This design comes from an exercise in tuning for small area and a short achievable clock period on the open sky130 flow, not from production work. At most, simulation tests tie the RTL to the original design; equivalence was not proved. Not every run is shown, and edits may drop behaviour that the tests do not exercise. Function not checked in runs 2 to 7 and 10: the RTL went through the layout flow alone. Power and IR drop assume default switching activity.

[config.mk]
export PLATFORM = sky130hd
export DESIGN_NAME = CPU
export DESIGN_NICKNAME = CPU
export VERILOG_FILES = /design/flow/design.v
export SDC_FILE = /design/flow/constraint.sdc
export NUM_CORES = 4
export LEC_CHECK = 0
export CAP_MARGIN = 20
export CORE_MARGIN = 2
export CORE_UTILIZATION = 40
export SLEW_MARGIN = 20
[constraint.sdc]
create_clock -name core_clock -period 3.8 [get_ports {clock}]
set_input_delay 0.7600 -clock core_clock [delete_from_list [all_inputs] [get_ports {clock}]]
set_output_delay 0.7600 -clock core_clock [all_outputs]
set_load 0.01 [all_outputs]
[design.v]
`timescale 1ns / 1ps
module CPU(
input [15:0]i_datain,
input [15:0]d_datain,
input clock,
input reset,
input enable,
input start,
output [7:0]i_addr,
output [7:0]d_addr,
output [15:0]d_dataout,
output d_we
);
reg [15:0]gr[7:0];
reg state;
reg next_state;
reg [7:0]pc;
reg [15:0]id_ir;
reg [15:0]ex_ir;
reg [15:0]mem_ir;
reg [15:0]wb_ir;
reg [15:0]reg_A;
reg [15:0]reg_B;
reg [15:0]reg_C;
reg [15:0]reg_C1;
reg [15:0]smdr;
reg [15:0]smdr1;
wire [15:0]ALUo;
reg nf,zf,dw;
reg cf;
wire alu_cf;    
assign i_addr = pc;
assign d_addr = reg_C[7:0];
assign d_we = dw;
assign d_dataout = smdr1;
always @(posedge clock or negedge reset)
    begin
        if (!reset)
            state <= 1'b0;
        else
            state <= next_state;
    end
always @(*)
    begin
        case (state)
            1'b0 : 
                if ((enable == 1'b1) 
                && (start == 1'b1))
                    next_state <= 1'b1;
                else    
                    next_state <= 1'b0;
            1'b1 :
                if ((enable == 1'b0) 
                || (wb_ir[15:11] == 5'b00001))
                    next_state <= 1'b0;
                else
                    next_state <= 1'b1;
        endcase
    end
always @(posedge clock or negedge reset)
    begin
        if (!reset)
            begin
                id_ir <= 0;
                pc <= 0;
            end
        else if (state ==1'b1)
            begin
                id_ir <= i_datain;
                if((mem_ir[15:11] == 5'b11000)
                || (mem_ir[15:11] == 5'b11001)
                ||  ((mem_ir[15:11] == 5'b11010)
                    && (zf == 1'b1)) 
                || ((mem_ir[15:11] == 5'b11011)
                    && (zf == 1'b0)) 
                || ((mem_ir[15:11] == 5'b11100)
                    && (nf == 1'b1))
                || ((mem_ir[15:11] == 5'b11101)
                    && (nf == 1'b0))
                || ((mem_ir[15:11] == 5'b11110)
                    && (cf == 1'b1))
                || ((mem_ir[15:11] == 5'b11111)
                    && (cf == 1'b0)))
                    pc <= reg_C[7:0]; 
                else
                    pc <= pc + 1; 
            end
    end
always @(posedge clock or negedge reset)
    begin
        if (!reset)
            begin
                ex_ir<=0;
                reg_A<=0;
                reg_B<=0;
                smdr<=0;
            end
        else if (state == 1'b1)
            begin
                ex_ir <= id_ir;
                if ((id_ir[15:11] == 5'b10000)
                || (id_ir[15:11] == 5'b01001) || (id_ir[15:11] == 5'b01011)
                || (id_ir[15:11] == 5'b11001)
                || (id_ir[15:11] == 5'b11010) || (id_ir[15:11] == 5'b11011)
                || (id_ir[15:11] == 5'b11100) || (id_ir[15:11] == 5'b11101)
                || (id_ir[15:11] == 5'b11110) || (id_ir[15:11] == 5'b11111))
                    reg_A <= gr[(id_ir[10:8])]; 
                else if(id_ir[15:11] == 5'b11000)
                    reg_A <= {8'b0000_0000, id_ir[7:0]}; 
                else
                    reg_A <= gr[id_ir[6:4]]; 
                if ((id_ir[15:11] == 5'b00010)
                || (id_ir[15:11] == 5'b00100) || (id_ir[15:11] == 5'b00110) 
                || (id_ir[15:11] == 5'b00101) || (id_ir[15:11] == 5'b00111))
                    reg_B <= {12'b0000_0000_0000, id_ir[3:0]}; 
                else if (id_ir[15:11] == 5'b00011)
                    begin
                        reg_B <= {12'b0000_0000_0000, id_ir[3:0]}; 
                        smdr <= gr[id_ir[10:8]];
                    end
                else if ((id_ir[15:11] == 5'b01001) || (id_ir[15:11] == 5'b01011) 
                || (id_ir[15:11] == 5'b11010) || (id_ir[15:11] == 5'b11011) 
                || (id_ir[15:11] == 5'b11100) || (id_ir[15:11] == 5'b11101) 
                || (id_ir[15:11] == 5'b11110) || (id_ir[15:11] == 5'b11111) 
                || (id_ir[15:11] == 5'b11001))
                    reg_B <= {8'b0000_0000,id_ir[7:0]}; 
                else if (id_ir[15:11] == 5'b11000) 
                    reg_B <= 0; 
                else if ((id_ir[15:11] == 5'b10001) || (id_ir[15:11] == 5'b10010))
                    reg_B <= gr[id_ir[2:0]]+cf; 
                else if (id_ir[15:11] == 5'b10000)
                   reg_B <= {id_ir[7:0],8'b0000_0000}; 
                else
                   reg_B <= gr[id_ir[2:0]];
            end
    end
ALU alu(
    .a(reg_A),
    .b(reg_B),
    .ir(ex_ir[15:11]),
    .ALUo(ALUo),
    .cf(alu_cf)
);
always @(posedge clock or negedge reset)
    begin
        if (!reset)
            begin
                reg_C<=0;
                mem_ir<=0;
                zf<=0;
                nf<=0;
                cf<=0;
                dw<=0;
                smdr1<=0;
            end
        else if (state == 1'b1)
            begin
                mem_ir <= ex_ir;
                reg_C <= ALUo;
                if ((ex_ir[15:11] == 5'b01000) || (ex_ir[15:11] == 5'b01001) || (ex_ir[15:11] == 5'b10001)
                || (ex_ir[15:11] == 5'b01010) || (ex_ir[15:11] == 5'b01011) || (ex_ir[15:11] == 5'b10010)
                || (ex_ir[15:11] == 5'b01100))
                    begin
                        if (ALUo == 16'b0000_0000_0000_0000)
                            zf <= 1'b1;
                        else
                            zf <= 1'b0;
                        begin
                        if (ALUo[15] == 1'b1)
                            nf <= 1'b1;
                        else
                            nf <= 1'b0;
                        end
                    end
                if ((ex_ir[15:11] == 5'b01000) || (ex_ir[15:11] == 5'b01001) || (ex_ir[15:11] == 5'b10001))
                    cf <= alu_cf;
                if (ex_ir[15:11] == 5'b00011)
                    begin
                        dw <= 1'b1;
                        smdr1 <= smdr;
                    end
                else
                    dw <= 1'b0;
            end
    end
always @(posedge clock or negedge reset)
    begin
        if (!reset)
            begin
                reg_C1<=0;
                wb_ir<=0;
            end
        else if (state == 1'b1)
            begin
                wb_ir <= mem_ir;
                if (mem_ir[15:11] == 5'b00010)
                    reg_C1 <= d_datain;
                else
                    reg_C1 <= reg_C;
            end
    end     
always @(posedge clock or negedge reset)
    begin
        if (!reset)
            begin
                gr[0] <= 16'b0000_0000_0000_0000;
                gr[1] <= 16'b0000_0000_0000_0000;
                gr[2] <= 16'b0000_0000_0000_0000;
                gr[3] <= 16'b0000_0000_0000_0000;
                gr[4] <= 16'b0000_0000_0000_0000;
                gr[5] <= 16'b0000_0000_0000_0000;
                gr[6] <= 16'b0000_0000_0000_0000;
                gr[7] <= 16'b0000_0000_0000_0000;
            end
        else if (state == 1'b1)
            begin
                if ((wb_ir[15:11] == 5'b00010) || (wb_ir[15:11] == 5'b10000)
                || (wb_ir[15:11] == 5'b01000)|| (wb_ir[15:11] == 5'b01001) || (wb_ir[15:11] == 5'b10001)
                || (wb_ir[15:11] == 5'b01010)|| (wb_ir[15:11] == 5'b01011) || (wb_ir[15:11] == 5'b10010)
                || (wb_ir[15:11] == 5'b01101)|| (wb_ir[15:11] == 5'b01110) || (wb_ir[15:11] == 5'b01111)
                || (wb_ir[15:11] == 5'b00100)|| (wb_ir[15:11] == 5'b00110) 
                || (wb_ir[15:11] == 5'b00101)|| (wb_ir[15:11] == 5'b00111))
                    gr[wb_ir[10:8]] <= reg_C1;
            end
    end
endmodule
module ALU(
input [15:0]a,
input [15:0]b,
input [4:0]ir,
output reg [15:0]ALUo,
output reg cf
);
always@(a or b or ir)begin
    cf <= 1'b0;
    if(ir==5'b00010 || ir==5'b00011 || ir==5'b10000
    || ir==5'b01000 || ir==5'b01001 || ir==5'b10001
    || ir==5'b11000 || ir==5'b11001 
    || ir==5'b11010 || ir==5'b11011 || ir==5'b11100 || ir==5'b11101 || ir==5'b11110 || ir==5'b11111)
        {cf,ALUo} <= a+b;
    else if(ir==5'b01010 || ir==5'b01011 || ir==5'b10010
    || ir==5'b01100)
        ALUo <= $signed(a)-b;
    else if(ir==5'b01101)
        ALUo <= a&b;
    else if(ir==5'b01110)
        ALUo <= a|b;
    else if(ir==5'b01111)
        ALUo <= a^b;
    else if(ir==5'b00100)
        ALUo <= a<<b;
    else if(ir==5'b00110)
        ALUo <= a>>b;
    else if(ir==5'b00101)
        ALUo <= $signed(a)<<<b;
    else if(ir==5'b00111)
        ALUo <= $signed(a)>>>b;
    else
        ALUo <= 16'b0000_0000_0000_0000;
end
endmodule
[run.sh]
#!/bin/bash
# synth_recipe.tcl (not shown) runs the flow's synth.tcl, then flattens the netlist and writes it again
# the make line also repeats each setting of config.mk as NAME=value (left out here)
make -C /OpenROAD-flow-scripts/flow DESIGN_CONFIG=/design/flow/config.mk WORK_HOME=/design/flow/orfs CLKGATE_MAP_FILE= SYNTH_SCRIPT=/design/flow/synth_recipe.tcl finish
==> results.sh, run 1 <==
export IMPL_postCtsSetupBuffers=0
export IMPL_crit_top_cell="buf_4"
export IMPL_crit_slowest_cell="or4_1"
export IMPL_p_leak_nw=9.64
export IMPL_gr_usage_met1=0.411
export IMPL_period_share=0.927
export IMPL_status="no timing/DRC/antenna violations"
export IMPL_dieHeight_um=227
export IMPL_postSynthCellCount=2126
export IMPL_relSlewSlack=0.362
export IMPL_synthArstFlopShare=1.00
export IMPL_grt_max_degree=90
export IMPL_grt_first_pass_wirelength_um=121000
export IMPL_arrival_ps=4050
export IMPL_avgViaCountPerCell=6.44
export IMPL_total_power_mw=22.0
export IMPL_fin_setup_tns_ps=0
export IMPL_fin_skew_ps=34.5
export IMPL_critical_path_class="reg2reg"
export IMPL_ant_nets=0
export IMPL_timing_hold_ws_ps=204
export IMPL_antenna_found_initial=3
export IMPL_start_util=0.406
export IMPL_cts_buffers=31
export IMPL_ys_top_cells_by_area="dfrtp_1, mux2_2, mux4_2, mux2i_1, a21oi_1"
export IMPL_hold_viol=0
export IMPL_met2_usage=0.515
export IMPL_synth_flop_cell="dfrtp_1"
export IMPL_cts_hold_buf=0
export IMPL_gp_congestion=0.984
export IMPL_swShare=0.474
export IMPL_cap_violations=0
export IMPL_syn_num_nets=2214
export IMPL_slowest_delay_ps=480
export IMPL_synth_top_cell_by_area="dfrtp_1"
export IMPL_yosysSeqAreaShare=0.348
export IMPL_power_frac_seq=0.274
export IMPL_layout_nets=2312
export IMPL_drive_gt1_frac=0.233
export IMPL_hpwl_um=60300
export IMPL_crit_required_ps=4330
export IMPL_grt_pass1_vias=18300
export IMPL_power_internal_mw=11.6
export IMPL_wirelength_um=81200
export IMPL_gr_usage_met3=0.0350
export IMPL_ys_ff_latch=277
export IMPL_crit_path_end_kind="flop"
export IMPL_irDropWorstVdd_mv=0.499
export IMPL_start_kind="flop"
export IMPL_clkTransAtPathRegs_ps=70
export IMPL_synth_edf_count=0
export IMPL_setup_slack_ps=276
export IMPL_pre_cts_slack_ps=366
export IMPL_rsz0062_at_grt="false"
export IMPL_yosys_top_cells_count="dfrtp_1, mux2_2, nor2_1"
export IMPL_synth_top_area_frac=0.348
export IMPL_synth_cell_types=93
export IMPL_cts_tree="built"
==> run 1: cell type report <==
| type | instances | area [µm²] | area share |
|---|---|---|---|
| repair buffers | 235 | 2060 | 0.0888 |
| clock inverters | 20 | 270 | 0.0116 |
| multi-input cells | 1595 | 12000 | 0.515 |
| diodes | 1 | 2.50 | 0.000108 |
| clock buffers | 38 | 832 | 0.0359 |
| flip-flops and latches | 277 | 6940 | 0.299 |
| well taps | 664 | 831 | 0.0358 |
| inverters | 84 | 315 | 0.0136 |
==> run 1: power by group through the flow <==
stage | logic (mW) | clock network, mW | registers (mW)
after floorplan | 8.14 | 0 | 5.18
after global placement | 12.4 | 0 | 5.96
after detailed placement | 12.4 | 0 | 6.02
after CTS | 12.4 | 3.34 | 5.97
after global routing | 13.5 | 3.45 | 6.18
final | 12.7 | 3.29 | 6.03
==> run 1: through the flow <==
step | instance area [µm²] | utilization | std cells
after detailed placement | 22100 | 0.450 | 2854
after floorplan | 19900 | - | 2126
after global routing | 23200 | 0.473 | 2913
final | 23200 | 0.473 | 2914
after global placement | 22100 | 0.450 | 2854
after CTS | 23200 | 0.473 | 2912
==> run 1: worst paths after layout <==
path                       endpoint  cells after the start  slack, ps     start
setup / recovery                 zf                     14        280  reg_A[0]
hold / removal             gr[7][9]                      1        200     reset
setup reg to reg                 zf                     14        280  reg_A[0]
hold reg to reg            smdr[11]                      2        480  smdr[11]
max in group asynchronous  gr[6][2]                      2       2770     reset
min in group core_clock    smdr[11]                      2        480  smdr[11]
==> run 1: cells in the final DEF, fill, tap and decap left out, drive strengths merged, types with 11 or more instances in the layout <==
master         Yosys  final
a21o              13     13
a22oi             13     13
nand2            134    134
nor3b             11     11
clkinv             3     13
nand3             37     37
nor2b             18     18
nand2b            27     27
and3              17     17
nor2             186    186
o22ai             49     49
mux4              44     44
nor3              55     55
o21ai            126    126
a31oi             22     22
and2              11     11
o211ai            20     20
clkdlybuf4s50      0     67
dfrtp            277    277
nor4              17     17
clkbuf           116     38
o221ai            17     17
a211oi            28     28
mux2i             85     85
buf               54    168
mux2             210    210
a21oi            152    152
ha                50     50
o31ai             18     18
or3               13     13
a221oi            41     41
inv               81     83
==> run 1: flip-flops by register name (all words and copies together), names as in the netlist, 16 cells and up <==
| register | flops |
|---|---|
| id_ir | 16 |
| reg_B | 16 |
| reg_C1 | 16 |
| smdr1 | 16 |
| gr | 128 |
| smdr | 16 |
| reg_C | 16 |
| reg_A | 16 |
==> run 1: per-layer routing <==
layer  routed length [µm]  part of all wire
met1                32800              0.40
met5                    0                 0
met3                 5930             0.073
met2                37600              0.46
met4                 4830             0.059
==> run 1: cells by family (layout without fill, tap and decap cells) <==
logic type | count (synthesis) | in the layout | synth area share
AO/OA/AOI/OAI | 622 | 622 | 0.209
AND/OR/NAND/NOR | 572 | 572 | 0.140
multiplexers | 339 | 339 | 0.211
flip-flops | 277 | 277 | 0.348
buffers and inverters | 254 | 377 | 0.0537
adder cells (fa/ha/maj) | 52 | 52 | 0.0334
XOR/XNOR | 10 | 10 | 0.00439
other | 0 | 1 | 0
==> run 1: critical path: cells and delay by family, from the launching register on <==
kind                     cells  cell delay [ps]
AND/OR/NAND/NOR              5             1330
AO/OA/AOI/OAI                4              680
adder cells (fa/ha/maj)      2              670
buffers and inverters        3              410
flip-flops                   1              360
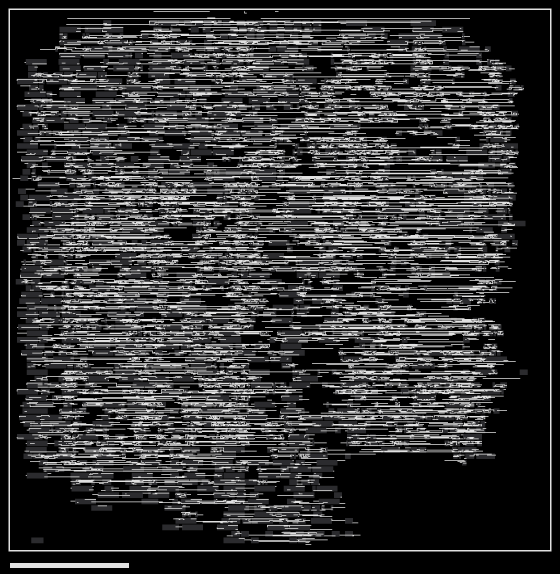
Figure 1: run 1, the metal 1 layer.
Scale bar: 50 µm. Cells faint in the background.
The layer holds 40% of the routed length. The longest straight run is 87.9 µm.

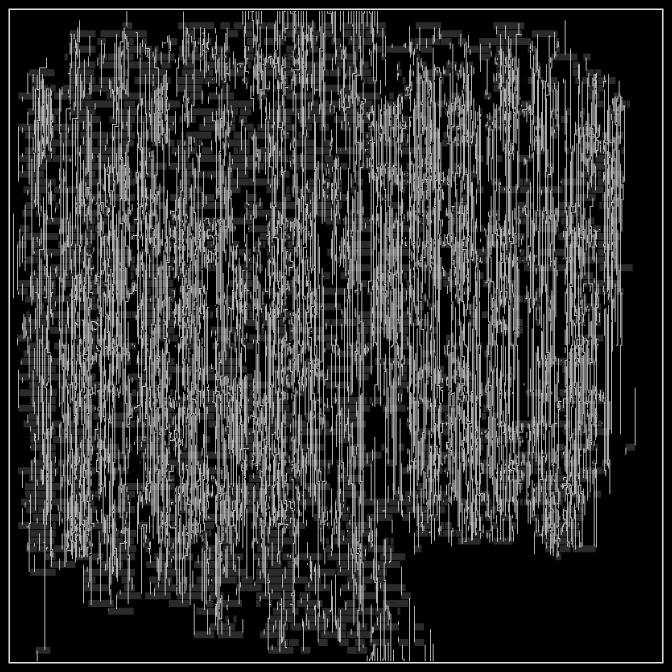
Figure 2: run 1, the metal 2 layer.
Cells faint in the background.
The layer holds 46% of the routed length. The layer carries 37.6 mm of wire. The wires run mostly vertical. 1928 nets have wire on it. The longest straight run is 83.0 µm.

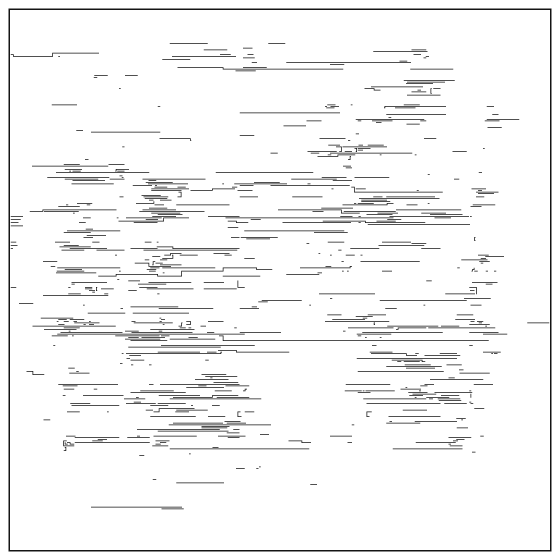
Figure 3: run 1, met3 routing.
The layer carries 5930 µm of wire. The longest straight run is 112 µm. 331 nets have wire on it. The layer holds 7.3% of the routed length.

Figure 4. Signal wires on met4 (run 1).
Cells faint in the background.
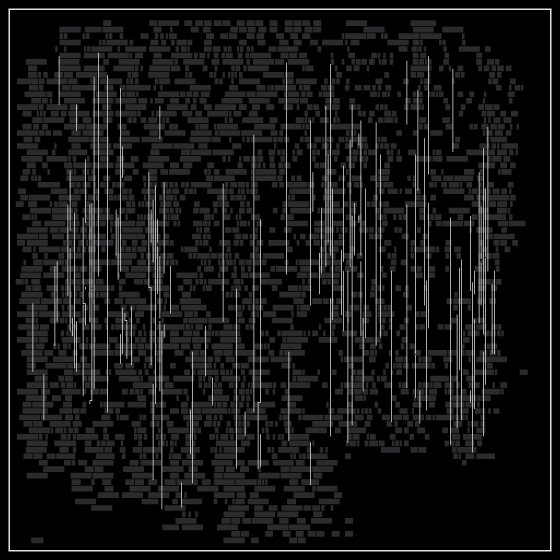

==> run 2: a larger rewrite; changed files in full <==
==> design.v <==
`timescale 1ns / 1ps
module CPU(
input [15:0]i_datain,
input [15:0]d_datain,
input clock,
input reset,
input enable,
input start,
output [7:0]i_addr,
output [7:0]d_addr,
output [15:0]d_dataout,
output d_we
);
reg        state;           
wire       run = state;
reg  [7:0] pc;
reg  [4:0] id_op;           
reg  [10:0] id_f;           
reg  [2:0] id_ixl, id_iy;    
reg  [4:0] ex_op;           
reg  [2:0] ex_rd;
reg  [15:0] ex_a, ex_b;
reg        ex_cin;
reg  [7:0] ex_sd;           
reg  [15:0] m_c;
reg  [7:0] m_sd;
reg        m_we, m_take, m_wen, m_halt;    
reg        m_load;
reg  [2:0] m_rd;
reg  [15:0] w_c;
reg        w_wen, w_halt;                  
reg  [2:0] w_rd;
reg        zf, nf, cf;
reg  [15:0] gr [7:0];
integer k;
assign i_addr    = pc;
assign d_addr    = m_c[7:0];
assign d_we      = m_we;
assign d_dataout = {m_c[15:8], m_sd};
always @(posedge clock or negedge reset)
    if (!reset)
        state <= 1'b0;
    else if (state)
        state <= enable & ~w_halt;
    else
        state <= enable & start;
wire [4:0] f_op = i_datain[15:11];
wire f_user1 = (f_op == 5'b10000) || (f_op == 5'b01001) || (f_op == 5'b01011)
             || (f_op[4:3] == 2'b11);
wire f_store = (f_op == 5'b00011);
always @(posedge clock or negedge reset)
    if (!reset) begin
        pc <= 8'd0;
        id_op <= 5'd0;
    end else if (run) begin
        pc <= m_take ? m_c[7:0] : pc + 8'd1;
        id_op <= f_op;
    end
always @(posedge clock)
    if (run) begin
        id_f <= i_datain[10:0];
        id_ixl <= f_user1 ? i_datain[10:8] : i_datain[6:4];
        id_iy  <= f_store ? i_datain[10:8] : i_datain[2:0];
    end
reg  [7:0] gv;
wire [7:0] selx = (8'd1 << id_ixl) & gv;
wire [7:0] sely = (8'd1 << id_iy) & gv;
reg  [15:0] rx, ry;
always @(*) begin
    rx = 16'd0;
    ry = 16'd0;
    for (k = 0; k < 8; k = k + 1) begin
        rx = rx | (gr[k] & {16{selx[k]}});
        ry = ry | (gr[k] & {16{sely[k]}});
    end
end
wire [7:0]  imm8 = id_f[7:0];
wire d_jump  = (id_op == 5'b11000);
wire d_store = (id_op == 5'b00011);
wire d_shl   = (id_op[4:1] == 4'b0010);
wire d_val3  = (id_op[4:2] == 3'b001) || (id_op[4:1] == 4'b0001);   
wire d_imm   = (id_op == 5'b01001) || (id_op == 5'b01011) || (id_op[4:3] == 2'b11);
wire d_ldih  = (id_op == 5'b10000);
wire d_sub   = (id_op == 5'b01010) || (id_op == 5'b01011) || (id_op == 5'b10010)
             || (id_op == 5'b01100);
wire d_addc  = (id_op == 5'b10001);
wire d_subc  = (id_op == 5'b10010);
reg [15:0] d_a, d_b;
always @(*) begin
    for (k = 0; k < 16; k = k + 1)
        d_a[k] = d_shl ? rx[15-k] : rx[k];
    if (d_store) d_a[15:8] = 8'd0;
    if (d_val3)
        d_b = {(d_store ? ry[15:8] : 8'd0), 4'd0, id_f[3:0]};
    else if (d_imm)
        d_b = {8'd0, imm8};
    else if (d_ldih)
        d_b = {imm8, 8'd0};
    else
        d_b = ry;
    if (d_sub) d_b = ~d_b;
end
always @(posedge clock or negedge reset)
    if (!reset)
        ex_op <= 5'd0;
    else if (run)
        ex_op <= id_op;
always @(posedge clock)
    if (run) begin
        ex_rd <= id_f[10:8];
        ex_a <= d_a;
        ex_b <= d_b;
        ex_cin <= d_addc ? cf : d_subc ? ~cf : d_sub;
        ex_sd <= ry[7:0];
    end
wire [15:0] a = ex_a;
wire [15:0] b = ex_b;
reg  [15:0] gg, gp, tg, tp;
integer lv, j;
always @(*) begin
    gg = a & b;
    gp = a ^ b;
    for (lv = 0; lv < 4; lv = lv + 1) begin
        tg = gg;
        tp = gp;
        for (j = 0; j < 16; j = j + 1)
            if (j >= (1 << lv)) begin
                gg[j] = tg[j] | (tp[j] & tg[j - (1 << lv)]);
                gp[j] = tp[j] & tp[j - (1 << lv)];
            end
    end
end
wire [15:0] p0 = a ^ b;
wire [15:0] sum = (p0 ^ {gg[14:0], 1'b0}) ^ ({gp[14:0], 1'b1} & {16{ex_cin}});
wire        cout = gg[15] | (gp[15] & ex_cin);
wire [15:0] p = a ^ b;
wire [15:0] o = a | b;
wire        z = &(~(p ^ {o[14:0], ex_cin}));
reg t3, t2, t1;
always @(*) begin
    case (ex_op)
        5'b01101: {t3, t2, t1} = 3'b100;    
        5'b01110: {t3, t2, t1} = 3'b111;    
        5'b01111: {t3, t2, t1} = 3'b011;    
        default:  {t3, t2, t1} = 3'b101;    
    endcase
end
wire [15:0] lg = (a & b & {16{t3}}) | (a & ~b & {16{t2}}) | (~a & b & {16{t1}});
wire        e_shl = (ex_op[4:1] == 4'b0010);
wire        fill = (ex_op == 5'b00111) & a[15];
wire [31:0] sh0 = {{16{fill}}, a};
wire [31:0] sh1 = b[0] ? {1'b0, sh0[31:1]} : sh0;
wire [31:0] sh2 = b[1] ? {2'b0, sh1[31:2]} : sh1;
wire [31:0] sh3 = b[2] ? {4'b0, sh2[31:4]} : sh2;
wire [15:0] y   = b[3] ? sh3[23:8] : sh3[15:0];
reg  [15:0] yr;
always @(*)
    for (k = 0; k < 16; k = k + 1)
        yr[k] = y[15-k];
wire e_logic = (ex_op[4:2] == 3'b011);
wire e_shift = (ex_op[4:2] == 3'b001);
wire e_jump  = (ex_op == 5'b11000);
wire e_store = (ex_op == 5'b00011);
wire [15:0] sh = e_shl ? yr : y;
wire [7:0] res_lo = (e_logic | e_jump) ? lg[7:0] : e_shift ? sh[7:0] : sum[7:0];
wire [7:0] res_hi = (e_logic | e_store) ? lg[15:8] : e_shift ? sh[15:8] : sum[15:8];
wire e_zn = (ex_op == 5'b01000) || (ex_op == 5'b01001) || (ex_op == 5'b10001)
          || (ex_op == 5'b01010) || (ex_op == 5'b01011) || (ex_op == 5'b10010)
          || (ex_op == 5'b01100);
wire e_c  = (ex_op == 5'b01000) || (ex_op == 5'b01001) || (ex_op == 5'b10001);
wire kill = (ex_op == 5'b10001) & ex_cin & (&b);
reg cond;
always @(*)
    case (ex_op[2:1])
        2'b00: cond = 1'b1;
        2'b01: cond = zf;
        2'b10: cond = nf;
        2'b11: cond = cf;
    endcase
wire e_take = (ex_op[4:3] == 2'b11) && ((ex_op[2:1] == 2'b00) || (cond ^ ex_op[0]));
wire e_wen = (ex_op == 5'b00010) || (ex_op == 5'b10000) || (ex_op == 5'b01000)
          || (ex_op == 5'b01001) || (ex_op == 5'b10001) || (ex_op == 5'b01010)
          || (ex_op == 5'b01011) || (ex_op == 5'b10010) || (ex_op == 5'b01101)
          || (ex_op == 5'b01110) || (ex_op == 5'b01111) || (ex_op[4:2] == 3'b001);
always @(posedge clock or negedge reset)
    if (!reset) begin
        zf <= 1'b0; nf <= 1'b0; cf <= 1'b0;
        m_we <= 1'b0; m_take <= 1'b0; m_wen <= 1'b0; m_halt <= 1'b0;
    end else if (run) begin
        if (e_zn) begin
            zf <= z;
            nf <= sum[15];
        end
        if (e_c)
            cf <= cout & ~kill;
        m_we <= e_store;
        m_take <= e_take;
        m_wen <= e_wen;
        m_halt <= (ex_op == 5'b00001);
    end
always @(posedge clock)
    if (run) begin
        m_c <= {res_hi, res_lo};
        m_sd <= ex_sd;
        m_load <= (ex_op == 5'b00010);
        m_rd <= ex_rd;
    end
always @(posedge clock or negedge reset)
    if (!reset) begin
        w_wen <= 1'b0; w_halt <= 1'b0;
    end else if (run) begin
        w_wen <= m_wen;
        w_halt <= m_halt;
    end
always @(posedge clock)
    if (run) begin
        w_c <= m_load ? d_datain : m_c;
        w_rd <= m_rd;
    end
always @(posedge clock or negedge reset)
    if (!reset)
        gv <= 8'd0;
    else if (run & w_wen)
        gv[w_rd] <= 1'b1;
always @(posedge clock)
    if (run & w_wen)
        gr[w_rd] <= w_c;
endmodule
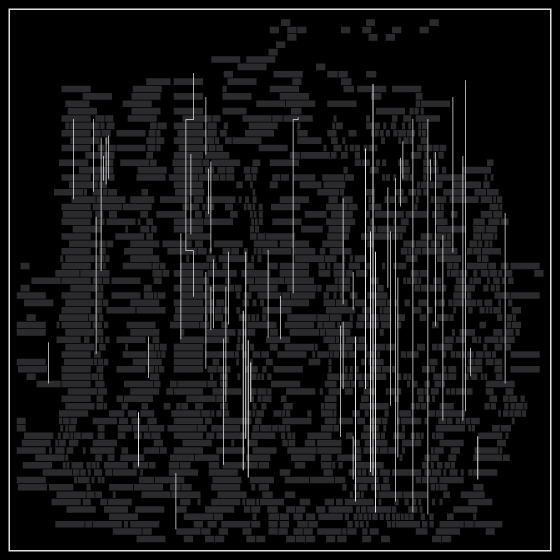
Figure 5: run 2, signal wires on met4.
Cells faint in the background.
The longest straight run is 146 µm. 40 nets have wire on it. The wires run mostly vertical. The layer carries 2710 µm of wire.

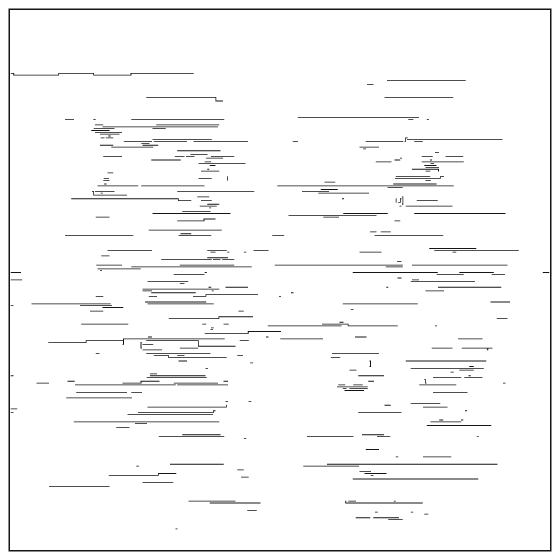
Figure 6: run 2, met3 routing.
The layer holds 6.7% of the routed length. The layer carries 3280 µm of wire. The wires run mostly horizontal. 177 nets have wire on it. The longest straight run is 64.9 µm.

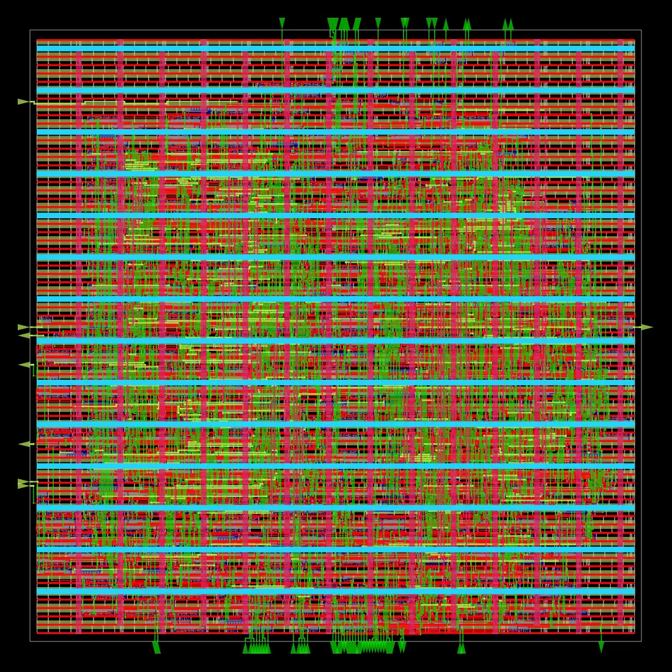
Figure 7: run 2, the whole layout, all layers.
design area: 0.0175 mm²
Rows: 71

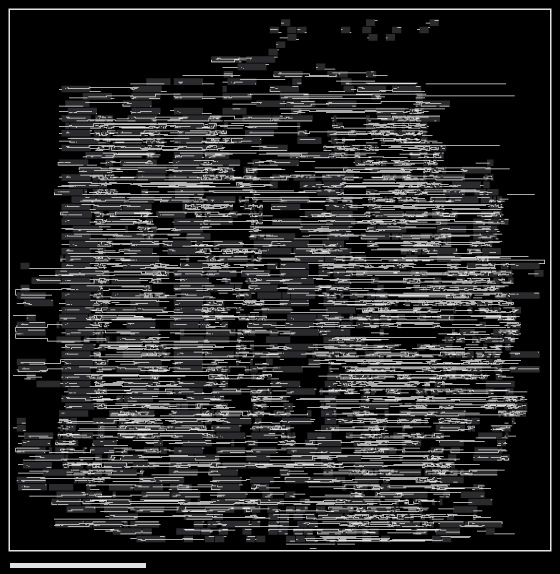
Figure 8: run 2, the metal 1 layer.
Scale bar: 50 µm. Cells faint in the background.
The layer carries 20.3 mm of wire. The layer holds 41% of the routed length. 1327 nets have wire on it. The wires run mostly horizontal. The longest straight run is 50.6 µm.

==> run 2 against run 1 <==
Against the previous run:
- still clean on timing, DRC and antenna
- combinational power fell by 72%
- cell count fell by 36%
- clock skew rose by 4.5 ps
- highest routed layer unchanged
- utilization fell by 0.75 points
- sequential power fell by 28%
- first-iteration DRC count fell by 47%
- setup slack improved by 180 ps
- synthesized area fell by 24%
- non-clock buffer count fell by 125
- critical path type unchanged
- die area fell by 23%
- wire length fell by 40%
==> results.sh, run 2 <==
export IMPL_status="no timing/DRC/antenna violations"
export IMPL_ys_top_cells_by_area="edfxtp_1, dfrtp_1, ha_1, a22oi_1, mux2_2"
export IMPL_fin_setup_tns_ps=0
export IMPL_irDropWorstVdd_mv=0.407
export IMPL_hpwl_um=34500
export IMPL_crit_required_ps=4030
export IMPL_period_share=0.880
export IMPL_synth_top_cell_by_area="edfxtp_1"
export IMPL_ff2ff_path_depth=7
export IMPL_cts_hold_buf=0
export IMPL_worstSetupPathDepth=7
export IMPL_postCtsSetupBuffers=0
export IMPL_powerDensity_mw_per_mm2=618
export IMPL_crit_path_end_kind="flop"
export IMPL_antenna_cells=0
export IMPL_p_leak_nw=6.23
export IMPL_top_register="gr"
export IMPL_synth_top_area_frac=0.465
export IMPL_largest_reg_flops=128
export IMPL_r2r_end="m_c[6]"
export IMPL_ant_nets=0
export IMPL_rsz0062_at_grt="false"
export IMPL_critical_path_class="reg2reg"
export IMPL_start_kind="flop"
export IMPL_slowest_delay_ps=630
export IMPL_ff2ff_setup_slack_ps=460
export IMPL_start_util=0.405
export IMPL_arrival_ps=3570
export IMPL_final_util=0.466
export IMPL_synth_flop_cell="edfxtp_1"
export IMPL_antenna_found_initial=1
export IMPL_timing_hold_ws_ps=261
export IMPL_hold_viol=0
export IMPL_final_cell_mix="edfxtp_1, nand2_1, ha_1, a21oi_1, clkdlybuf4s50_1"
export IMPL_yosysSeqAreaShare=0.524
export IMPL_postSynthCellCount=1271
export IMPL_dieHeight_um=199
export IMPL_cts_buffers=30
export IMPL_grt_max_degree=58
export IMPL_drive_gt1_frac=0.140
export IMPL_final_common_cell="edfxtp_1"
export IMPL_fin_skew_ps=39.0
export IMPL_crit_slowest_cell="a2111oi_0"
export IMPL_gp_congestion=0.980
export IMPL_syn_num_nets=1376
export IMPL_crit_family="compound AO/OA/AOI/OAI gates"
export IMPL_grt_pass1_vias=11300
export IMPL_total_power_mw=10.8
export IMPL_crit_buf_inv=1
export IMPL_yosys_top_cells_count="edfxtp_1, nand2_1, ha_1"
export IMPL_synth_cell_types=98
export IMPL_regToRegStartpoint="ex_op[3]"
[run 2: changes by cell type in the layout (fill, tap and decap cells not counted), moves of 40 or more]
cell	delta
edfxtp_1	+236
o22ai_1	-40
nor2_1	-124
nand2_1	-49
a21oi_1	-85
mux2_2	-173
o21ai_0	-68
buf_4	-115
mux2i_1	-67
dfrtp_1	-237
a22oi_1	+47
[run 2: layout make-up]
type | count | area, µm²
Sequential cell | 272 | 7990
Inverter | 47 | 176
Timing Repair Buffer | 110 | 991
Clock buffer | 36 | 773
Tap cell | 511 | 639
Multi-Input combinational cell | 868 | 6700
Fill cell | 3331 | 20100
Clock inverter | 20 | 226
[run 2: power by group]
part	internal, mW	leakage [nW]	switching (mW)
combinational	1.46	3.12	2.07
clock	1.73	0.482	1.19
sequential	3.78	2.63	0.587
total	6.96	6.23	3.85
[run 2: worst max path at each step]
stage	start	endpoint
2_1_floorplan	state	gr[4][0]
3_3_place_gp	ex_op[3]	m_c[6]
3_5_place_dp	ex_op[3]	m_c[6]
4_1_cts	ex_a[11]	m_c[15]
5_1_grt	ex_a[11]	m_c[15]
6_report	ex_op[3]	m_c[6]
[run 2: per-layer routing]
| metal | global-route usage | wire length (µm) | share of wire | up-vias |
|---|---|---|---|---|
| met5 | 0 | 0 | 0 | - |
| met4 | 0.124 | 2710 | 0.055 | 0 |
| met3 | 0.0343 | 3280 | 0.067 | 126 |
| met2 | 0.402 | 22700 | 0.46 | 534 |
| met1 | 0.327 | 20300 | 0.41 | 5691 |
| li1 | - | - | - | 5141 |
[run 2: cell families (layout without fill, tap and decap cells)]
group                    count (synthesis)  count (layout)  share of synthesized area
adder cells (fa/ha/maj)                 69              69                     0.0572
flip-flops                             272             272                      0.524
AND/OR/NAND/NOR                        308             308                      0.109
AO/OA/AOI/OAI                          372             372                      0.179
multiplexers                            71              71                     0.0628
buffers and inverters                  131             213                     0.0398
XOR/XNOR                                48              48                     0.0276
[run 2: stage by stage]
step	setup slack (ps)	std cells	cell area, µm²
after CTS	520	1864	17500
after global placement	506	1808	16500
after detailed placement	560	1808	16500
final	457	1864	17500
after global routing	325	1864	17500
after floorplan	335	1271	15200
Figure 9. The metal 2 layer (run 2).
Cells faint in the background.
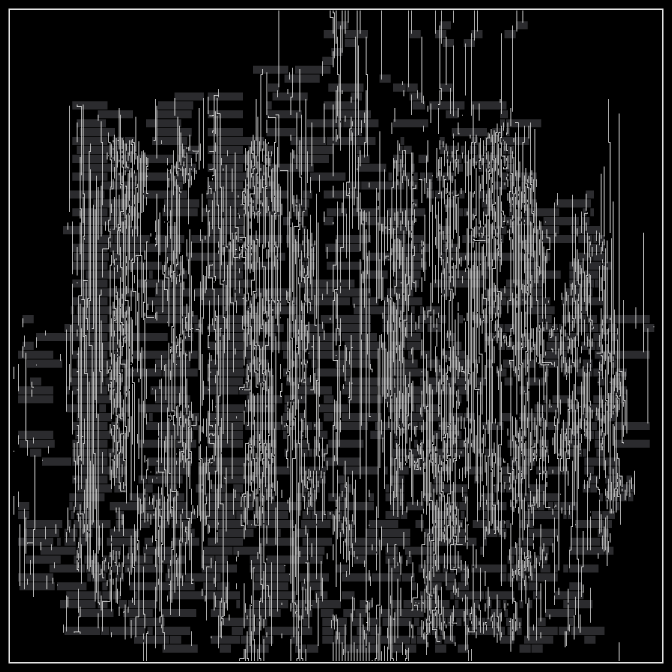

## Run 3: what changed since run 2
--- a/design.v
+++ b/design.v
@@ -133,3 +133,3 @@
 wire [15:0] p0 = a ^ b;
-wire [15:0] sum = (p0 ^ {gg[14:0], 1'b0}) ^ ({gp[14:0], 1'b1} & {16{ex_cin}});
+wire [15:0] sum = p0 ^ ({gg[14:0], 1'b0} ^ ({gp[14:0], 1'b1} & {16{ex_cin}}));
 wire        cout = gg[15] | (gp[15] & ex_cin);
--- a/config.mk
+++ b/config.mk
@@ -10,2 +10,3 @@
 export CORE_UTILIZATION = 40
+export SETUP_SLACK_MARGIN = 1.0
 export SLEW_MARGIN = 20
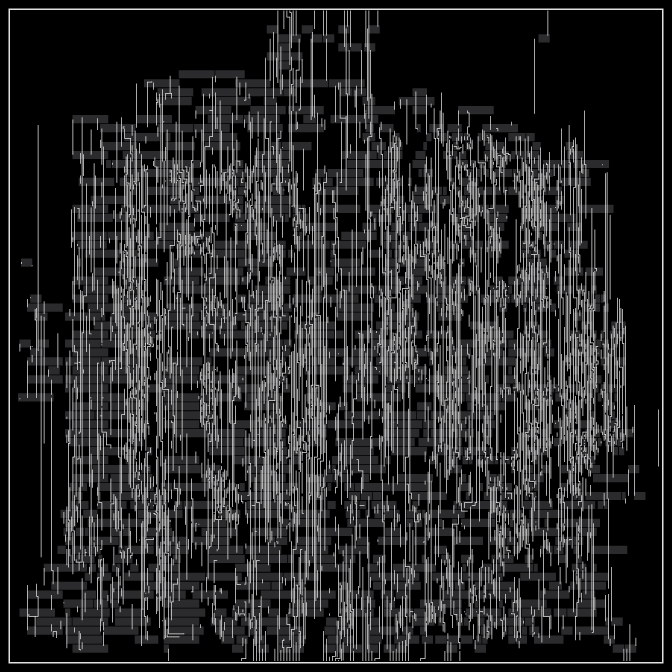
Figure 10: run 3, the metal 2 layer.
Cells faint in the background.
The layer holds 47% of the routed length. 1185 nets have wire on it. The longest straight run is 98.9 µm.

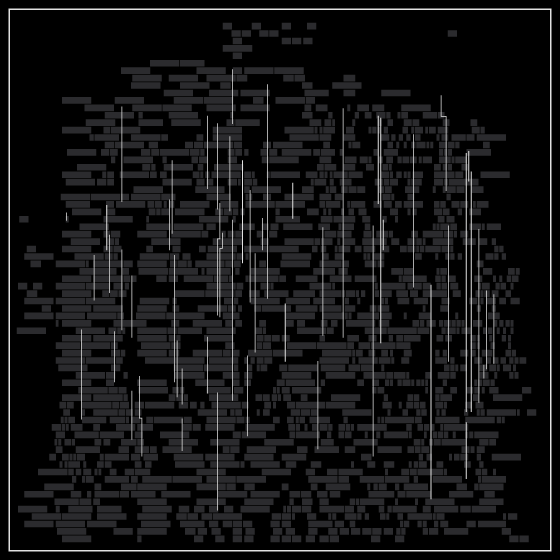
Figure 11: run 3, signal wires on met4.
Cells faint in the background.
The wires run mostly vertical. The layer carries 1870 µm of wire. 34 nets have wire on it. The layer holds 3.9% of the routed length. The longest straight run is 94.5 µm.

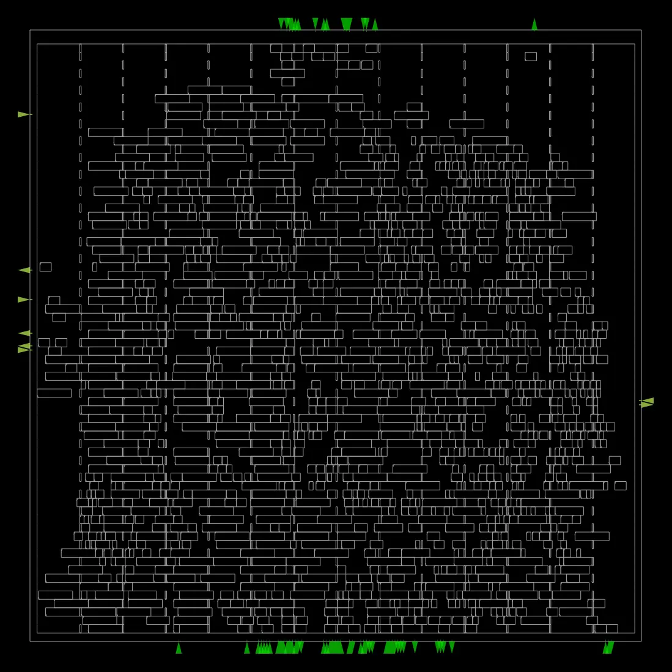
Figure 12: run 3, placement view.
count of flip-flops and latches: 272
Final Util: 0.472
Filler cells: 3263

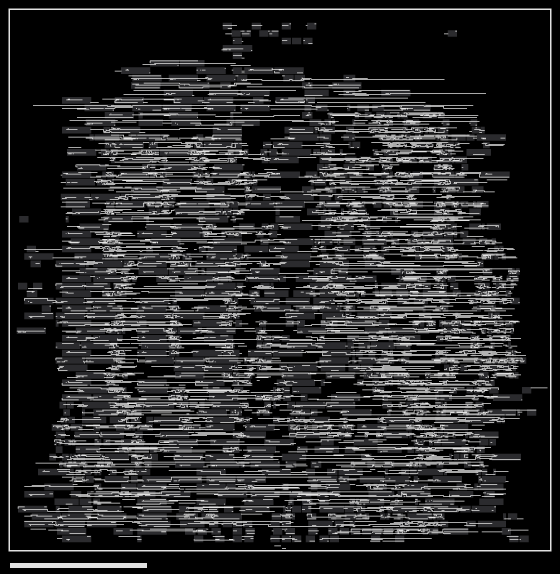
Figure 13: run 3, the metal 1 layer.
Scale bar: 50 µm. Cells faint in the background.
The wires run mostly horizontal. The layer holds 41% of the routed length. The longest straight run is 66.2 µm. 1302 nets have wire on it.

==> run 3 against run 2 <==
Against the previous run:
- still clean on timing, DRC and antenna
- non-clock buffer count increased by 8
- sequential share of layout area increased by 0.40 points
- synthesized cell count shrank 2.8%
- sequential power down 1%
- combinational power up 1%
- largest cell class unchanged
- highest routed layer is now met5
==> results.sh, run 3 <==
export IMPL_ant_nets=0
export IMPL_relSlewSlack=0.355
export IMPL_ff2ff_setup_slack_ps=1050
export IMPL_top_register="gr"
export IMPL_crit_buf_inv=1
export IMPL_ys_top_cells_by_area="edfxtp_1, dfrtp_1, ha_1, a22oi_1, mux2_2"
export IMPL_fin_skew_ps=23.8
export IMPL_final_cell_mix="edfxtp_1, a22oi_1, nand2_1, nor2_1, clkdlybuf4s50_1"
export IMPL_final_common_cell="edfxtp_1"
export IMPL_irDropWorstVdd_mv=0.378
export IMPL_cts_hold_buf=0
export IMPL_synthArstFlopShare=0.132
export IMPL_antenna_found_initial=2
export IMPL_rsz0062_at_grt="true"
export IMPL_crit_family="compound AO/OA/AOI/OAI gates"
export IMPL_largest_reg_flops=128
export IMPL_status="no timing/DRC/antenna violations"
export IMPL_crit_top_cell="a21oi_1"
export IMPL_grt_max_degree=129
export IMPL_postPlaceCellArea_mm2=0.0162
export IMPL_yosys_top_cells_count="edfxtp_1, a22oi_1, nand2_1"
export IMPL_setup_slack_ps=1050
export IMPL_fin_setup_tns_ps=0
export IMPL_slowest_delay_ps=450
export IMPL_powerDensity_mw_per_mm2=608
export IMPL_critical_path_class="reg2reg"
## run 3: area by class of cell
| cell class | count | area [µm²] |
|---|---|---|
| Multi-Input combinational cell | 831 | 6630 |
| Clock buffer | 33 | 762 |
| Clock inverter | 23 | 139 |
| Inverter | 46 | 175 |
| Fill cell | 3263 | 19400 |
| Tap cell | 468 | 586 |
| Sequential cell | 272 | 7990 |
| Timing Repair Buffer | 118 | 1070 |
## run 3: cell families (layout without fill, tap and decap cells)
kind of cell / after synthesis / after routing / synth area share
mux: 70 / 70 / 0.0616
flops: 272 / 272 / 0.533
fa+ha+maj: 68 / 68 / 0.0572
compound gates: 364 / 364 / 0.178
buf+inv: 132 / 220 / 0.0423
xor+xnor: 49 / 49 / 0.0286
simple gates: 280 / 280 / 0.0994
## run 3: where the power goes
group          switching [mW]  internal, mW
clock                    1.21          1.45
combinational            2.07          1.52
sequential              0.531          3.77
total                    3.81          6.74
## run 3: per-layer routing
metal	global-route usage	vias up	share of wire
met1	0.320	5675	0.41
li1	-	4995	-
met3	0.0422	121	0.075
met5	0	-	0.00044
met4	0.0936	4	0.039
met2	0.406	522	0.47
## run 3: worst paths after layout
path	startpoint	to	cells after the start
max	ex_b[3]	m_c[10]	8
min	reset	gv[7]	1
max reg2reg	ex_b[3]	m_c[10]	8
min reg2reg	m_rd[2]	w_rd[2]	0
max in group asynchronous	reset	state	1
min in group core_clock	m_rd[2]	w_rd[2]	0
## run 3: what timing repair did
action	CTS	global route
endpoints found under the hold margin	0	0
gates resized for setup	11	27
setup endpoints to repair	10	15
pin swaps	3	5
setup buffers	8	4
## run 3: through the flow
stage / total power [mW] / std cells
finish: 10.6 / 1791
global route: 11.1 / 1791
CTS: 10.5 / 1787
detailed placement: 7.70 / 1723
global placement: 7.71 / 1723
floorplan: 6.44 / 1235
Figure 14. The whole layout, all layers (run 3).
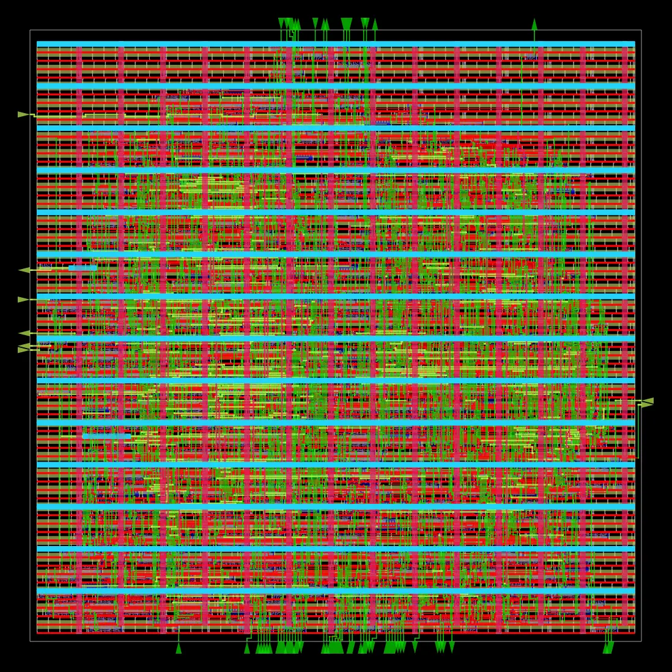

## Run 4: what changed since run 3
--- a/design.v
+++ b/design.v
@@ -126,5 +126,5 @@
         for (j = 0; j < 16; j = j + 1)
-            if (j >= (1 << lv)) begin
-                gg[j] = tg[j] | (tp[j] & tg[j - (1 << lv)]);
-                gp[j] = tp[j] & tp[j - (1 << lv)];
+            if (j & (1 << lv)) begin
+                gg[j] = tg[j] | (tp[j] & tg[((j >> lv) << lv) - 1]);
+                gp[j] = tp[j] & tp[((j >> lv) << lv) - 1];
             end
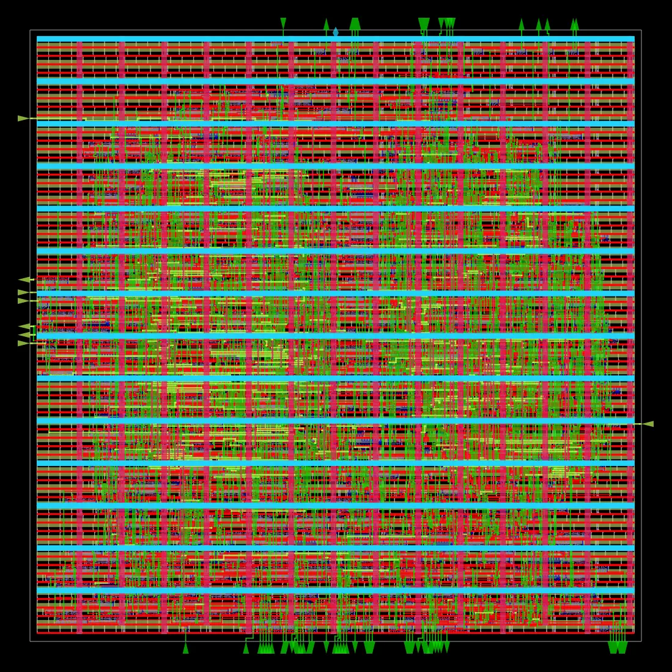
Figure 15: run 4, the whole layout, all layers.
Die X: 196 µm
Rows: 70

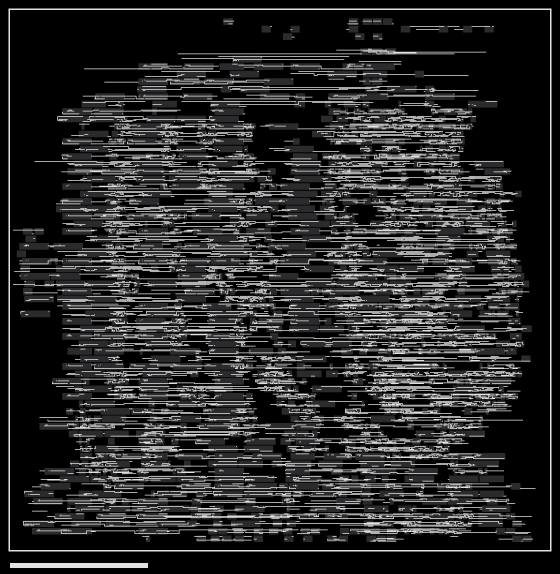
Figure 16: run 4, the metal 1 layer.
Scale bar: 50 µm. Cells faint in the background.
The longest straight run is 66.7 µm. The layer carries 19600 µm of wire. 1320 nets have wire on it. The wires run mostly horizontal.

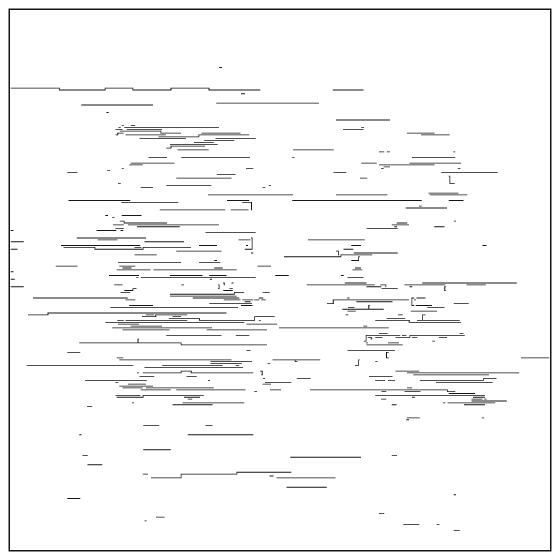
Figure 17: run 4, met3 routing.
The layer holds 7.2% of the routed length. The wires run mostly horizontal. The longest straight run is 64.6 µm. 173 nets have wire on it. The layer carries 3430 µm of wire.

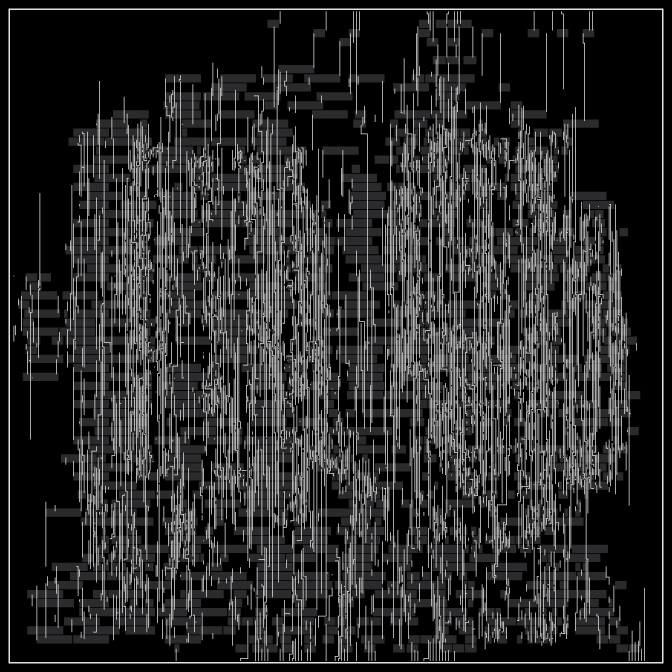
Figure 18: run 4, the metal 2 layer.
Cells faint in the background.
The layer carries 22.6 mm of wire. The wires run mostly vertical. 1203 nets have wire on it.

==> run 4 against run 3 <==
Against the previous run:
- still clean
- cell count rose by 1.5%
- setup slack got worse by 1.3 ps
- synthesized cell count barely moved
- via count fell by 0.49%
- wire length fell by 0.25%
- die area fell by 1.7%
- sequential share of layout area fell by 0.41 points
- sequential cell count did not move
- critical path depth rose by 1
- first-iteration DRC count fell by 0.49%
- non-clock buffer count rose by 27
- largest power group unchanged
==> results.sh, run 4 <==
export IMPL_status="no timing/DRC/antenna violations"
export IMPL_period_share=0.725
export IMPL_ff2ff_path_depth=9
export IMPL_final_cells=1817
export IMPL_fin_skew_ps=14.7
export IMPL_synth_cell_types=83
export IMPL_powerDensity_mw_per_mm2=612
export IMPL_clkTransAtPathRegs_ps=60
export IMPL_arrival_ps=3050
export IMPL_wirelength_um=47900
export IMPL_hold_viol=0
export IMPL_crit_path_end_kind="flop"
export IMPL_antenna_found_initial=0
export IMPL_synth_top_cell_by_area="edfxtp_1"
export IMPL_fin_setup_tns_ps=0
export IMPL_ff2ff_setup_slack_ps=1050
export IMPL_postSynthCellCount=1236
export IMPL_start_util=0.405
export IMPL_ys_ff_latch=272
export IMPL_setup_slack_ps=1050
export IMPL_dp_cells=1734
export IMPL_synth_flop_cell="edfxtp_1"
export IMPL_multi_input_area_mm2=0.00656
export IMPL_r2r_end="m_c[14]"
export IMPL_fill_cells=3280
export IMPL_cap_violations=0
export IMPL_synthArstFlopShare=0.132
export IMPL_relSlewSlack=0.257
export IMPL_regToRegStartpoint="ex_a[4]"
run 4: cell count changes after synthesis, moves of 6 or more:
cell | previous run | this run
a22o_1 | 23 | 16
nor3_1 | 14 | 20
nand2_1 | 70 | 92
a41oi_1 | 7 | 0
clkbuf_1 | 44 | 61
mux2i_1 | 17 | 23
nor2_1 | 68 | 62
o22ai_1 | 9 | 15
buf_2 | 21 | 13
xnor2_1 | 28 | 35
a222oi_1 | 37 | 18
a221oi_1 | 23 | 35
run 4: cell type report:
cell class | instances | share of cell area
inverters | 42 | 0.00915
clock inverters | 17 | 0.00901
multi-input cells | 840 | 0.375
clock buffers | 33 | 0.0423
repair buffers | 145 | 0.0742
well taps | 468 | 0.0335
flip-flops and latches | 272 | 0.457
run 4: power breakdown:
part | leakage [nW] | switching, mW | internal [mW]
Sequential | 2.63 | 0.461 | 3.78
Combinational | 3.21 | 2.20 | 1.58
Clock | 0.435 | 1.15 | 1.54
run 4: logic make-up (layout without fill, tap and decap cells):
kind of cell | after synthesis | in the layout | share of synthesized area
and+or+nand+nor | 312 | 312 | 0.110
adders and majority gates | 68 | 68 | 0.0582
AOI/OAI and AO/OA | 337 | 337 | 0.163
DFF | 272 | 272 | 0.542
buffers and inverters | 124 | 237 | 0.0335
xor gates and xnor gates | 51 | 51 | 0.0303
muxes | 72 | 72 | 0.0632
run 4: critical path: stages, from the launching register on:
cell	delay, ps
edfxtp_1	410
buf_4	180
ha_1	250
a21o_4	260
a211oi_4	260
nand3_4	150
and2_4	180
or3_1	390
a32o_1	230
a41o_1	190
run 4: metal layers:
metal	vias to the layer above	track usage	routed length [µm]
met4	0	0.114	2350
met1	5566	0.322	19600
li1	5002	-	-
met2	559	0.398	22600
met5	-	0	0
met3	134	0.0325	3430
run 4: worst max path at each step:
stage / from / end / slack [ps] / depth (start not counted)
2_1_floorplan: state / gr[5][0] / 820 / 4
3_3_place_gp: ex_a[9] / m_c[14] / 850 / 9
3_5_place_dp: ex_a[9] / m_c[14] / 780 / 9
4_1_cts: ex_b[3] / m_c[14] / 1000 / 10
5_1_grt: ex_a[15] / m_c[13] / 920 / 7
6_report: ex_a[4] / m_c[14] / 1050 / 9
run 4: metrics by stage:
step,total power [mW],hold WS (ps)
2_1_floorplan,6.35,400
3_3_place_gp,7.74,402
3_5_place_dp,7.74,405
4_1_cts,10.5,354
5_1_grt,11.2,397
6_report,10.7,329
run 4: what timing repair did:
action,4_1_cts,5_1_grt
hold buffers,0,0
gates cloned,0,1
setup endpoints to repair,8,19
buffers inserted,7,25
resized for setup,17,37
pin swaps,2,7
Figure 19. Signal wires on met4 (run 4).
Cells faint in the background.
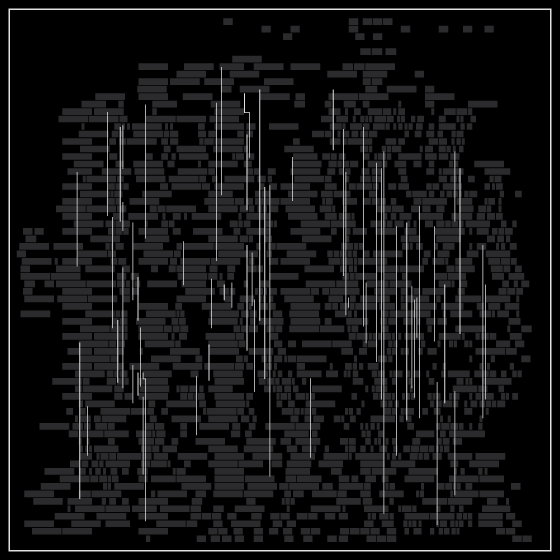

## Run 5: what changed since run 4
--- a/design.v
+++ b/design.v
@@ -117,20 +117,18 @@
 wire [15:0] b = ex_b;
-reg  [15:0] gg, gp, tg, tp;
+reg  [16:0] pg, pp;
+reg  [16:0] c;
 integer lv, j;
 always @(*) begin
-    gg = a & b;
-    gp = a ^ b;
-    for (lv = 0; lv < 4; lv = lv + 1) begin
-        tg = gg;
-        tp = gp;
-        for (j = 0; j < 16; j = j + 1)
-            if (j & (1 << lv)) begin
-                gg[j] = tg[j] | (tp[j] & tg[((j >> lv) << lv) - 1]);
-                gp[j] = tp[j] & tp[((j >> lv) << lv) - 1];
+    pg = {a & b, ex_cin};
+    pp = {a ^ b, 1'b0};
+    for (lv = 0; lv < 5; lv = lv + 1)
+        for (j = 16; j >= 0; j = j - 1)
+            if (j[lv]) begin
+                pg[j] = pg[j] | (pp[j] & pg[((j >> lv) << lv) - 1]);
+                pp[j] = pp[j] & pp[((j >> lv) << lv) - 1];
             end
-    end
-end
-wire [15:0] p0 = a ^ b;
-wire [15:0] sum = p0 ^ ({gg[14:0], 1'b0} ^ ({gp[14:0], 1'b1} & {16{ex_cin}}));
-wire        cout = gg[15] | (gp[15] & ex_cin);
+    c = pg;
+end
+wire [15:0] sum = (a ^ b) ^ c[15:0];
+wire        cout = c[16];
 wire [15:0] p = a ^ b;
--- a/config.mk
+++ b/config.mk
@@ -10,3 +10,2 @@
 export CORE_UTILIZATION = 40
-export SETUP_SLACK_MARGIN = 1.0
 export SLEW_MARGIN = 20
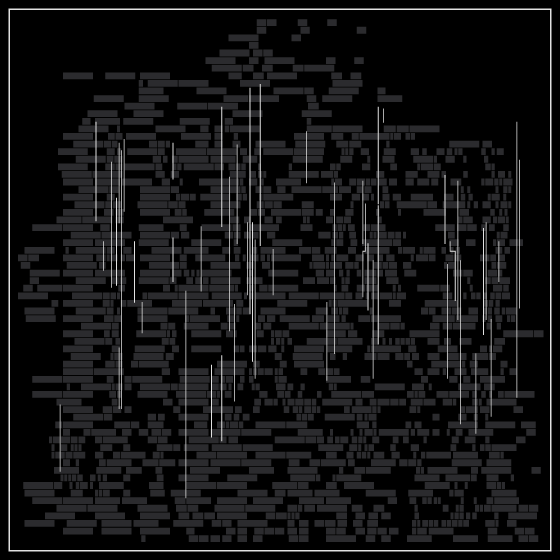
Figure 20: run 5, signal wires on met4.
Cells faint in the background.
The layer carries 1790 µm of wire. The longest straight run is 98.6 µm. The layer holds 4.0% of the routed length. The wires run mostly vertical.

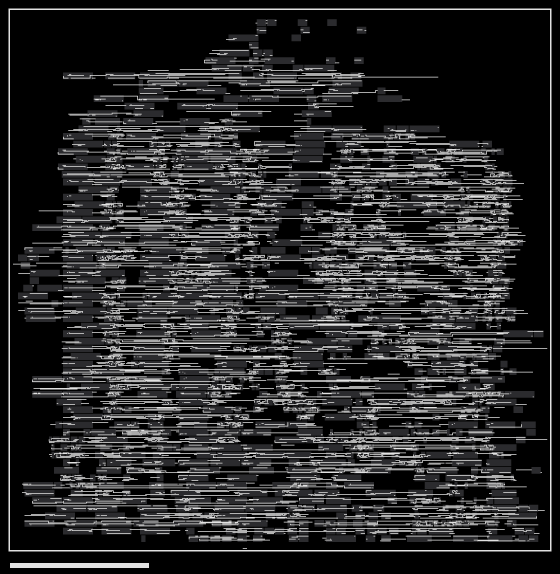
Figure 21: run 5, the metal 1 layer.
Scale bar: 50 µm. Cells faint in the background.
The layer holds 42% of the routed length. The layer carries 18900 µm of wire. The wires run mostly horizontal. 1247 nets have wire on it.

==> run 5 against run 4 <==
Against the previous run:
- clock skew is 23 ps higher
- sequential cell count stayed put
- die area fell by 2.4%
- global-route usage fell by 0.81 points
- hold slack got worse by 56 ps
- sequential power is essentially flat
- synthesized cell count is 4.9% lower
- maximum frequency shrank 13%
- final area decreased by 3.7%
- power down 2.0%
- register-to-register slack got worse by 400 ps
- critical path type unchanged
- largest cell class unchanged
- largest power group unchanged
==> results.sh, run 5 <==
export IMPL_status="no timing/DRC/antenna violations"
export IMPL_crit_required_ps=4100
export IMPL_worstSetupPathDepth=13
export IMPL_irDropWorstVdd_mv=0.482
export IMPL_cp_endpoint="m_c[8]"
export IMPL_syn_num_nets=1284
export IMPL_ys_ff_latch=272
export IMPL_powerDensity_mw_per_mm2=623
export IMPL_ys_top_cells_by_area="edfxtp_1, dfrtp_1, ha_1, a22oi_1, mux2_2"
export IMPL_p_leak_nw=6.15
export IMPL_slowest_delay_ps=380
export IMPL_cts_hold_buf=0
export IMPL_dr_wl_met2_um=21400
export IMPL_final_cell_mix="edfxtp_1, a22oi_1, nand2_1, ha_1, clkdlybuf4s50_1"
export IMPL_synth_top_area_frac=0.493
export IMPL_arrival_ps=3450
export IMPL_rsz0062_at_grt="false"
export IMPL_avgViaCountPerCell=6.14
export IMPL_grt_max_degree=71
export IMPL_synth_mux_area_frac=0.0618
export IMPL_layout_nets=1355
export IMPL_start_kind="flop"
export IMPL_yosys_top_cells_count="edfxtp_1, a22oi_1, nand2_1"
export IMPL_fin_skew_ps=37.9
export IMPL_r2r_end="m_c[8]"
export IMPL_start_util=0.405
export IMPL_crit_path_end_kind="flop"
export IMPL_postSynthCellCount=1176
export IMPL_postCtsSetupBuffers=0
export IMPL_ant_nets=0
export IMPL_largest_reg_flops=128
export IMPL_crit_buf_inv=2
export IMPL_grt_first_pass_wirelength_um=66700
export IMPL_synth_xor_area_share=0.0262
export IMPL_wirelength_um=45100
export IMPL_antenna_found_initial=1
export IMPL_hpwl_um=31400
export IMPL_hold_viol=0
export IMPL_clkTransAtPathRegs_ps=60
export IMPL_top_register="gr"
export IMPL_synthArstFlopShare=0.132
export IMPL_cap_violations=0
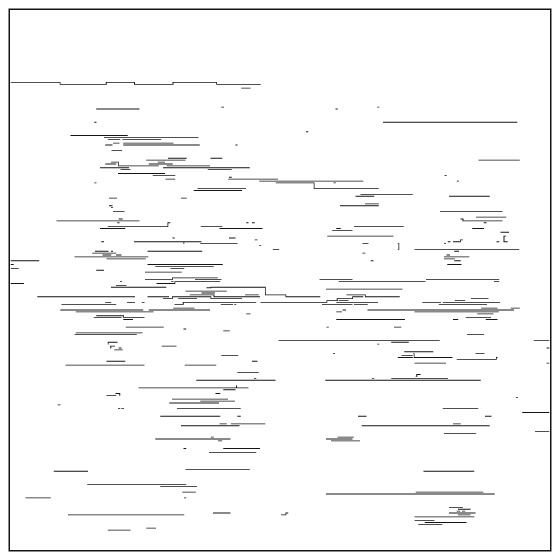
Figure 22: run 5, met3 routing.
The layer holds 6.7% of the routed length. 150 nets have wire on it. The longest straight run is 60.3 µm.

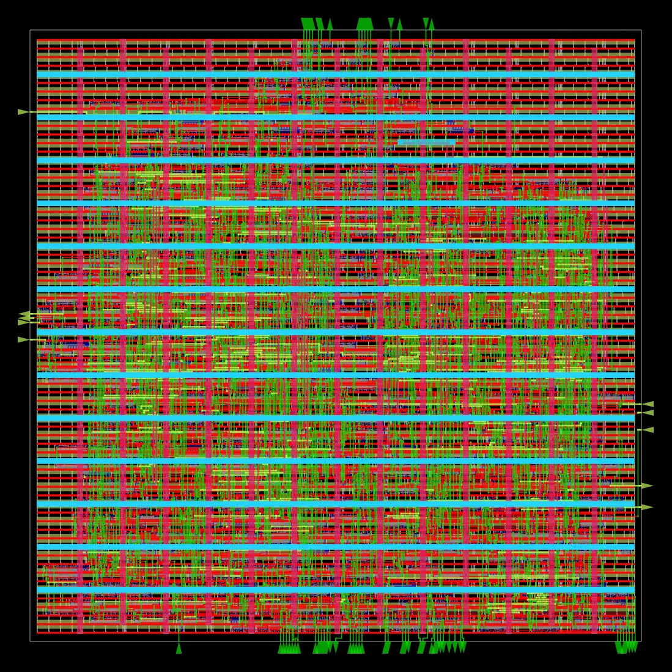
Figure 23: run 5, the whole layout, all layers.
Rows: 69
design area: 0.0168 mm²
Chip Height: 194 µm
Die X: 194 µm

## run 5: cell count changes in the layout (fill, tap and decap cells not counted), sizes merged, moves of 6 or more
cell,delta
nor4,-7
a211oi,+6
o22ai,-6
nand3,-17
xnor2,-23
xor2,+15
buf,-30
a221oi,-17
nand2,-21
a22oi,+17
## run 5: worst reg2reg max path: cells and delay by family, from the launching register on
family	cells	cell delay [ps]
buf+inv	2	290
fa+ha+maj	2	760
compound gates	6	1130
xor+xnor	1	140
flops	1	350
simple gates	2	210
## run 5: area by class of cell
class | instances | area [µm²]
Fill cell | 3156 | 18600
Sequential cell | 272 | 7990
Multi-Input combinational cell | 785 | 6000
Timing Repair Buffer | 114 | 1040
Clock buffer | 37 | 828
Tap cell | 461 | 577
Clock inverter | 19 | 249
Inverter | 44 | 165
## run 5: cells by family after synthesis
logic type	after synthesis
flip-flops	272
multiplexers	73
AO/OA/AOI/OAI	342
buffers and inverters	119
adder cells (fa/ha/maj)	72
AND/OR/NAND/NOR	255
XOR/XNOR	43
## run 5: worst min path at each step
stage / startpoint / end / slack (ps)
4_1_cts: reset / gv[2] / 300
6_report: reset / gv[2] / 270
2_1_floorplan: id_f[8] / ex_rd[0] / 400
5_1_grt: reset / gv[2] / 340
3_5_place_dp: ex_sd[1] / m_sd[1] / 410
3_3_place_gp: id_f[10] / ex_rd[2] / 400
## run 5: metrics by stage
| stage | cell area [µm²] | power (mW) | utilization | setup WS [ps] | std cells |
|---|---|---|---|---|---|
| after floorplan | 14400 | 6.06 | - | 402 | 1176 |
| after global placement | 15800 | 7.39 | 0.444 | 727 | 1675 |
| after detailed placement | 15800 | 7.38 | 0.444 | 657 | 1675 |
| after CTS | 16800 | 10.5 | 0.474 | 645 | 1731 |
| after global routing | 16800 | 11.0 | 0.475 | 406 | 1732 |
| final | 16800 | 10.5 | 0.475 | 648 | 1732 |
## run 5: per-layer routing
layer  vias to the layer above  global-route usage
li1                       4725                   -
met1                      5307               0.319
met2                       476               0.381
met3                       116              0.0309
met4                         2              0.0950
met5                         -                   0
## run 5: where the power goes
group	switching, mW	internal [mW]
Combinational	1.84	1.30
Clock	1.26	1.84
Sequential	0.480	3.77
Figure 24. Placement view (run 5).
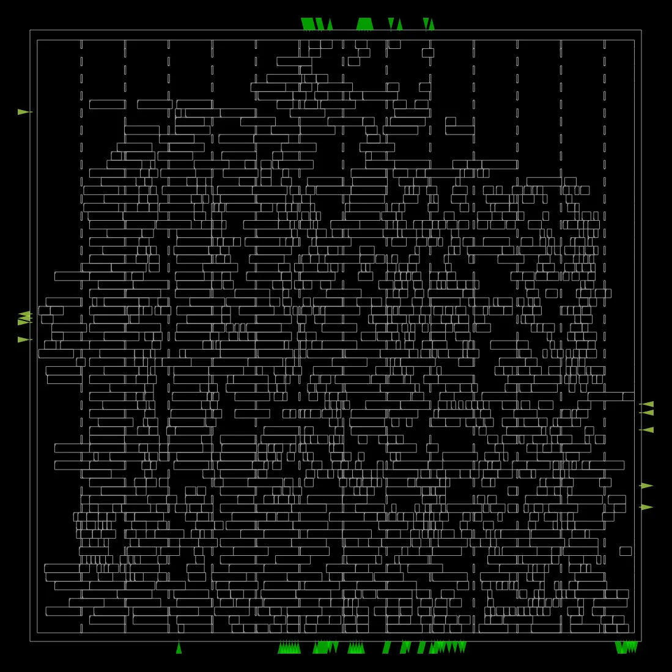

## Run 6: what changed since run 5
--- a/config.mk
+++ b/config.mk
@@ -10,2 +10,3 @@
 export CORE_UTILIZATION = 40
+export SETUP_SLACK_MARGIN = 1.0
 export SLEW_MARGIN = 20
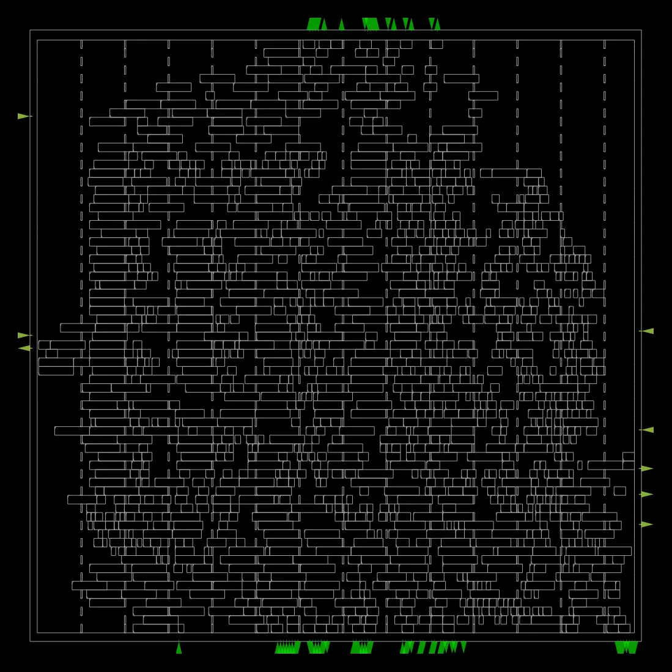
Figure 25: run 6, placement view.
well tap count: 461
Filler cells: 3126
Final Util: 0.482
non-filler cells, final: 1753

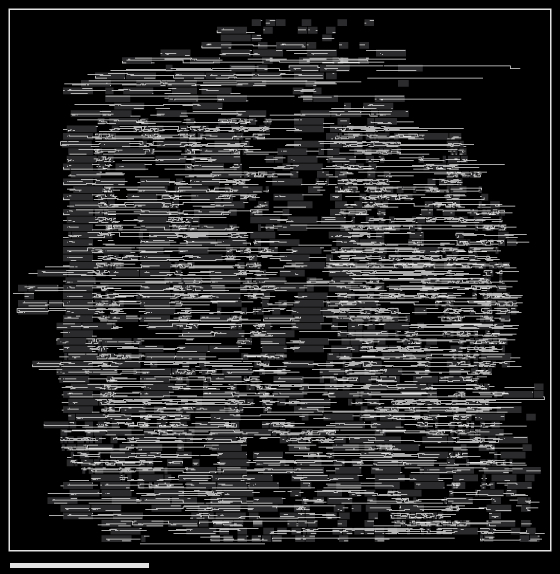
Figure 26: run 6, the metal 1 layer.
Scale bar: 50 µm. Cells faint in the background.
The longest straight run is 75.0 µm. The layer carries 18800 µm of wire. The layer holds 41% of the routed length. The wires run mostly horizontal. 1263 nets have wire on it.

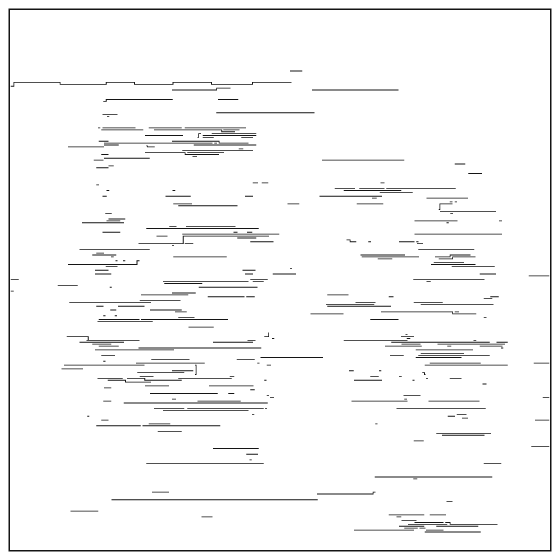
Figure 27: run 6, met3 routing.
171 nets have wire on it. The wires run mostly horizontal. The longest straight run is 73.6 µm. The layer holds 7.0% of the routed length.

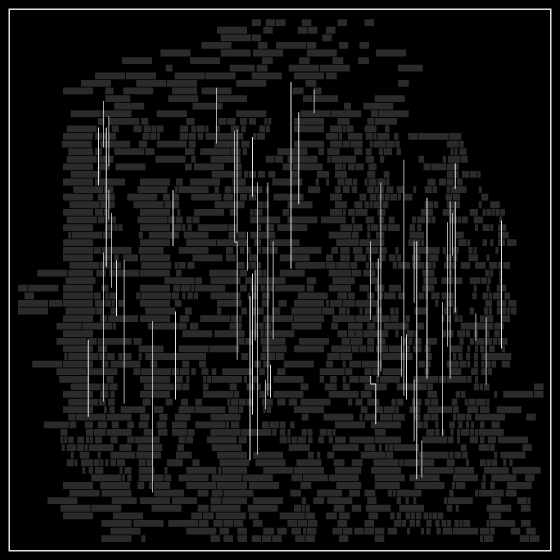
Figure 28: run 6, signal wires on met4.
Cells faint in the background.
The wires run mostly vertical. The longest straight run is 97.2 µm. The layer holds 4.0% of the routed length.

==> run 6 against run 5 <==
Against the previous run:
- clock power is 6% lower
- die area stayed put
- first-iteration DRC count is 18% higher
- sequential share of layout area is 0.73 points lower
- power hardly changed
- maximum frequency is 13% higher
- combinational power is 6% higher
- utilization is 0.76 points higher
- global-route usage is 0.41 points higher
- via count is 1.5% higher
- largest power group unchanged
- highest routed layer is now met4
==> results.sh, run 6 <==
export IMPL_synthArstFlopShare=0.132
export IMPL_power_internal_mw=6.89
export IMPL_irDropWorstVdd_mv=0.439
export IMPL_critical_path_class="reg2reg"
export IMPL_dieHeight_um=194
export IMPL_crit_slowest_cell="fa_2"
export IMPL_antenna_cells=0
export IMPL_crit_path_end_kind="flop"
export IMPL_grt_first_pass_wirelength_um=67400
export IMPL_hpwl_um=31300
export IMPL_regToRegStartpoint="ex_a[0]"
export IMPL_grt_pass1_vias=10400
export IMPL_p_leak_nw=6.23
export IMPL_synth_cell_types=67
export IMPL_clkTransAtPathRegs_ps=70
export IMPL_ff2ff_path_depth=9
export IMPL_status="no timing/DRC/antenna violations"
export IMPL_yosys_top_cells_count="edfxtp_1, a22oi_1, nand2_1"
export IMPL_cts_buffers=30
export IMPL_layout_nets=1376
export IMPL_highest_layer="met4"
export IMPL_final_area_mm2=0.0171
export IMPL_gp_congestion=0.977
export IMPL_fin_skew_ps=31.4
export IMPL_r2r_end="m_c[15]"
export IMPL_largest_reg_flops=128
export IMPL_start_kind="flop"
export IMPL_dr_wl_met2_um=21900
export IMPL_relSlewSlack=0.266
export IMPL_ys_ff_latch=272
export IMPL_hold_viol=0
export IMPL_final_common_cell="edfxtp_1"
export IMPL_synth_top_area_frac=0.493
export IMPL_fin_setup_tns_ps=0
export IMPL_period_share=0.734
export IMPL_cts_tree="built"
export IMPL_start_util=0.405
export IMPL_wirelength_um=45700
export IMPL_cap_violations=0
export IMPL_final_cell_mix="edfxtp_1, a22oi_1, nand2_1, clkdlybuf4s50_1, buf_4"
export IMPL_wl_met1_um=18800
export IMPL_path_cells="fa_2 -> a211oi_4 -> o211a_1 -> o211ai_1 -> a21o_1 -> a21oi_4 -> fa_1 -> nand3_1 -> and3_1"
export IMPL_syn_num_nets=1284
export IMPL_ff2ff_setup_slack_ps=1010
export IMPL_slowest_delay_ps=450
export IMPL_yosysSeqAreaShare=0.556
export IMPL_postSynthCellCount=1176
export IMPL_ys_top_cells_by_area="edfxtp_1, dfrtp_1, ha_1, a22oi_1, mux2_2"
export IMPL_arrival_ps=3230
export IMPL_postPlaceCellArea_mm2=0.0158
export IMPL_rsz0062_at_grt="true"
export IMPL_crit_family="compound AO/OA/AOI/OAI gates"
export IMPL_power_frac_seq=0.407
export IMPL_top_register="gr"
export IMPL_synth_top_cell_by_area="edfxtp_1"
export IMPL_powerDensity_mw_per_mm2=613
## run 6: cell counts after synthesis
No cell type changed its count.
## run 6: area by class of cell
type	count	area, µm²
sequential	272	8000
timing repair buffer	135	1230
multi-input combinational	785	6140
tap	461	577
inverter	44	173
clock buffer	35	779
fill	3126	18400
clock inverter	21	226
## run 6: cells by family (layout without fill, tap and decap cells)
logic type,after synthesis,after routing,share of synthesized area
mux,73,73,0.0618
buf+inv,119,235,0.0323
simple gates,255,255,0.0914
compound gates,342,342,0.167
fa+ha+maj,72,72,0.0653
xor+xnor,43,43,0.0262
flops,272,272,0.556
## run 6: timing repair
| item | CTS | global route |
|---|---|---|
| cloned | 1 | 0 |
| gates resized for setup | 15 | 19 |
| setup endpoints to repair | 8 | 14 |
| pin swaps | 5 | 5 |
| buffers inserted | 15 | 10 |
## run 6: worst reg2reg max path, stage by stage, from the launching register on
cell,delay [ps]
edfxtp_1,430
fa_2,450
a211oi_4,270
o211a_1,270
o211ai_1,130
a21o_1,220
a21oi_4,190
fa_1,460
nand3_1,80
and3_1,180
## run 6: worst max path at each step
stage	startpoint	to	slack, ps	cells after the start
4_1_cts	ex_b[2]	m_c[8]	970	12
2_1_floorplan	state	gr[5][0]	820	4
5_1_grt	ex_a[0]	m_c[8]	930	11
6_report	ex_a[0]	m_c[15]	1010	9
3_3_place_gp	ex_a[0]	m_c[15]	670	9
3_5_place_dp	ex_a[0]	m_c[8]	640	11
## run 6: metal layers
layer  vias up  GRT usage
met4         0     0.0947
li1       4775          -
met2       513      0.396
met1      5390      0.322
met5         -          0
met3       112     0.0258
## run 6: power by group through the flow
| stage | clock network, mW | logic (mW) | registers [mW] |
|---|---|---|---|
| after global routing | 3.10 | 3.57 | 4.32 |
| after global placement | 0 | 3.04 | 4.33 |
| after detailed placement | 0 | 3.04 | 4.34 |
| final | 2.91 | 3.32 | 4.27 |
| after floorplan | 0 | 1.94 | 4.15 |
| after CTS | 2.97 | 3.19 | 4.27 |
## run 6: per-stage QoR
stage	power [mW]	worst slack (ps)	util	cells	hold WS, ps
finish	10.5	1010	0.482	1753	305
global route	11.0	931	0.482	1753	360
CTS	10.4	972	0.478	1743	320
detailed placement	7.38	637	0.444	1671	406
global placement	7.37	674	0.444	1671	402
floorplan	6.08	822	-	1176	400
Figure 29. The metal 2 layer (run 6).
Cells faint in the background.
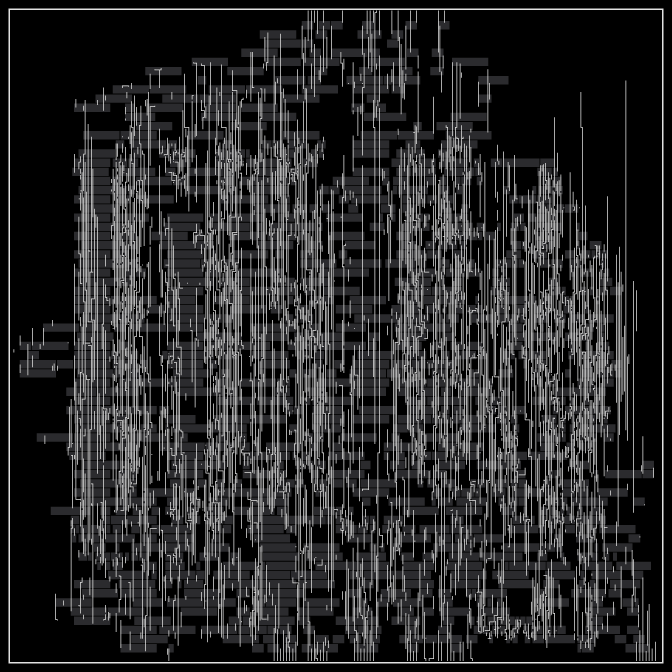

## Run 7: what changed since run 6
--- a/config.mk
+++ b/config.mk
@@ -10,3 +10,3 @@
 export CORE_UTILIZATION = 40
-export SETUP_SLACK_MARGIN = 1.0
+export SETUP_SLACK_MARGIN = 1.5
 export SLEW_MARGIN = 20
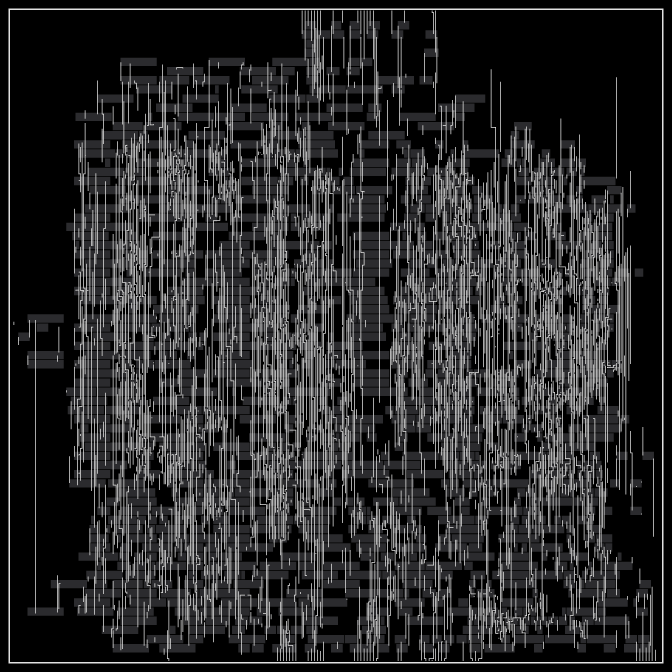
Figure 30: run 7, the metal 2 layer.
Cells faint in the background.
The wires run mostly vertical. The longest straight run is 87.0 µm. The layer carries 22.6 mm of wire. The layer holds 48% of the routed length.

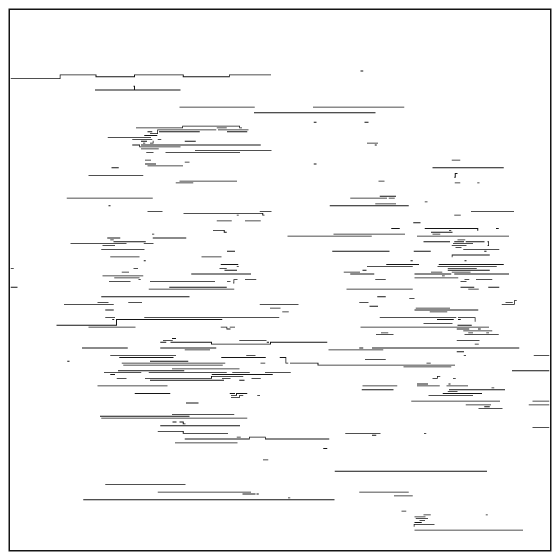
Figure 31: run 7, met3 routing.
183 nets have wire on it. The layer holds 7.0% of the routed length. The longest straight run is 89.7 µm. The layer carries 3270 µm of wire.

==> run 7 against run 6 <==
Against the previous run:
- largest power group unchanged
- power is 5.9% higher
- still clean
- largest cell class unchanged
- hold slack better by 20 ps
- clock skew is 16 ps lower
- first-iteration DRC count is 4.0% higher
- clock power is 5% higher
- maximum frequency is 3.6% higher
==> results.sh, run 7 <==
export IMPL_status="no timing/DRC/antenna violations"
export IMPL_synth_top_cell_by_area="edfxtp_1"
export IMPL_period_share=0.709
export IMPL_ys_ff_latch=272
export IMPL_fin_skew_ps=15.8
export IMPL_crit_buf_inv=1
export IMPL_p_leak_nw=6.76
export IMPL_antenna_cells=0
export IMPL_swShare=0.338
export IMPL_cts_buffers=30
export IMPL_synth_top_area_frac=0.493
export IMPL_combPwrFrac=0.346
export IMPL_ys_top_cells_by_area="edfxtp_1, dfrtp_1, ha_1, a22oi_1, mux2_2"
export IMPL_crit_family="compound AO/OA/AOI/OAI gates"
export IMPL_hpwl_um=31100
export IMPL_final_common_cell="edfxtp_1"
export IMPL_powerDensity_mw_per_mm2=612
export IMPL_arrival_ps=3010
export IMPL_synth_cell_types=67
export IMPL_yosys_top_cells_count="edfxtp_1, a22oi_1, nand2_1"
export IMPL_final_cell_mix="edfxtp_1, buf_4, a22oi_1, nand2_1, ha_1"
export IMPL_clkTransAtPathRegs_ps=70
export IMPL_avgViaCountPerCell=6.07
export IMPL_start_util=0.405
export IMPL_postSynthCellCount=1176
export IMPL_layout_nets=1442
export IMPL_yosysSeqAreaShare=0.556
export IMPL_synth_flop_cell="edfxtp_1"
export IMPL_crit_path_end_kind="flop"
export IMPL_synthArstFlopShare=0.132
export IMPL_dieHeight_um=194
export IMPL_drive_gt1_frac=0.258
export IMPL_fp_dieW_um=194
export IMPL_syn_num_nets=1284
export IMPL_switchingPower_mw=3.76
export IMPL_top_register="gr"
export IMPL_cts_hold_buf=0
export IMPL_relSlewSlack=0.357
export IMPL_fin_setup_tns_ps=0
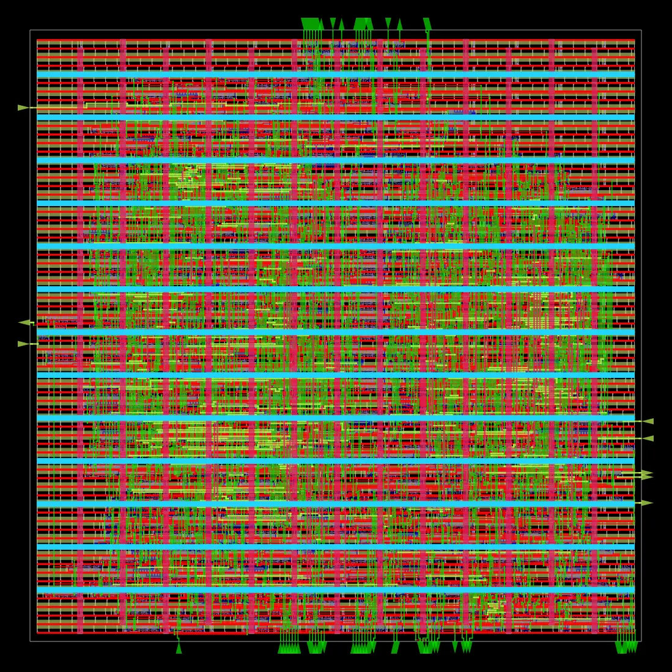
Figure 32: run 7, the whole layout, all layers.
Routed WL: 46800 µm
non-filler cells, final: 1819
Final Util: 0.512
Ports: 69

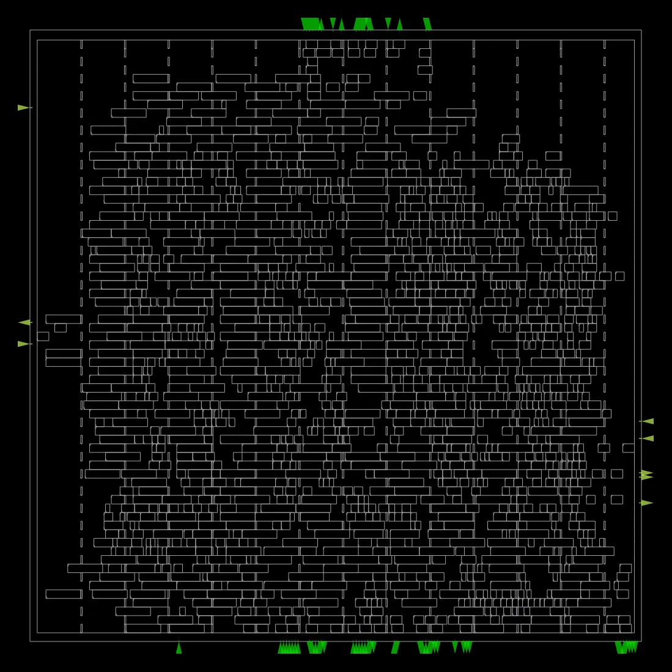
Figure 33: run 7, placement view.
Filler cells: 3051
fraction of area in registers: 0.440
core box area: 0.0355 mm²

-- run 7: cell counts after synthesis --
No cell type changed its count.
-- run 7: per-stage QoR --
step	instances	utilization	hold WS (ps)	area, µm²
floorplan	1176	-	400	14600
global placement	1661	0.445	404	15800
detailed placement	1661	0.445	406	15800
CTS	1781	0.498	350	17700
global route	1819	0.512	387	18200
finish	1819	0.512	325	18200
-- run 7: cells by family (layout without fill, tap and decap cells) --
family,Yosys count,count (layout),share of synthesized area
mux,73,73,0.0618
compound gates,342,342,0.167
xor+xnor,43,43,0.0262
simple gates,255,256,0.0914
fa+ha+maj,72,72,0.0653
buf+inv,119,300,0.0323
flops,272,272,0.556
-- run 7: routing by layer --
layer	global-route usage	routed length, µm
met3	0.0387	3270
met5	0	0
met1	0.313	18900
met4	0.101	1990
met2	0.400	22600
-- run 7: worst paths after layout --
kind	startpoint	to	slack, ps	cells past startpoint
max	ex_b[1]	m_c[15]	1110	10
min	reset	gv[5]	330	1
max reg2reg	ex_b[1]	m_c[15]	1110	10
min reg2reg	ex_sd[2]	m_sd[2]	420	0
max in group asynchronous	reset	state	2800	1
min in group core_clock	ex_sd[2]	m_sd[2]	420	0
-- run 7: area by class of cell --
type	count	area, µm²	share of cell area
inverters	44	178	0.00978
clock inverters	19	228	0.0125
multi-input cells	786	6560	0.361
repair buffers	200	1820	0.100
flip-flops and latches	272	8000	0.440
well taps	461	577	0.0317
clock buffers	37	818	0.0450
-- run 7: power by group through the flow --
stage / Sequential, mW / Combinational (mW) / Clock [mW]
2_1_floorplan: 4.16 / 1.96 / 0
3_3_place_gp: 4.34 / 3.03 / 0
3_5_place_dp: 4.34 / 3.02 / 0
4_1_cts: 4.21 / 3.54 / 3.11
5_1_grt: 4.25 / 4.11 / 3.24
6_report: 4.21 / 3.84 / 3.06
-- run 7: repair_timing --
| item | in CTS | in global routing |
|---|---|---|
| setup endpoints to repair | 63 | 55 |
| buffers inserted | 63 | 36 |
| pin swaps | 22 | 32 |
| resized for setup | 91 | 55 |
| cloned | 1 | 2 |
Figure 34. The metal 1 layer (run 7).
Scale bar: 50 µm. Cells faint in the background.
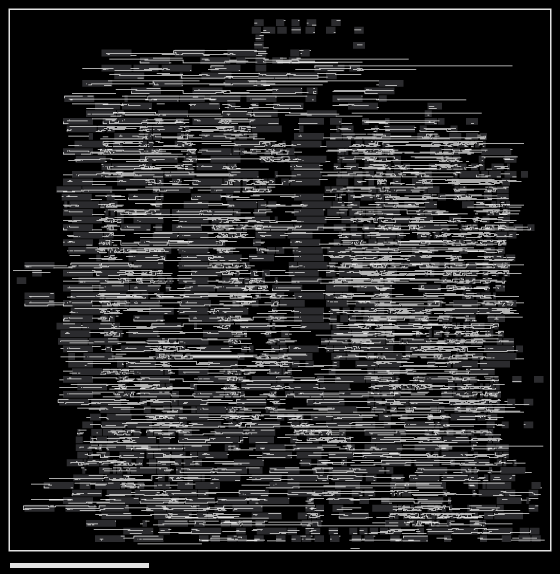

## Run 8: what changed since run 7
--- a/design.v
+++ b/design.v
@@ -18,3 +18,3 @@
 reg  [10:0] id_f;           
-reg  [2:0] id_ixl, id_iy;    
+reg  [2:0] id_ixl, id_ixh, id_iy;    
 reg  [4:0] ex_op;           
@@ -34,3 +34,2 @@
 reg  [15:0] gr [7:0];
-integer k;
 assign i_addr    = pc;
@@ -62,2 +61,3 @@
         id_ixl <= f_user1 ? i_datain[10:8] : i_datain[6:4];
+        id_ixh <= f_user1 ? i_datain[10:8] : i_datain[6:4];
         id_iy  <= f_store ? i_datain[10:8] : i_datain[2:0];
@@ -65,13 +65,4 @@
 reg  [7:0] gv;
-wire [7:0] selx = (8'd1 << id_ixl) & gv;
-wire [7:0] sely = (8'd1 << id_iy) & gv;
-reg  [15:0] rx, ry;
-always @(*) begin
-    rx = 16'd0;
-    ry = 16'd0;
-    for (k = 0; k < 8; k = k + 1) begin
-        rx = rx | (gr[k] & {16{selx[k]}});
-        ry = ry | (gr[k] & {16{sely[k]}});
-    end
-end
+wire [15:0] rx = {gr[id_ixh][15:8] & {8{gv[id_ixh]}}, gr[id_ixl][7:0] & {8{gv[id_ixl]}}};
+wire [15:0] ry = gr[id_iy] & {16{gv[id_iy]}};
 wire [7:0]  imm8 = id_f[7:0];
@@ -87,2 +78,3 @@
 wire d_subc  = (id_op == 5'b10010);
+integer k;
 reg [15:0] d_a, d_b;
--- a/config.mk
+++ b/config.mk
@@ -10,3 +10,2 @@
 export CORE_UTILIZATION = 40
-export SETUP_SLACK_MARGIN = 1.5
 export SLEW_MARGIN = 20
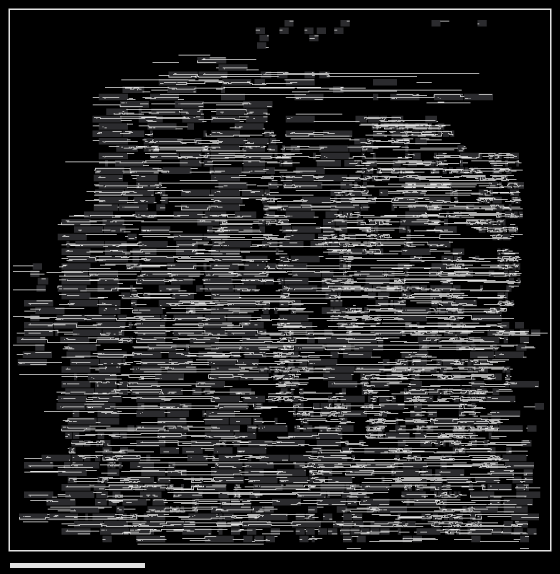
Figure 35: run 8, the metal 1 layer.
Scale bar: 50 µm. Cells faint in the background.
The layer carries 18400 µm of wire. The layer holds 44% of the routed length.

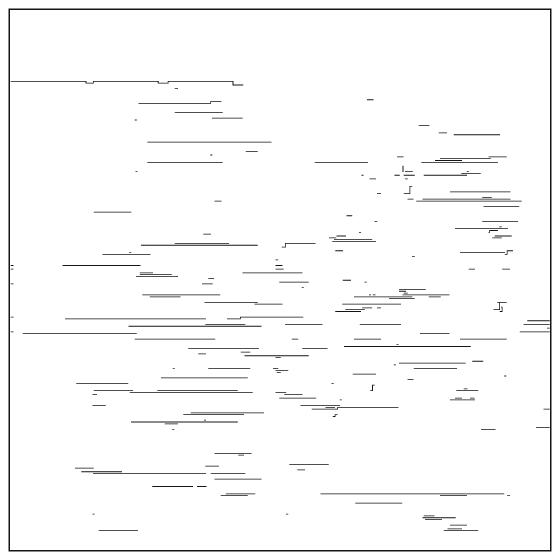
Figure 36: run 8, met3 routing.
The wires run mostly horizontal. The longest straight run is 67.6 µm. 140 nets have wire on it.

==> run 8 against run 7 <==
Against the previous run:
- clock skew grew 24 ps
- cell count shrank 4.0%
- clock-buffer cell count grew 6
- die area grew 6.1%
- combinational power shrank 13%
- global-route usage shrank 2.3 points
- maximum frequency shrank 16%
- synthesized area grew 6.2%
==> results.sh, run 8 <==
export IMPL_grt_pass1_vias=10200
export IMPL_final_cells=1747
export IMPL_p_leak_nw=6.43
export IMPL_clkTransAtPathRegs_ps=60
export IMPL_ys_top_cells_by_area="edfxtp_1, mux4_2, dfrtp_1, ha_1, mux2i_1"
export IMPL_multi_input_area_mm2=0.00671
export IMPL_synth_edf_count=236
export IMPL_rows=71
export IMPL_antenna_found_initial=1
export IMPL_ant_nets=0
export IMPL_cts_hold_buf=0
export IMPL_start_kind="flop"
export IMPL_power_share_clock=0.261
export IMPL_power_frac_seq=0.418
export IMPL_final_common_cell="edfxtp_1"
export IMPL_setup_slack_ps=604
export IMPL_cap_violations=0
export IMPL_syn_num_nets=1256
export IMPL_power_internal_mw=6.82
export IMPL_rsz0062_at_grt="false"
export IMPL_start_util=0.405
export IMPL_cts_buffers=30
export IMPL_synthArstFlopShare=0.129
export IMPL_largest_reg_flops=128
export IMPL_postSynthCellCount=1147
export IMPL_avgViaCountPerCell=5.77
export IMPL_crit_required_ps=4080
export IMPL_yosys_top_cells_count="edfxtp_1, mux4_2, nor2_1"
export IMPL_status="no timing/DRC/antenna violations"
export IMPL_hpwl_um=30000
export IMPL_fin_setup_tns_ps=0
export IMPL_grt_first_pass_wirelength_um=63900
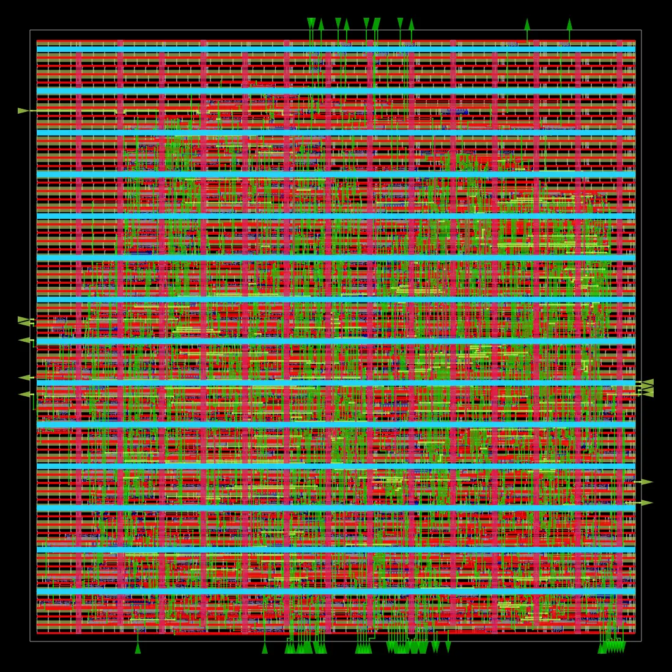
Figure 37: run 8, the whole layout, all layers.
Final Util: 0.465
Die X: 199 µm
design area: 0.0175 mm²
Routed WL: 42200 µm

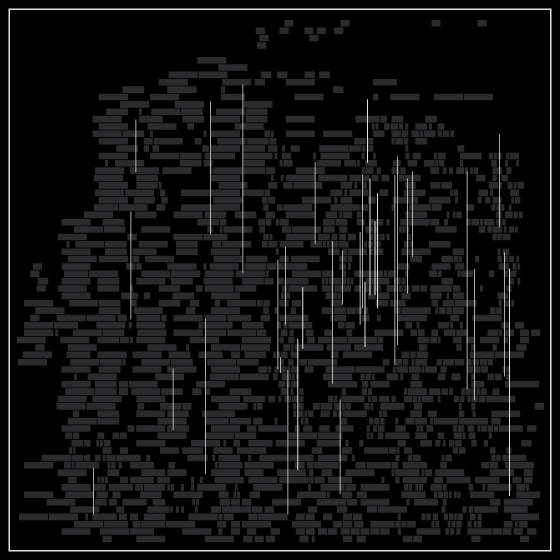
Figure 38: run 8, signal wires on met4.
Cells faint in the background.
The wires run mostly vertical. The layer holds 3.2% of the routed length. The longest straight run is 83.6 µm. The layer carries 1350 µm of wire. 26 nets have wire on it.

## run 8: cell types whose count changed in the layout (fill, tap and decap cells not counted), sizes merged, moves of 15 or more
cell,before,now
mux4,9,79
nand3,26,10
clkdlybuf4s50,51,67
buf,128,40
nand2b,6,21
mux2i,28,59
a22oi,90,19
a22o,17,0
nor2,60,75
## run 8: power by group through the flow
stage	clock network (mW)	registers [mW]	logic (mW)
final	2.71	4.34	3.33
after global routing	2.90	4.41	3.61
after CTS	2.76	4.35	3.33
after detailed placement	0	4.40	3.30
after global placement	0	4.39	3.31
after floorplan	0	4.20	2.18
## run 8: logic make-up after synthesis
| family | synth area share |
|---|---|
| compound gates | 0.0911 |
| xor+xnor | 0.0212 |
| fa+ha+maj | 0.0623 |
| buf+inv | 0.0312 |
| flops | 0.531 |
| mux | 0.184 |
| simple gates | 0.0797 |
## run 8: cell type report
cell class,instances,share of cell area
clock buffer,43,0.0473
clock inverter,13,0.00521
inverter,47,0.0101
multi-input combinational,748,0.383
sequential,278,0.463
tap,511,0.0365
timing repair buffer,107,0.0552
## run 8: worst max-delay path: stages (launching register included)
cell	delay, ps
edfxtp_1	480
fa_1	530
a211oi_1	350
o21ai_0	220
a21o_1	240
nand2_1	70
nand2_1	60
fa_1	380
xnor2_1	180
nor3_1	60
a221oi_1	250
o21ai_1	110
## run 8: worst max-delay path by stage
stage / slack (ps) / cells past startpoint / end / from
global route: 390 / 11 / m_c[8] / ex_a[0]
detailed placement: 680 / 11 / m_c[8] / ex_a[0]
finish: 600 / 11 / m_c[8] / ex_a[0]
CTS: 630 / 11 / m_c[8] / ex_a[0]
global placement: 740 / 11 / m_c[15] / ex_a[2]
floorplan: 180 / 5 / gr[5][0] / state
## run 8: layer usage
layer | vias up | track usage | part of all wire
met4 | 0 | 0.0702 | 0.032
met1 | 5133 | 0.299 | 0.44
met2 | 344 | 0.364 | 0.48
li1 | 4535 | - | -
met5 | - | 0 | 0
met3 | 74 | 0.0209 | 0.052
## run 8: metrics by stage
| stage | hold WS, ps | instance area (µm²) |
|---|---|---|
| 3_5_place_dp | 406 | 16600 |
| 4_1_cts | 313 | 17500 |
| 2_1_floorplan | 400 | 15300 |
| 6_report | 303 | 17500 |
| 5_1_grt | 365 | 17500 |
| 3_3_place_gp | 402 | 16600 |
Figure 39. The metal 2 layer (run 8).
Cells faint in the background.
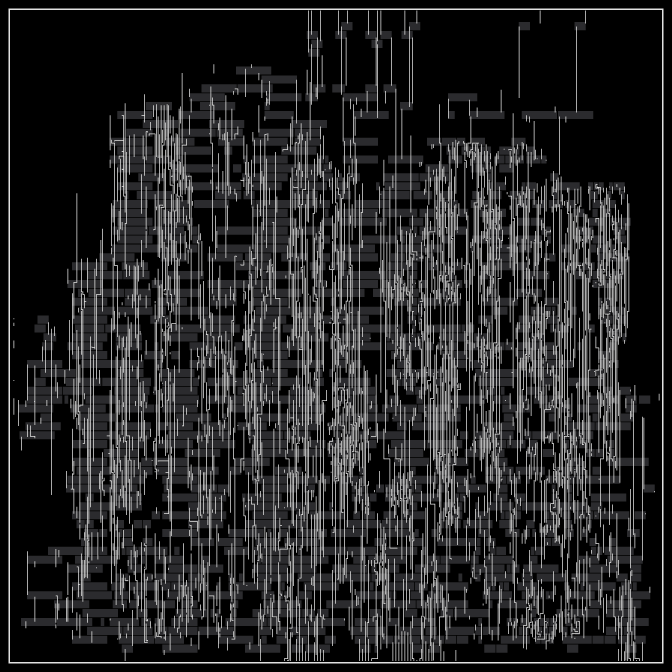

## Run 9: what changed since run 8
--- a/design.v
+++ b/design.v
@@ -64,5 +64,4 @@
     end
-reg  [7:0] gv;
-wire [15:0] rx = {gr[id_ixh][15:8] & {8{gv[id_ixh]}}, gr[id_ixl][7:0] & {8{gv[id_ixl]}}};
-wire [15:0] ry = gr[id_iy] & {16{gv[id_iy]}};
+wire [15:0] rx = {gr[id_ixh][15:8], gr[id_ixl][7:0]};
+wire [15:0] ry = gr[id_iy];
 wire [7:0]  imm8 = id_f[7:0];
@@ -109,18 +108,5 @@
 wire [15:0] b = ex_b;
-reg  [16:0] pg, pp;
-reg  [16:0] c;
-integer lv, j;
-always @(*) begin
-    pg = {a & b, ex_cin};
-    pp = {a ^ b, 1'b0};
-    for (lv = 0; lv < 5; lv = lv + 1)
-        for (j = 16; j >= 0; j = j - 1)
-            if (j[lv]) begin
-                pg[j] = pg[j] | (pp[j] & pg[((j >> lv) << lv) - 1]);
-                pp[j] = pp[j] & pp[((j >> lv) << lv) - 1];
-            end
-    c = pg;
-end
-wire [15:0] sum = (a ^ b) ^ c[15:0];
-wire        cout = c[16];
+wire [16:0] s = {1'b0, a} + {1'b0, b} + {16'd0, ex_cin};
+wire [15:0] sum = s[15:0];
+wire        cout = s[16];
 wire [15:0] p = a ^ b;
@@ -210,8 +196,6 @@
 always @(posedge clock or negedge reset)
-    if (!reset)
-        gv <= 8'd0;
-    else if (run & w_wen)
-        gv[w_rd] <= 1'b1;
-always @(posedge clock)
-    if (run & w_wen)
+    if (!reset) begin
+        for (k = 0; k < 8; k = k + 1)
+            gr[k] <= 16'd0;
+    end else if (run & w_wen)
         gr[w_rd] <= w_c;
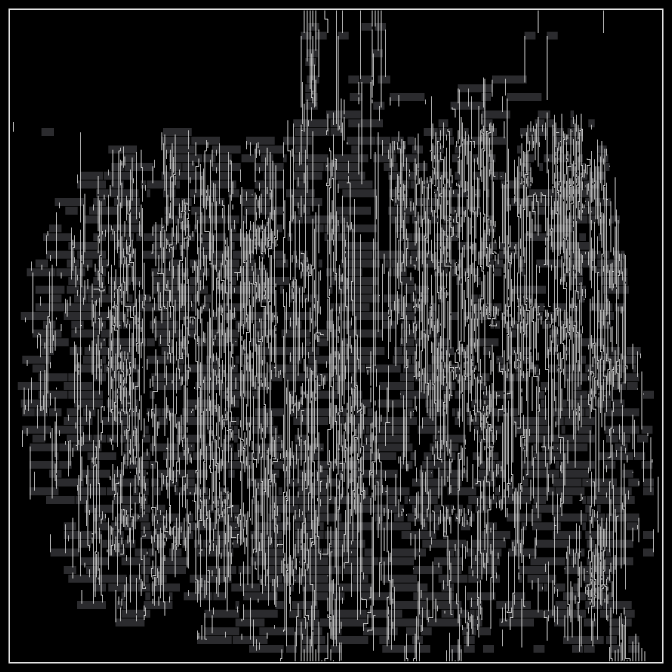
Figure 40: run 9, the metal 2 layer.
Cells faint in the background.
1293 nets have wire on it. The layer carries 23.3 mm of wire. The wires run mostly vertical. The layer holds 48% of the routed length. The longest straight run is 84.0 µm.

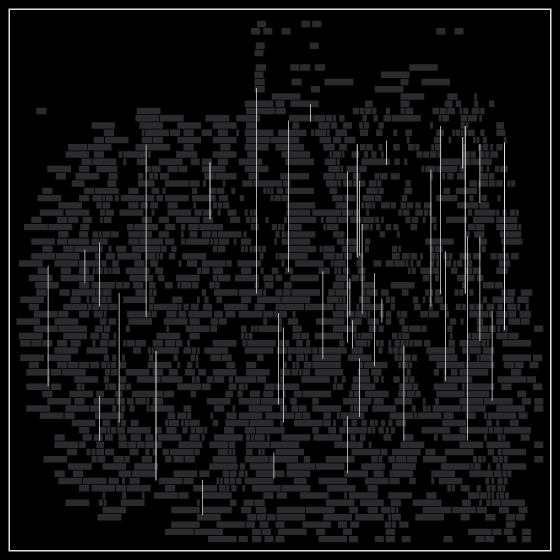
Figure 41: run 9, signal wires on met4.
Cells faint in the background.
The layer carries 1340 µm of wire. 31 nets have wire on it.

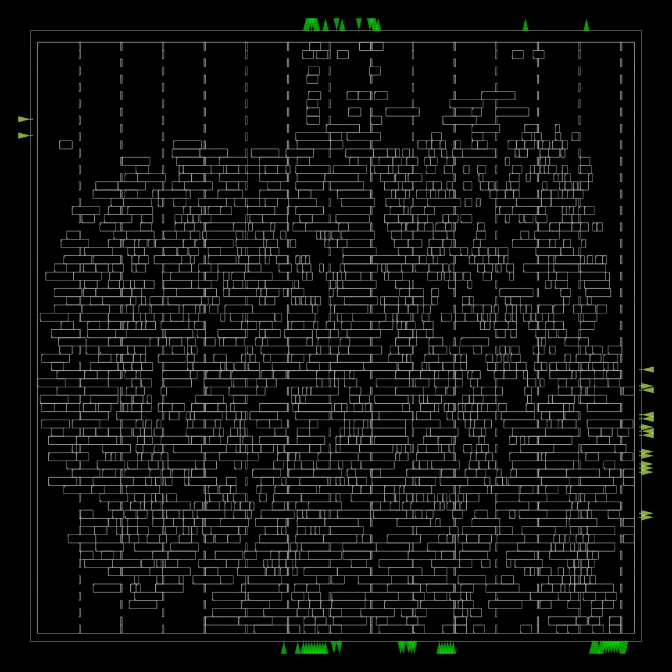
Figure 42: run 9, placement view.
non-filler cells, final: 1994
Rows: 72
fraction of area in registers: 0.396

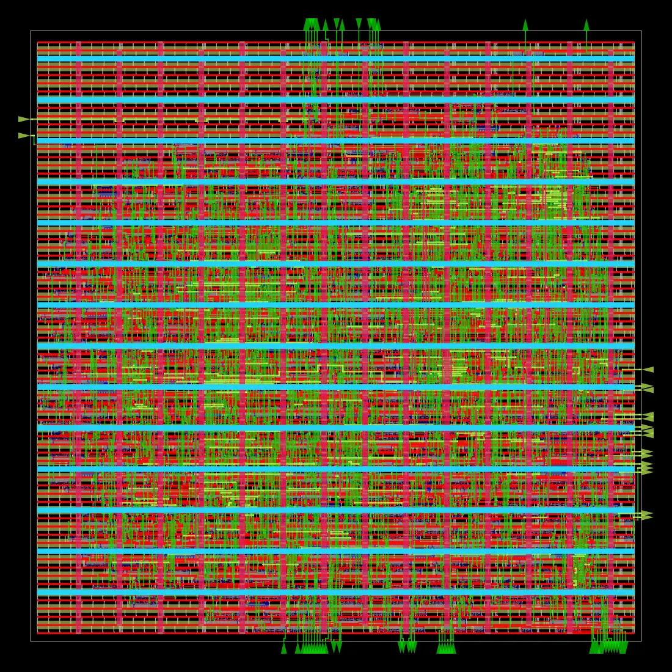
Figure 43: run 9, the whole layout, all layers.
Chip Height: 202 µm
Final Util: 0.466
die footprint: 0.0410 mm²

==> run 9 against run 8 <==
Against the previous run:
- wire length increased by 15%
- hold slack got worse by 150 ps
- die area increased by 3.1%
- setup slack improved by 170 ps
- global-route usage increased by 1.9 points
- power increased by 19%
- utilization increased by 0.063 points
- largest cell class is now multi-input combinational cells
- still clean
==> results.sh, run 9 <==
export IMPL_postCtsSetupBuffers=0
export IMPL_fill_cells=3583
export IMPL_status="no timing/DRC/antenna violations"
export IMPL_hpwl_um=35500
export IMPL_top_register="gr"
export IMPL_arrival_ps=3420
export IMPL_ys_top_cells_by_area="dfrtp_1, edfxtp_1, mux2_2, ha_1, mux4_2"
export IMPL_cts_hold_buf=0
export IMPL_crit_required_ps=4190
export IMPL_antenna_cells=0
export IMPL_crit_slowest_cell="fa_1"
export IMPL_largest_reg_flops=128
export IMPL_fp_dieW_um=202
export IMPL_wirelength_um=48600
export IMPL_rsz0062_at_grt="false"
export IMPL_core_mm2=0.0387
export IMPL_total_power_mw=12.4
export IMPL_synth_top_area_frac=0.248
export IMPL_final_common_cell="mux2_2"
export IMPL_syn_num_nets=1505
export IMPL_postPlaceCellArea_mm2=0.0170
export IMPL_irDropWorstVdd_mv=0.442
export IMPL_pre_cts_slack_ps=858
export IMPL_grt_first_pass_wirelength_um=74000
export IMPL_dp_cells=1938
export IMPL_hold_viol=0
export IMPL_antenna_found_initial=0
export IMPL_crit_path_end_kind="flop"
export IMPL_setup_slack_ps=779
export IMPL_clkTransAtPathRegs_ps=60
export IMPL_ys_ff_latch=264
## run 9: cell families after synthesis
logic type	synth area share
muxes	0.189
xor gates and xnor gates	0.0200
DFF	0.454
AOI/OAI and AO/OA	0.141
and+or+nand+nor	0.104
adders and majority gates	0.0534
buffers and inverters	0.0400
## run 9: power breakdown
group          internal [mW]  switching [mW]
Sequential              4.02           0.955
Combinational           2.08            2.29
Clock                   1.86            1.20
Total                   7.96            4.44
## run 9: area by class of cell
class                      count  area [µm²]  share of cell area
multi-input combinational    993        7990               0.442
sequential                   264        7150               0.396
timing repair buffer         109        1010              0.0562
clock buffer                  41         863              0.0478
tap                          518         648              0.0359
inverter                      54         203              0.0112
clock inverter                15         189              0.0105
## run 9: final timing paths
kind,startpoint,end,cells after the start
setup / recovery,ex_a[0],m_c[14],9
hold / removal,reset,gr[3][7],1
setup reg to reg,ex_a[0],m_c[14],9
hold reg to reg,ex_rd[0],m_rd[0],0
max in group asynchronous,reset,state,2
min in group core_clock,ex_rd[0],m_rd[0],0
## run 9: routing by layer
metal | part of all wire | track usage | vias up
met1 | 0.44 | 0.324 | 6062
met3 | 0.051 | 0.0282 | 84
met4 | 0.028 | 0.0633 | 0
met2 | 0.48 | 0.396 | 398
li1 | - | - | 5351
met5 | 0 | 0 | -
## run 9: through the flow
stage          hold WS [ps]   util
2_1_floorplan           400      -
3_3_place_gp            403  0.439
3_5_place_dp            405  0.439
4_1_cts                 159  0.466
5_1_grt                 180  0.466
6_report                154  0.466
## run 9: critical path: cells and delay by family, from the launching register on
family	cells	cell delay [ps]
compound gates	4	930
fa+ha+maj	2	870
simple gates	2	550
flops	1	390
buf+inv	1	110
Figure 44. The metal 1 layer (run 9).
Scale bar: 50 µm. Cells faint in the background.
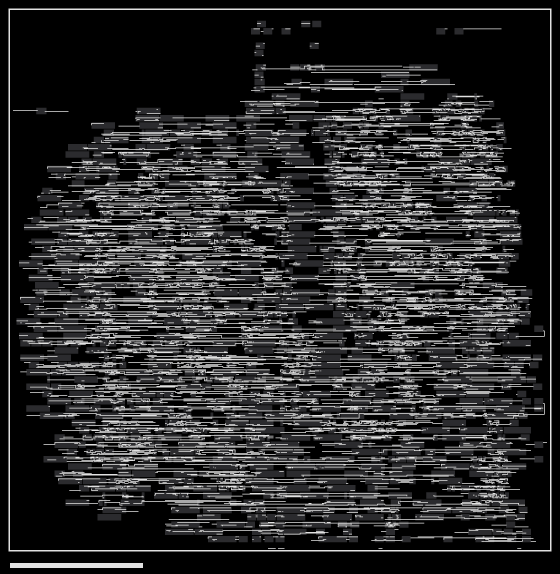

## Run 10: what changed since run 9
--- a/design.v
+++ b/design.v
@@ -18,3 +18,3 @@
 reg  [10:0] id_f;           
-reg  [2:0] id_ixl, id_ixh, id_iy;    
+reg  [2:0] id_ixl, id_iy;    
 reg  [4:0] ex_op;           
@@ -34,2 +34,3 @@
 reg  [15:0] gr [7:0];
+integer k;
 assign i_addr    = pc;
@@ -61,7 +62,16 @@
         id_ixl <= f_user1 ? i_datain[10:8] : i_datain[6:4];
-        id_ixh <= f_user1 ? i_datain[10:8] : i_datain[6:4];
         id_iy  <= f_store ? i_datain[10:8] : i_datain[2:0];
     end
-wire [15:0] rx = {gr[id_ixh][15:8], gr[id_ixl][7:0]};
-wire [15:0] ry = gr[id_iy];
+reg  [7:0] gv;
+wire [7:0] selx = (8'd1 << id_ixl) & gv;
+wire [7:0] sely = (8'd1 << id_iy) & gv;
+reg  [15:0] rx, ry;
+always @(*) begin
+    rx = 16'd0;
+    ry = 16'd0;
+    for (k = 0; k < 8; k = k + 1) begin
+        rx = rx | (gr[k] & {16{selx[k]}});
+        ry = ry | (gr[k] & {16{sely[k]}});
+    end
+end
 wire [7:0]  imm8 = id_f[7:0];
@@ -77,3 +87,2 @@
 wire d_subc  = (id_op == 5'b10010);
-integer k;
 reg [15:0] d_a, d_b;
@@ -108,8 +117,23 @@
 wire [15:0] b = ex_b;
-wire [16:0] s = {1'b0, a} + {1'b0, b} + {16'd0, ex_cin};
-wire [15:0] sum = s[15:0];
-wire        cout = s[16];
-wire [15:0] p = a ^ b;
-wire [15:0] o = a | b;
-wire        z = &(~(p ^ {o[14:0], ex_cin}));
+wire [15:0] g = a & b;
+wire [15:0] t = a | b;
+reg  [15:0] gg, gt, tg, tt;
+integer lv, j;
+always @(*) begin
+    gg = g;
+    gt = t;
+    for (lv = 0; lv < 4; lv = lv + 1) begin
+        tg = gg;
+        tt = gt;
+        for (j = 0; j < 16; j = j + 1)
+            if (j >= (1 << lv)) begin
+                gg[j] = tg[j] | (tt[j] & tg[j - (1 << lv)]);
+                gt[j] = tt[j] & tt[j - (1 << lv)];
+            end
+    end
+end
+wire [15:0] c    = {gg[14:0], 1'b0} | ({gt[14:0], 1'b1} & {16{ex_cin}});
+wire [15:0] sum  = (t ^ c) ^ g;
+wire        cout = gg[15] | (gt[15] & ex_cin);
+wire        z = &(~((t ^ {t[14:0], ex_cin}) ^ g));
 reg t3, t2, t1;
@@ -196,6 +220,8 @@
 always @(posedge clock or negedge reset)
-    if (!reset) begin
-        for (k = 0; k < 8; k = k + 1)
-            gr[k] <= 16'd0;
-    end else if (run & w_wen)
+    if (!reset)
+        gv <= 8'd0;
+    else if (run & w_wen)
+        gv[w_rd] <= 1'b1;
+always @(posedge clock)
+    if (run & w_wen)
         gr[w_rd] <= w_c;
--- a/config.mk
+++ b/config.mk
@@ -10,2 +10,3 @@
 export CORE_UTILIZATION = 40
+export SETUP_SLACK_MARGIN = 1.0
 export SLEW_MARGIN = 20
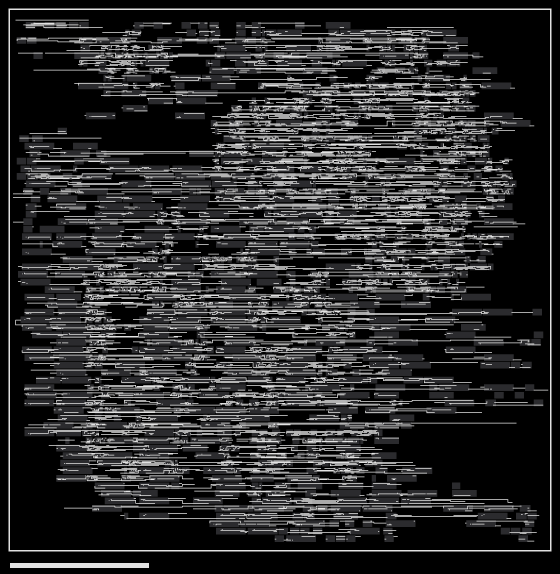
Figure 45: run 10, the metal 1 layer.
Scale bar: 50 µm. Cells faint in the background.
The longest straight run is 52.9 µm. The layer carries 20.6 mm of wire.

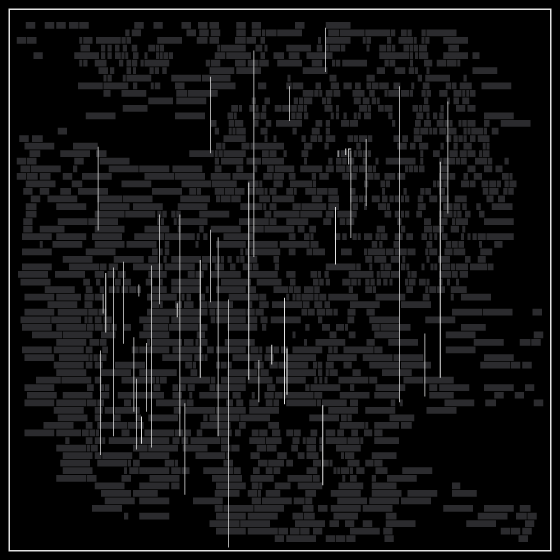
Figure 46: run 10, signal wires on met4.
Cells faint in the background.
The longest straight run is 114 µm. 30 nets have wire on it. The layer carries 1360 µm of wire.

==> run 10 against run 9 <==
Against the previous run:
- largest power group unchanged
- utilization grew 0.93 points
- wire length shrank 2.6%
- die area shrank 7.6%
- power shrank 13%
- maximum frequency grew 6.5%
- still clean on timing, DRC and antenna
==> results.sh, run 10 <==
export IMPL_status="no timing/DRC/antenna violations"
export IMPL_ant_nets=0
export IMPL_synth_top_area_frac=0.488
export IMPL_synth_top_family_by_area="compound AO/OA/AOI/OAI gates"
export IMPL_pre_cts_slack_ps=697
export IMPL_synth_cell_types=89
export IMPL_grt_pass1_vias=10500
export IMPL_ys_top_cells_by_area="edfxtp_1, dfrtp_1, mux2_2, a22oi_1, nand2_1"
export IMPL_antenna_found_initial=1
export IMPL_regArea_mm2=0.00799
export IMPL_rows=69
export IMPL_largest_reg_flops=128
export IMPL_core_mm2=0.0357
export IMPL_final_util=0.475
export IMPL_setup_slack_ps=963
export IMPL_crit_top_cell="a21oi_1"
export IMPL_dp_cells=1701
export IMPL_wirelength_um=47300
export IMPL_synth_top_cell_by_area="edfxtp_1"
export IMPL_period_share=0.747
export IMPL_start_util=0.407
export IMPL_top_register="gr"
export IMPL_postSynthCellCount=1232
export IMPL_final_cell_mix="edfxtp_1, nand2_1, a21oi_1, clkdlybuf4s50_1, a22oi_1"
export IMPL_synth_xor_area_share=0.0289
export IMPL_critical_path_class="reg2reg"
export IMPL_drive_gt1_frac=0.164
export IMPL_crit_buf_inv=0
export IMPL_multi_input_area_mm2=0.00615
export IMPL_final_cells=1772
export IMPL_path_cells="or3b_1 -> or2_2 -> a21oi_1 -> o21a_1 -> a21oi_1 -> a31oi_1"
export IMPL_synthSimpleGateAreaFrac=0.113
export IMPL_crit_family="simple AND/OR/NAND/NOR gates"
export IMPL_synth_mux_area_frac=0.0734
export IMPL_rsz0062_at_grt="true"
export IMPL_dieHeight_um=195
export IMPL_yosysSeqAreaShare=0.550
export IMPL_irDropWorstVdd_mv=0.462
export IMPL_antenna_cells=0
export IMPL_grt_first_pass_wirelength_um=69700
export IMPL_fin_setup_tns_ps=0
export IMPL_synthAdderAreaFrac=0.0192
export IMPL_yosys_top_cells_count="edfxtp_1, nand2_1, a21oi_1"
export IMPL_syn_num_nets=1288
export IMPL_slowest_delay_ps=620
export IMPL_p_leak_nw=5.93
export IMPL_fp_dieW_um=195
export IMPL_regToRegStartpoint="ex_op[3]"
export IMPL_arrival_ps=3140
export IMPL_crit_required_ps=4110
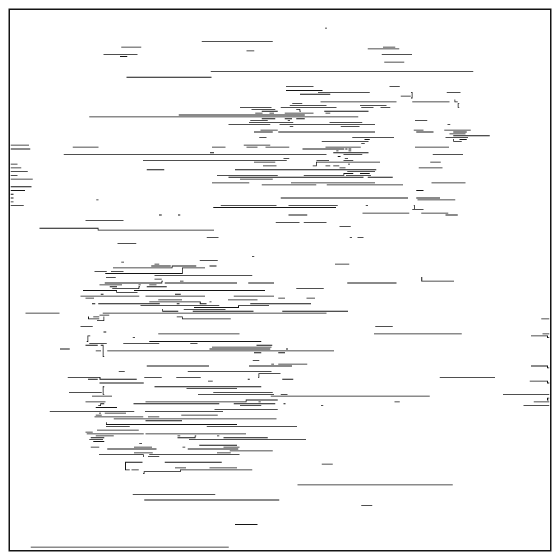
Figure 47: run 10, met3 routing.
214 nets have wire on it. The layer holds 8.9% of the routed length. The longest straight run is 96.6 µm. The wires run mostly horizontal.

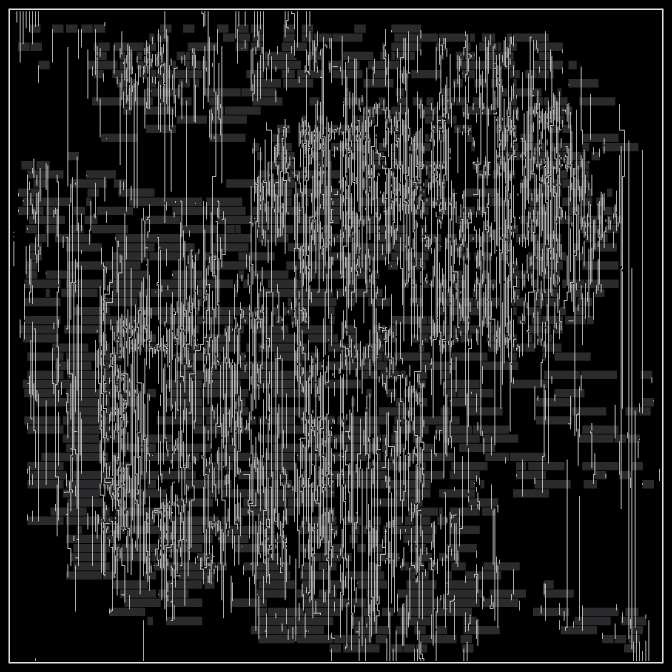
Figure 48: run 10, the metal 2 layer.
Cells faint in the background.
The longest straight run is 149 µm. The wires run mostly vertical. The layer carries 21.2 mm of wire. The layer holds 45% of the routed length.

-- run 10: changes by cell type after synthesis, sizes merged, moves of 18 or more --
cell / previous run / this run
nor2: 93 / 64
inv: 53 / 26
ha: 64 / 19
a22oi: 20 / 65
a222oi: 6 / 25
nand2b: 26 / 8
mux2: 174 / 46
dfrtp: 156 / 36
edfxtp: 108 / 236
mux2i: 47 / 24
-- run 10: final timing paths --
check	endpoint	slack (ps)	cells after the start
max	m_c[8]	960	6
min	gv[0]	80	1
max reg2reg	m_c[8]	960	6
min reg2reg	m_sd[5]	420	0
max in group asynchronous	state	3190	2
min in group core_clock	m_sd[5]	420	0
-- run 10: what timing repair did --
action / CTS / global route
setup endpoints to repair: 4 / 23
gates resized for setup: 4 / 9
cloned: 0 / 0
setup buffers: 1 / 12
-- run 10: routing by layer --
metal  GRT usage  up-vias  routed length (µm)
li1            -     4959                   -
met1       0.349     5514               20600
met2       0.385      627               21200
met3      0.0446       87                4210
met4      0.0695        0                1360
met5           0        -                   0
-- run 10: final cells by class --
class,instances,area share
clock buffer,35,0.0467
inverter,27,0.00598
sequential,272,0.472
timing repair buffer,118,0.0639
clock inverter,22,0.0149
tap,461,0.0340
multi-input combinational,837,0.363
-- run 10: worst reg2reg max path: cells and delay by family, from the launching register on --
family / cells / cell delay [ps]
AO/OA/AOI/OAI: 4 / 1000
AND/OR/NAND/NOR: 2 / 1020
flip-flops: 1 / 540
-- run 10: stage by stage --
step	cell area [µm²]	hold slack, ps
global route	17000	69.8
CTS	16800	358
global placement	15700	400
finish	17000	82.2
detailed placement	15700	405
floorplan	14600	400
-- run 10: report_power, final --
group | total [mW] | switching (mW) | internal (mW)
clock network | 3.05 | 1.26 | 1.78
logic | 3.31 | 1.90 | 1.41
registers | 4.38 | 0.607 | 3.77
total | 10.7 | 3.77 | 6.97
-- run 10: cell families (layout without fill, tap and decap cells) --
logic type | Yosys count | after routing
AO/OA/AOI/OAI | 366 | 366
AND/OR/NAND/NOR | 318 | 318
flip-flops | 272 | 272
buffers and inverters | 123 | 202
multiplexers | 83 | 83
XOR/XNOR | 48 | 48
adder cells (fa/ha/maj) | 22 | 22

==> layout pictures side by side <==
Placement view.
Plate I
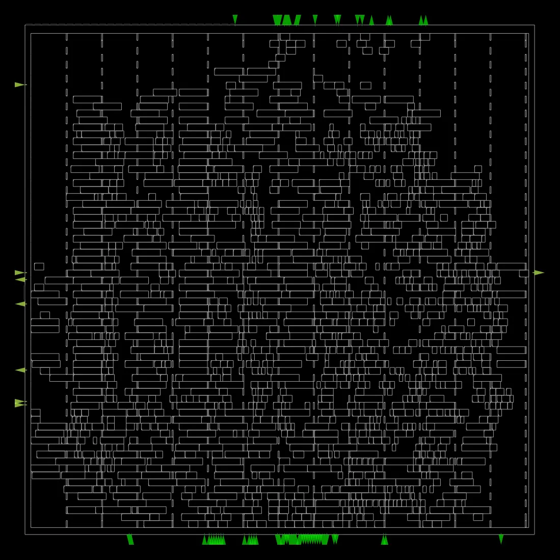
Plate II
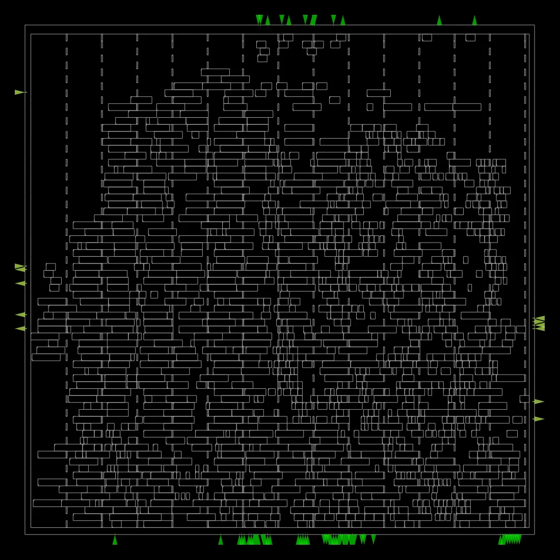
Plate III
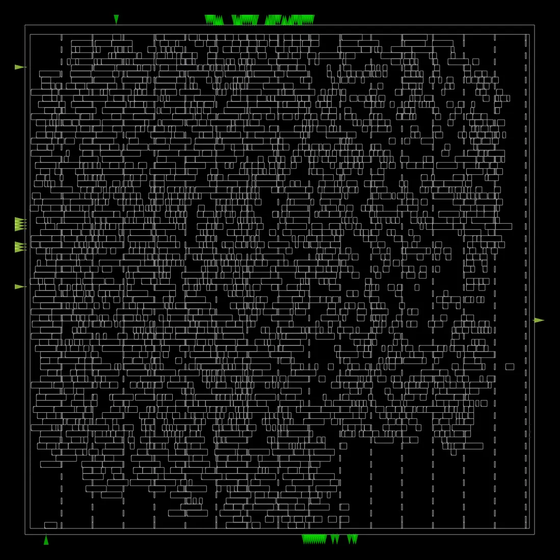
Plate IV
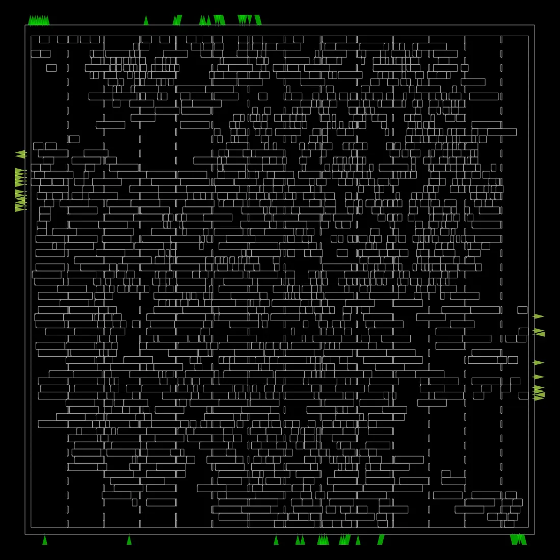
Plate II comes from run 8.
Plate IV comes from run 10.
Plate III comes from run 1.
Plate I comes from run 2.


==> layout pictures side by side <==
The whole layout, all layers.
image #1
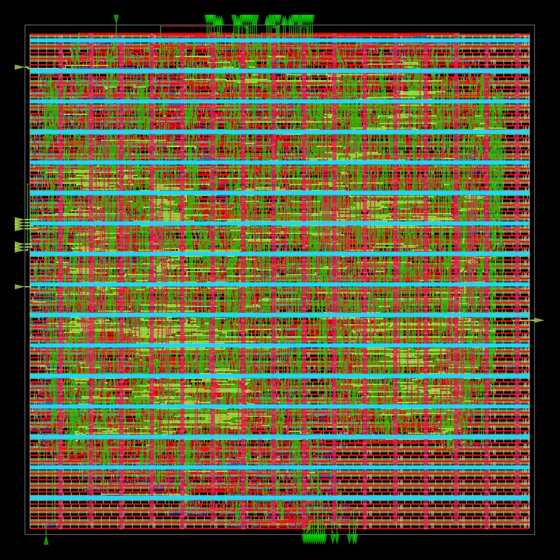
image #2
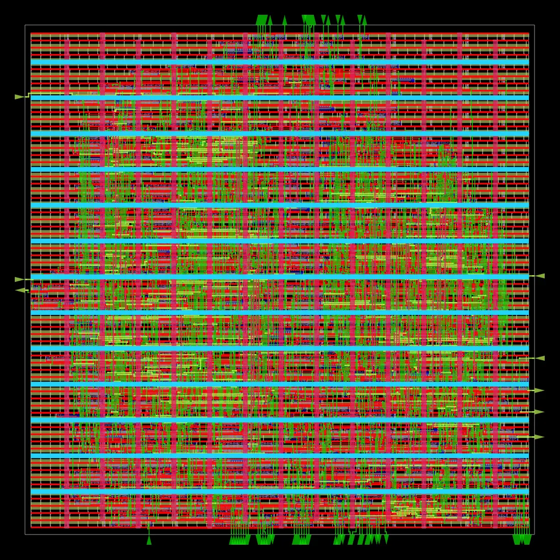
image #3
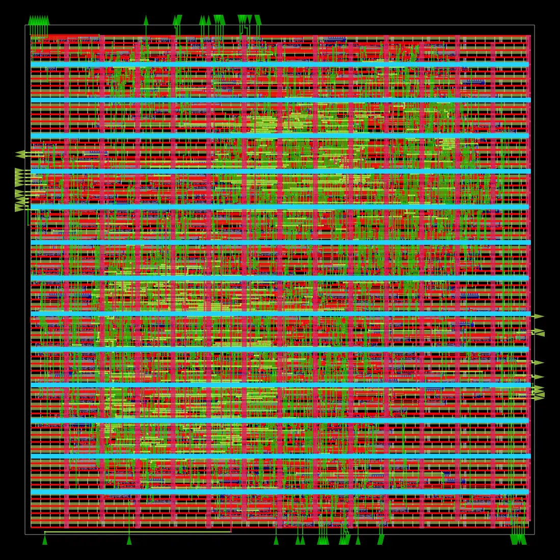
- image #1 = run 1
- image #3 = run 10
- image #2 = run 6

afterwards: timing with drivers on the ports:
Ports are ideal in the flow. The routed layouts listed here were re-timed in OpenROAD. Step 1, drivers: a clkbuf_16 drives clock and a buf_2 each remaining input, both assumed. Step 2 times the ports against the registers' clock, not the clock port: input delays grow and output delays shrink by t, the midpoint of the rising clock arrivals with the driver on. Three values: no drivers, after step 1, after step 2; two values: the first two.
| run | t, ns | setup WS [ns] | latest minus earliest clock arrival (ns) |
|---|---|---|---|
| run 1 | 0.645 | 0.276 / 0.276 / 0.276 | 0.034 / 0.035 |
| run 2 | 0.621 | 0.457 / 0.457 / 0.457 | 0.039 / 0.039 |
| run 3 | 0.620 | 1.046 / 1.046 / 1.046 | 0.024 / 0.024 |
| run 4 | 0.598 | 1.045 / 1.045 / 1.045 | 0.016 / 0.016 |
| run 5 | 0.620 | 0.648 / 0.648 / 0.648 | 0.038 / 0.038 |
| run 6 | 0.616 | 1.010 / 1.010 / 1.010 | 0.032 / 0.032 |
| run 7 | 0.608 | 1.107 / 1.107 / 1.107 | 0.016 / 0.016 |
| run 8 | 0.619 | 0.604 / 0.604 / 0.604 | 0.040 / 0.041 |
| run 9 | 0.607 | 0.779 / 0.779 / 0.779 | 0.012 / 0.013 |
| run 10 | 0.627 | 0.963 / 0.963 / 0.963 | 0.015 / 0.016 |
After both steps setup and hold are still met in every run listed.
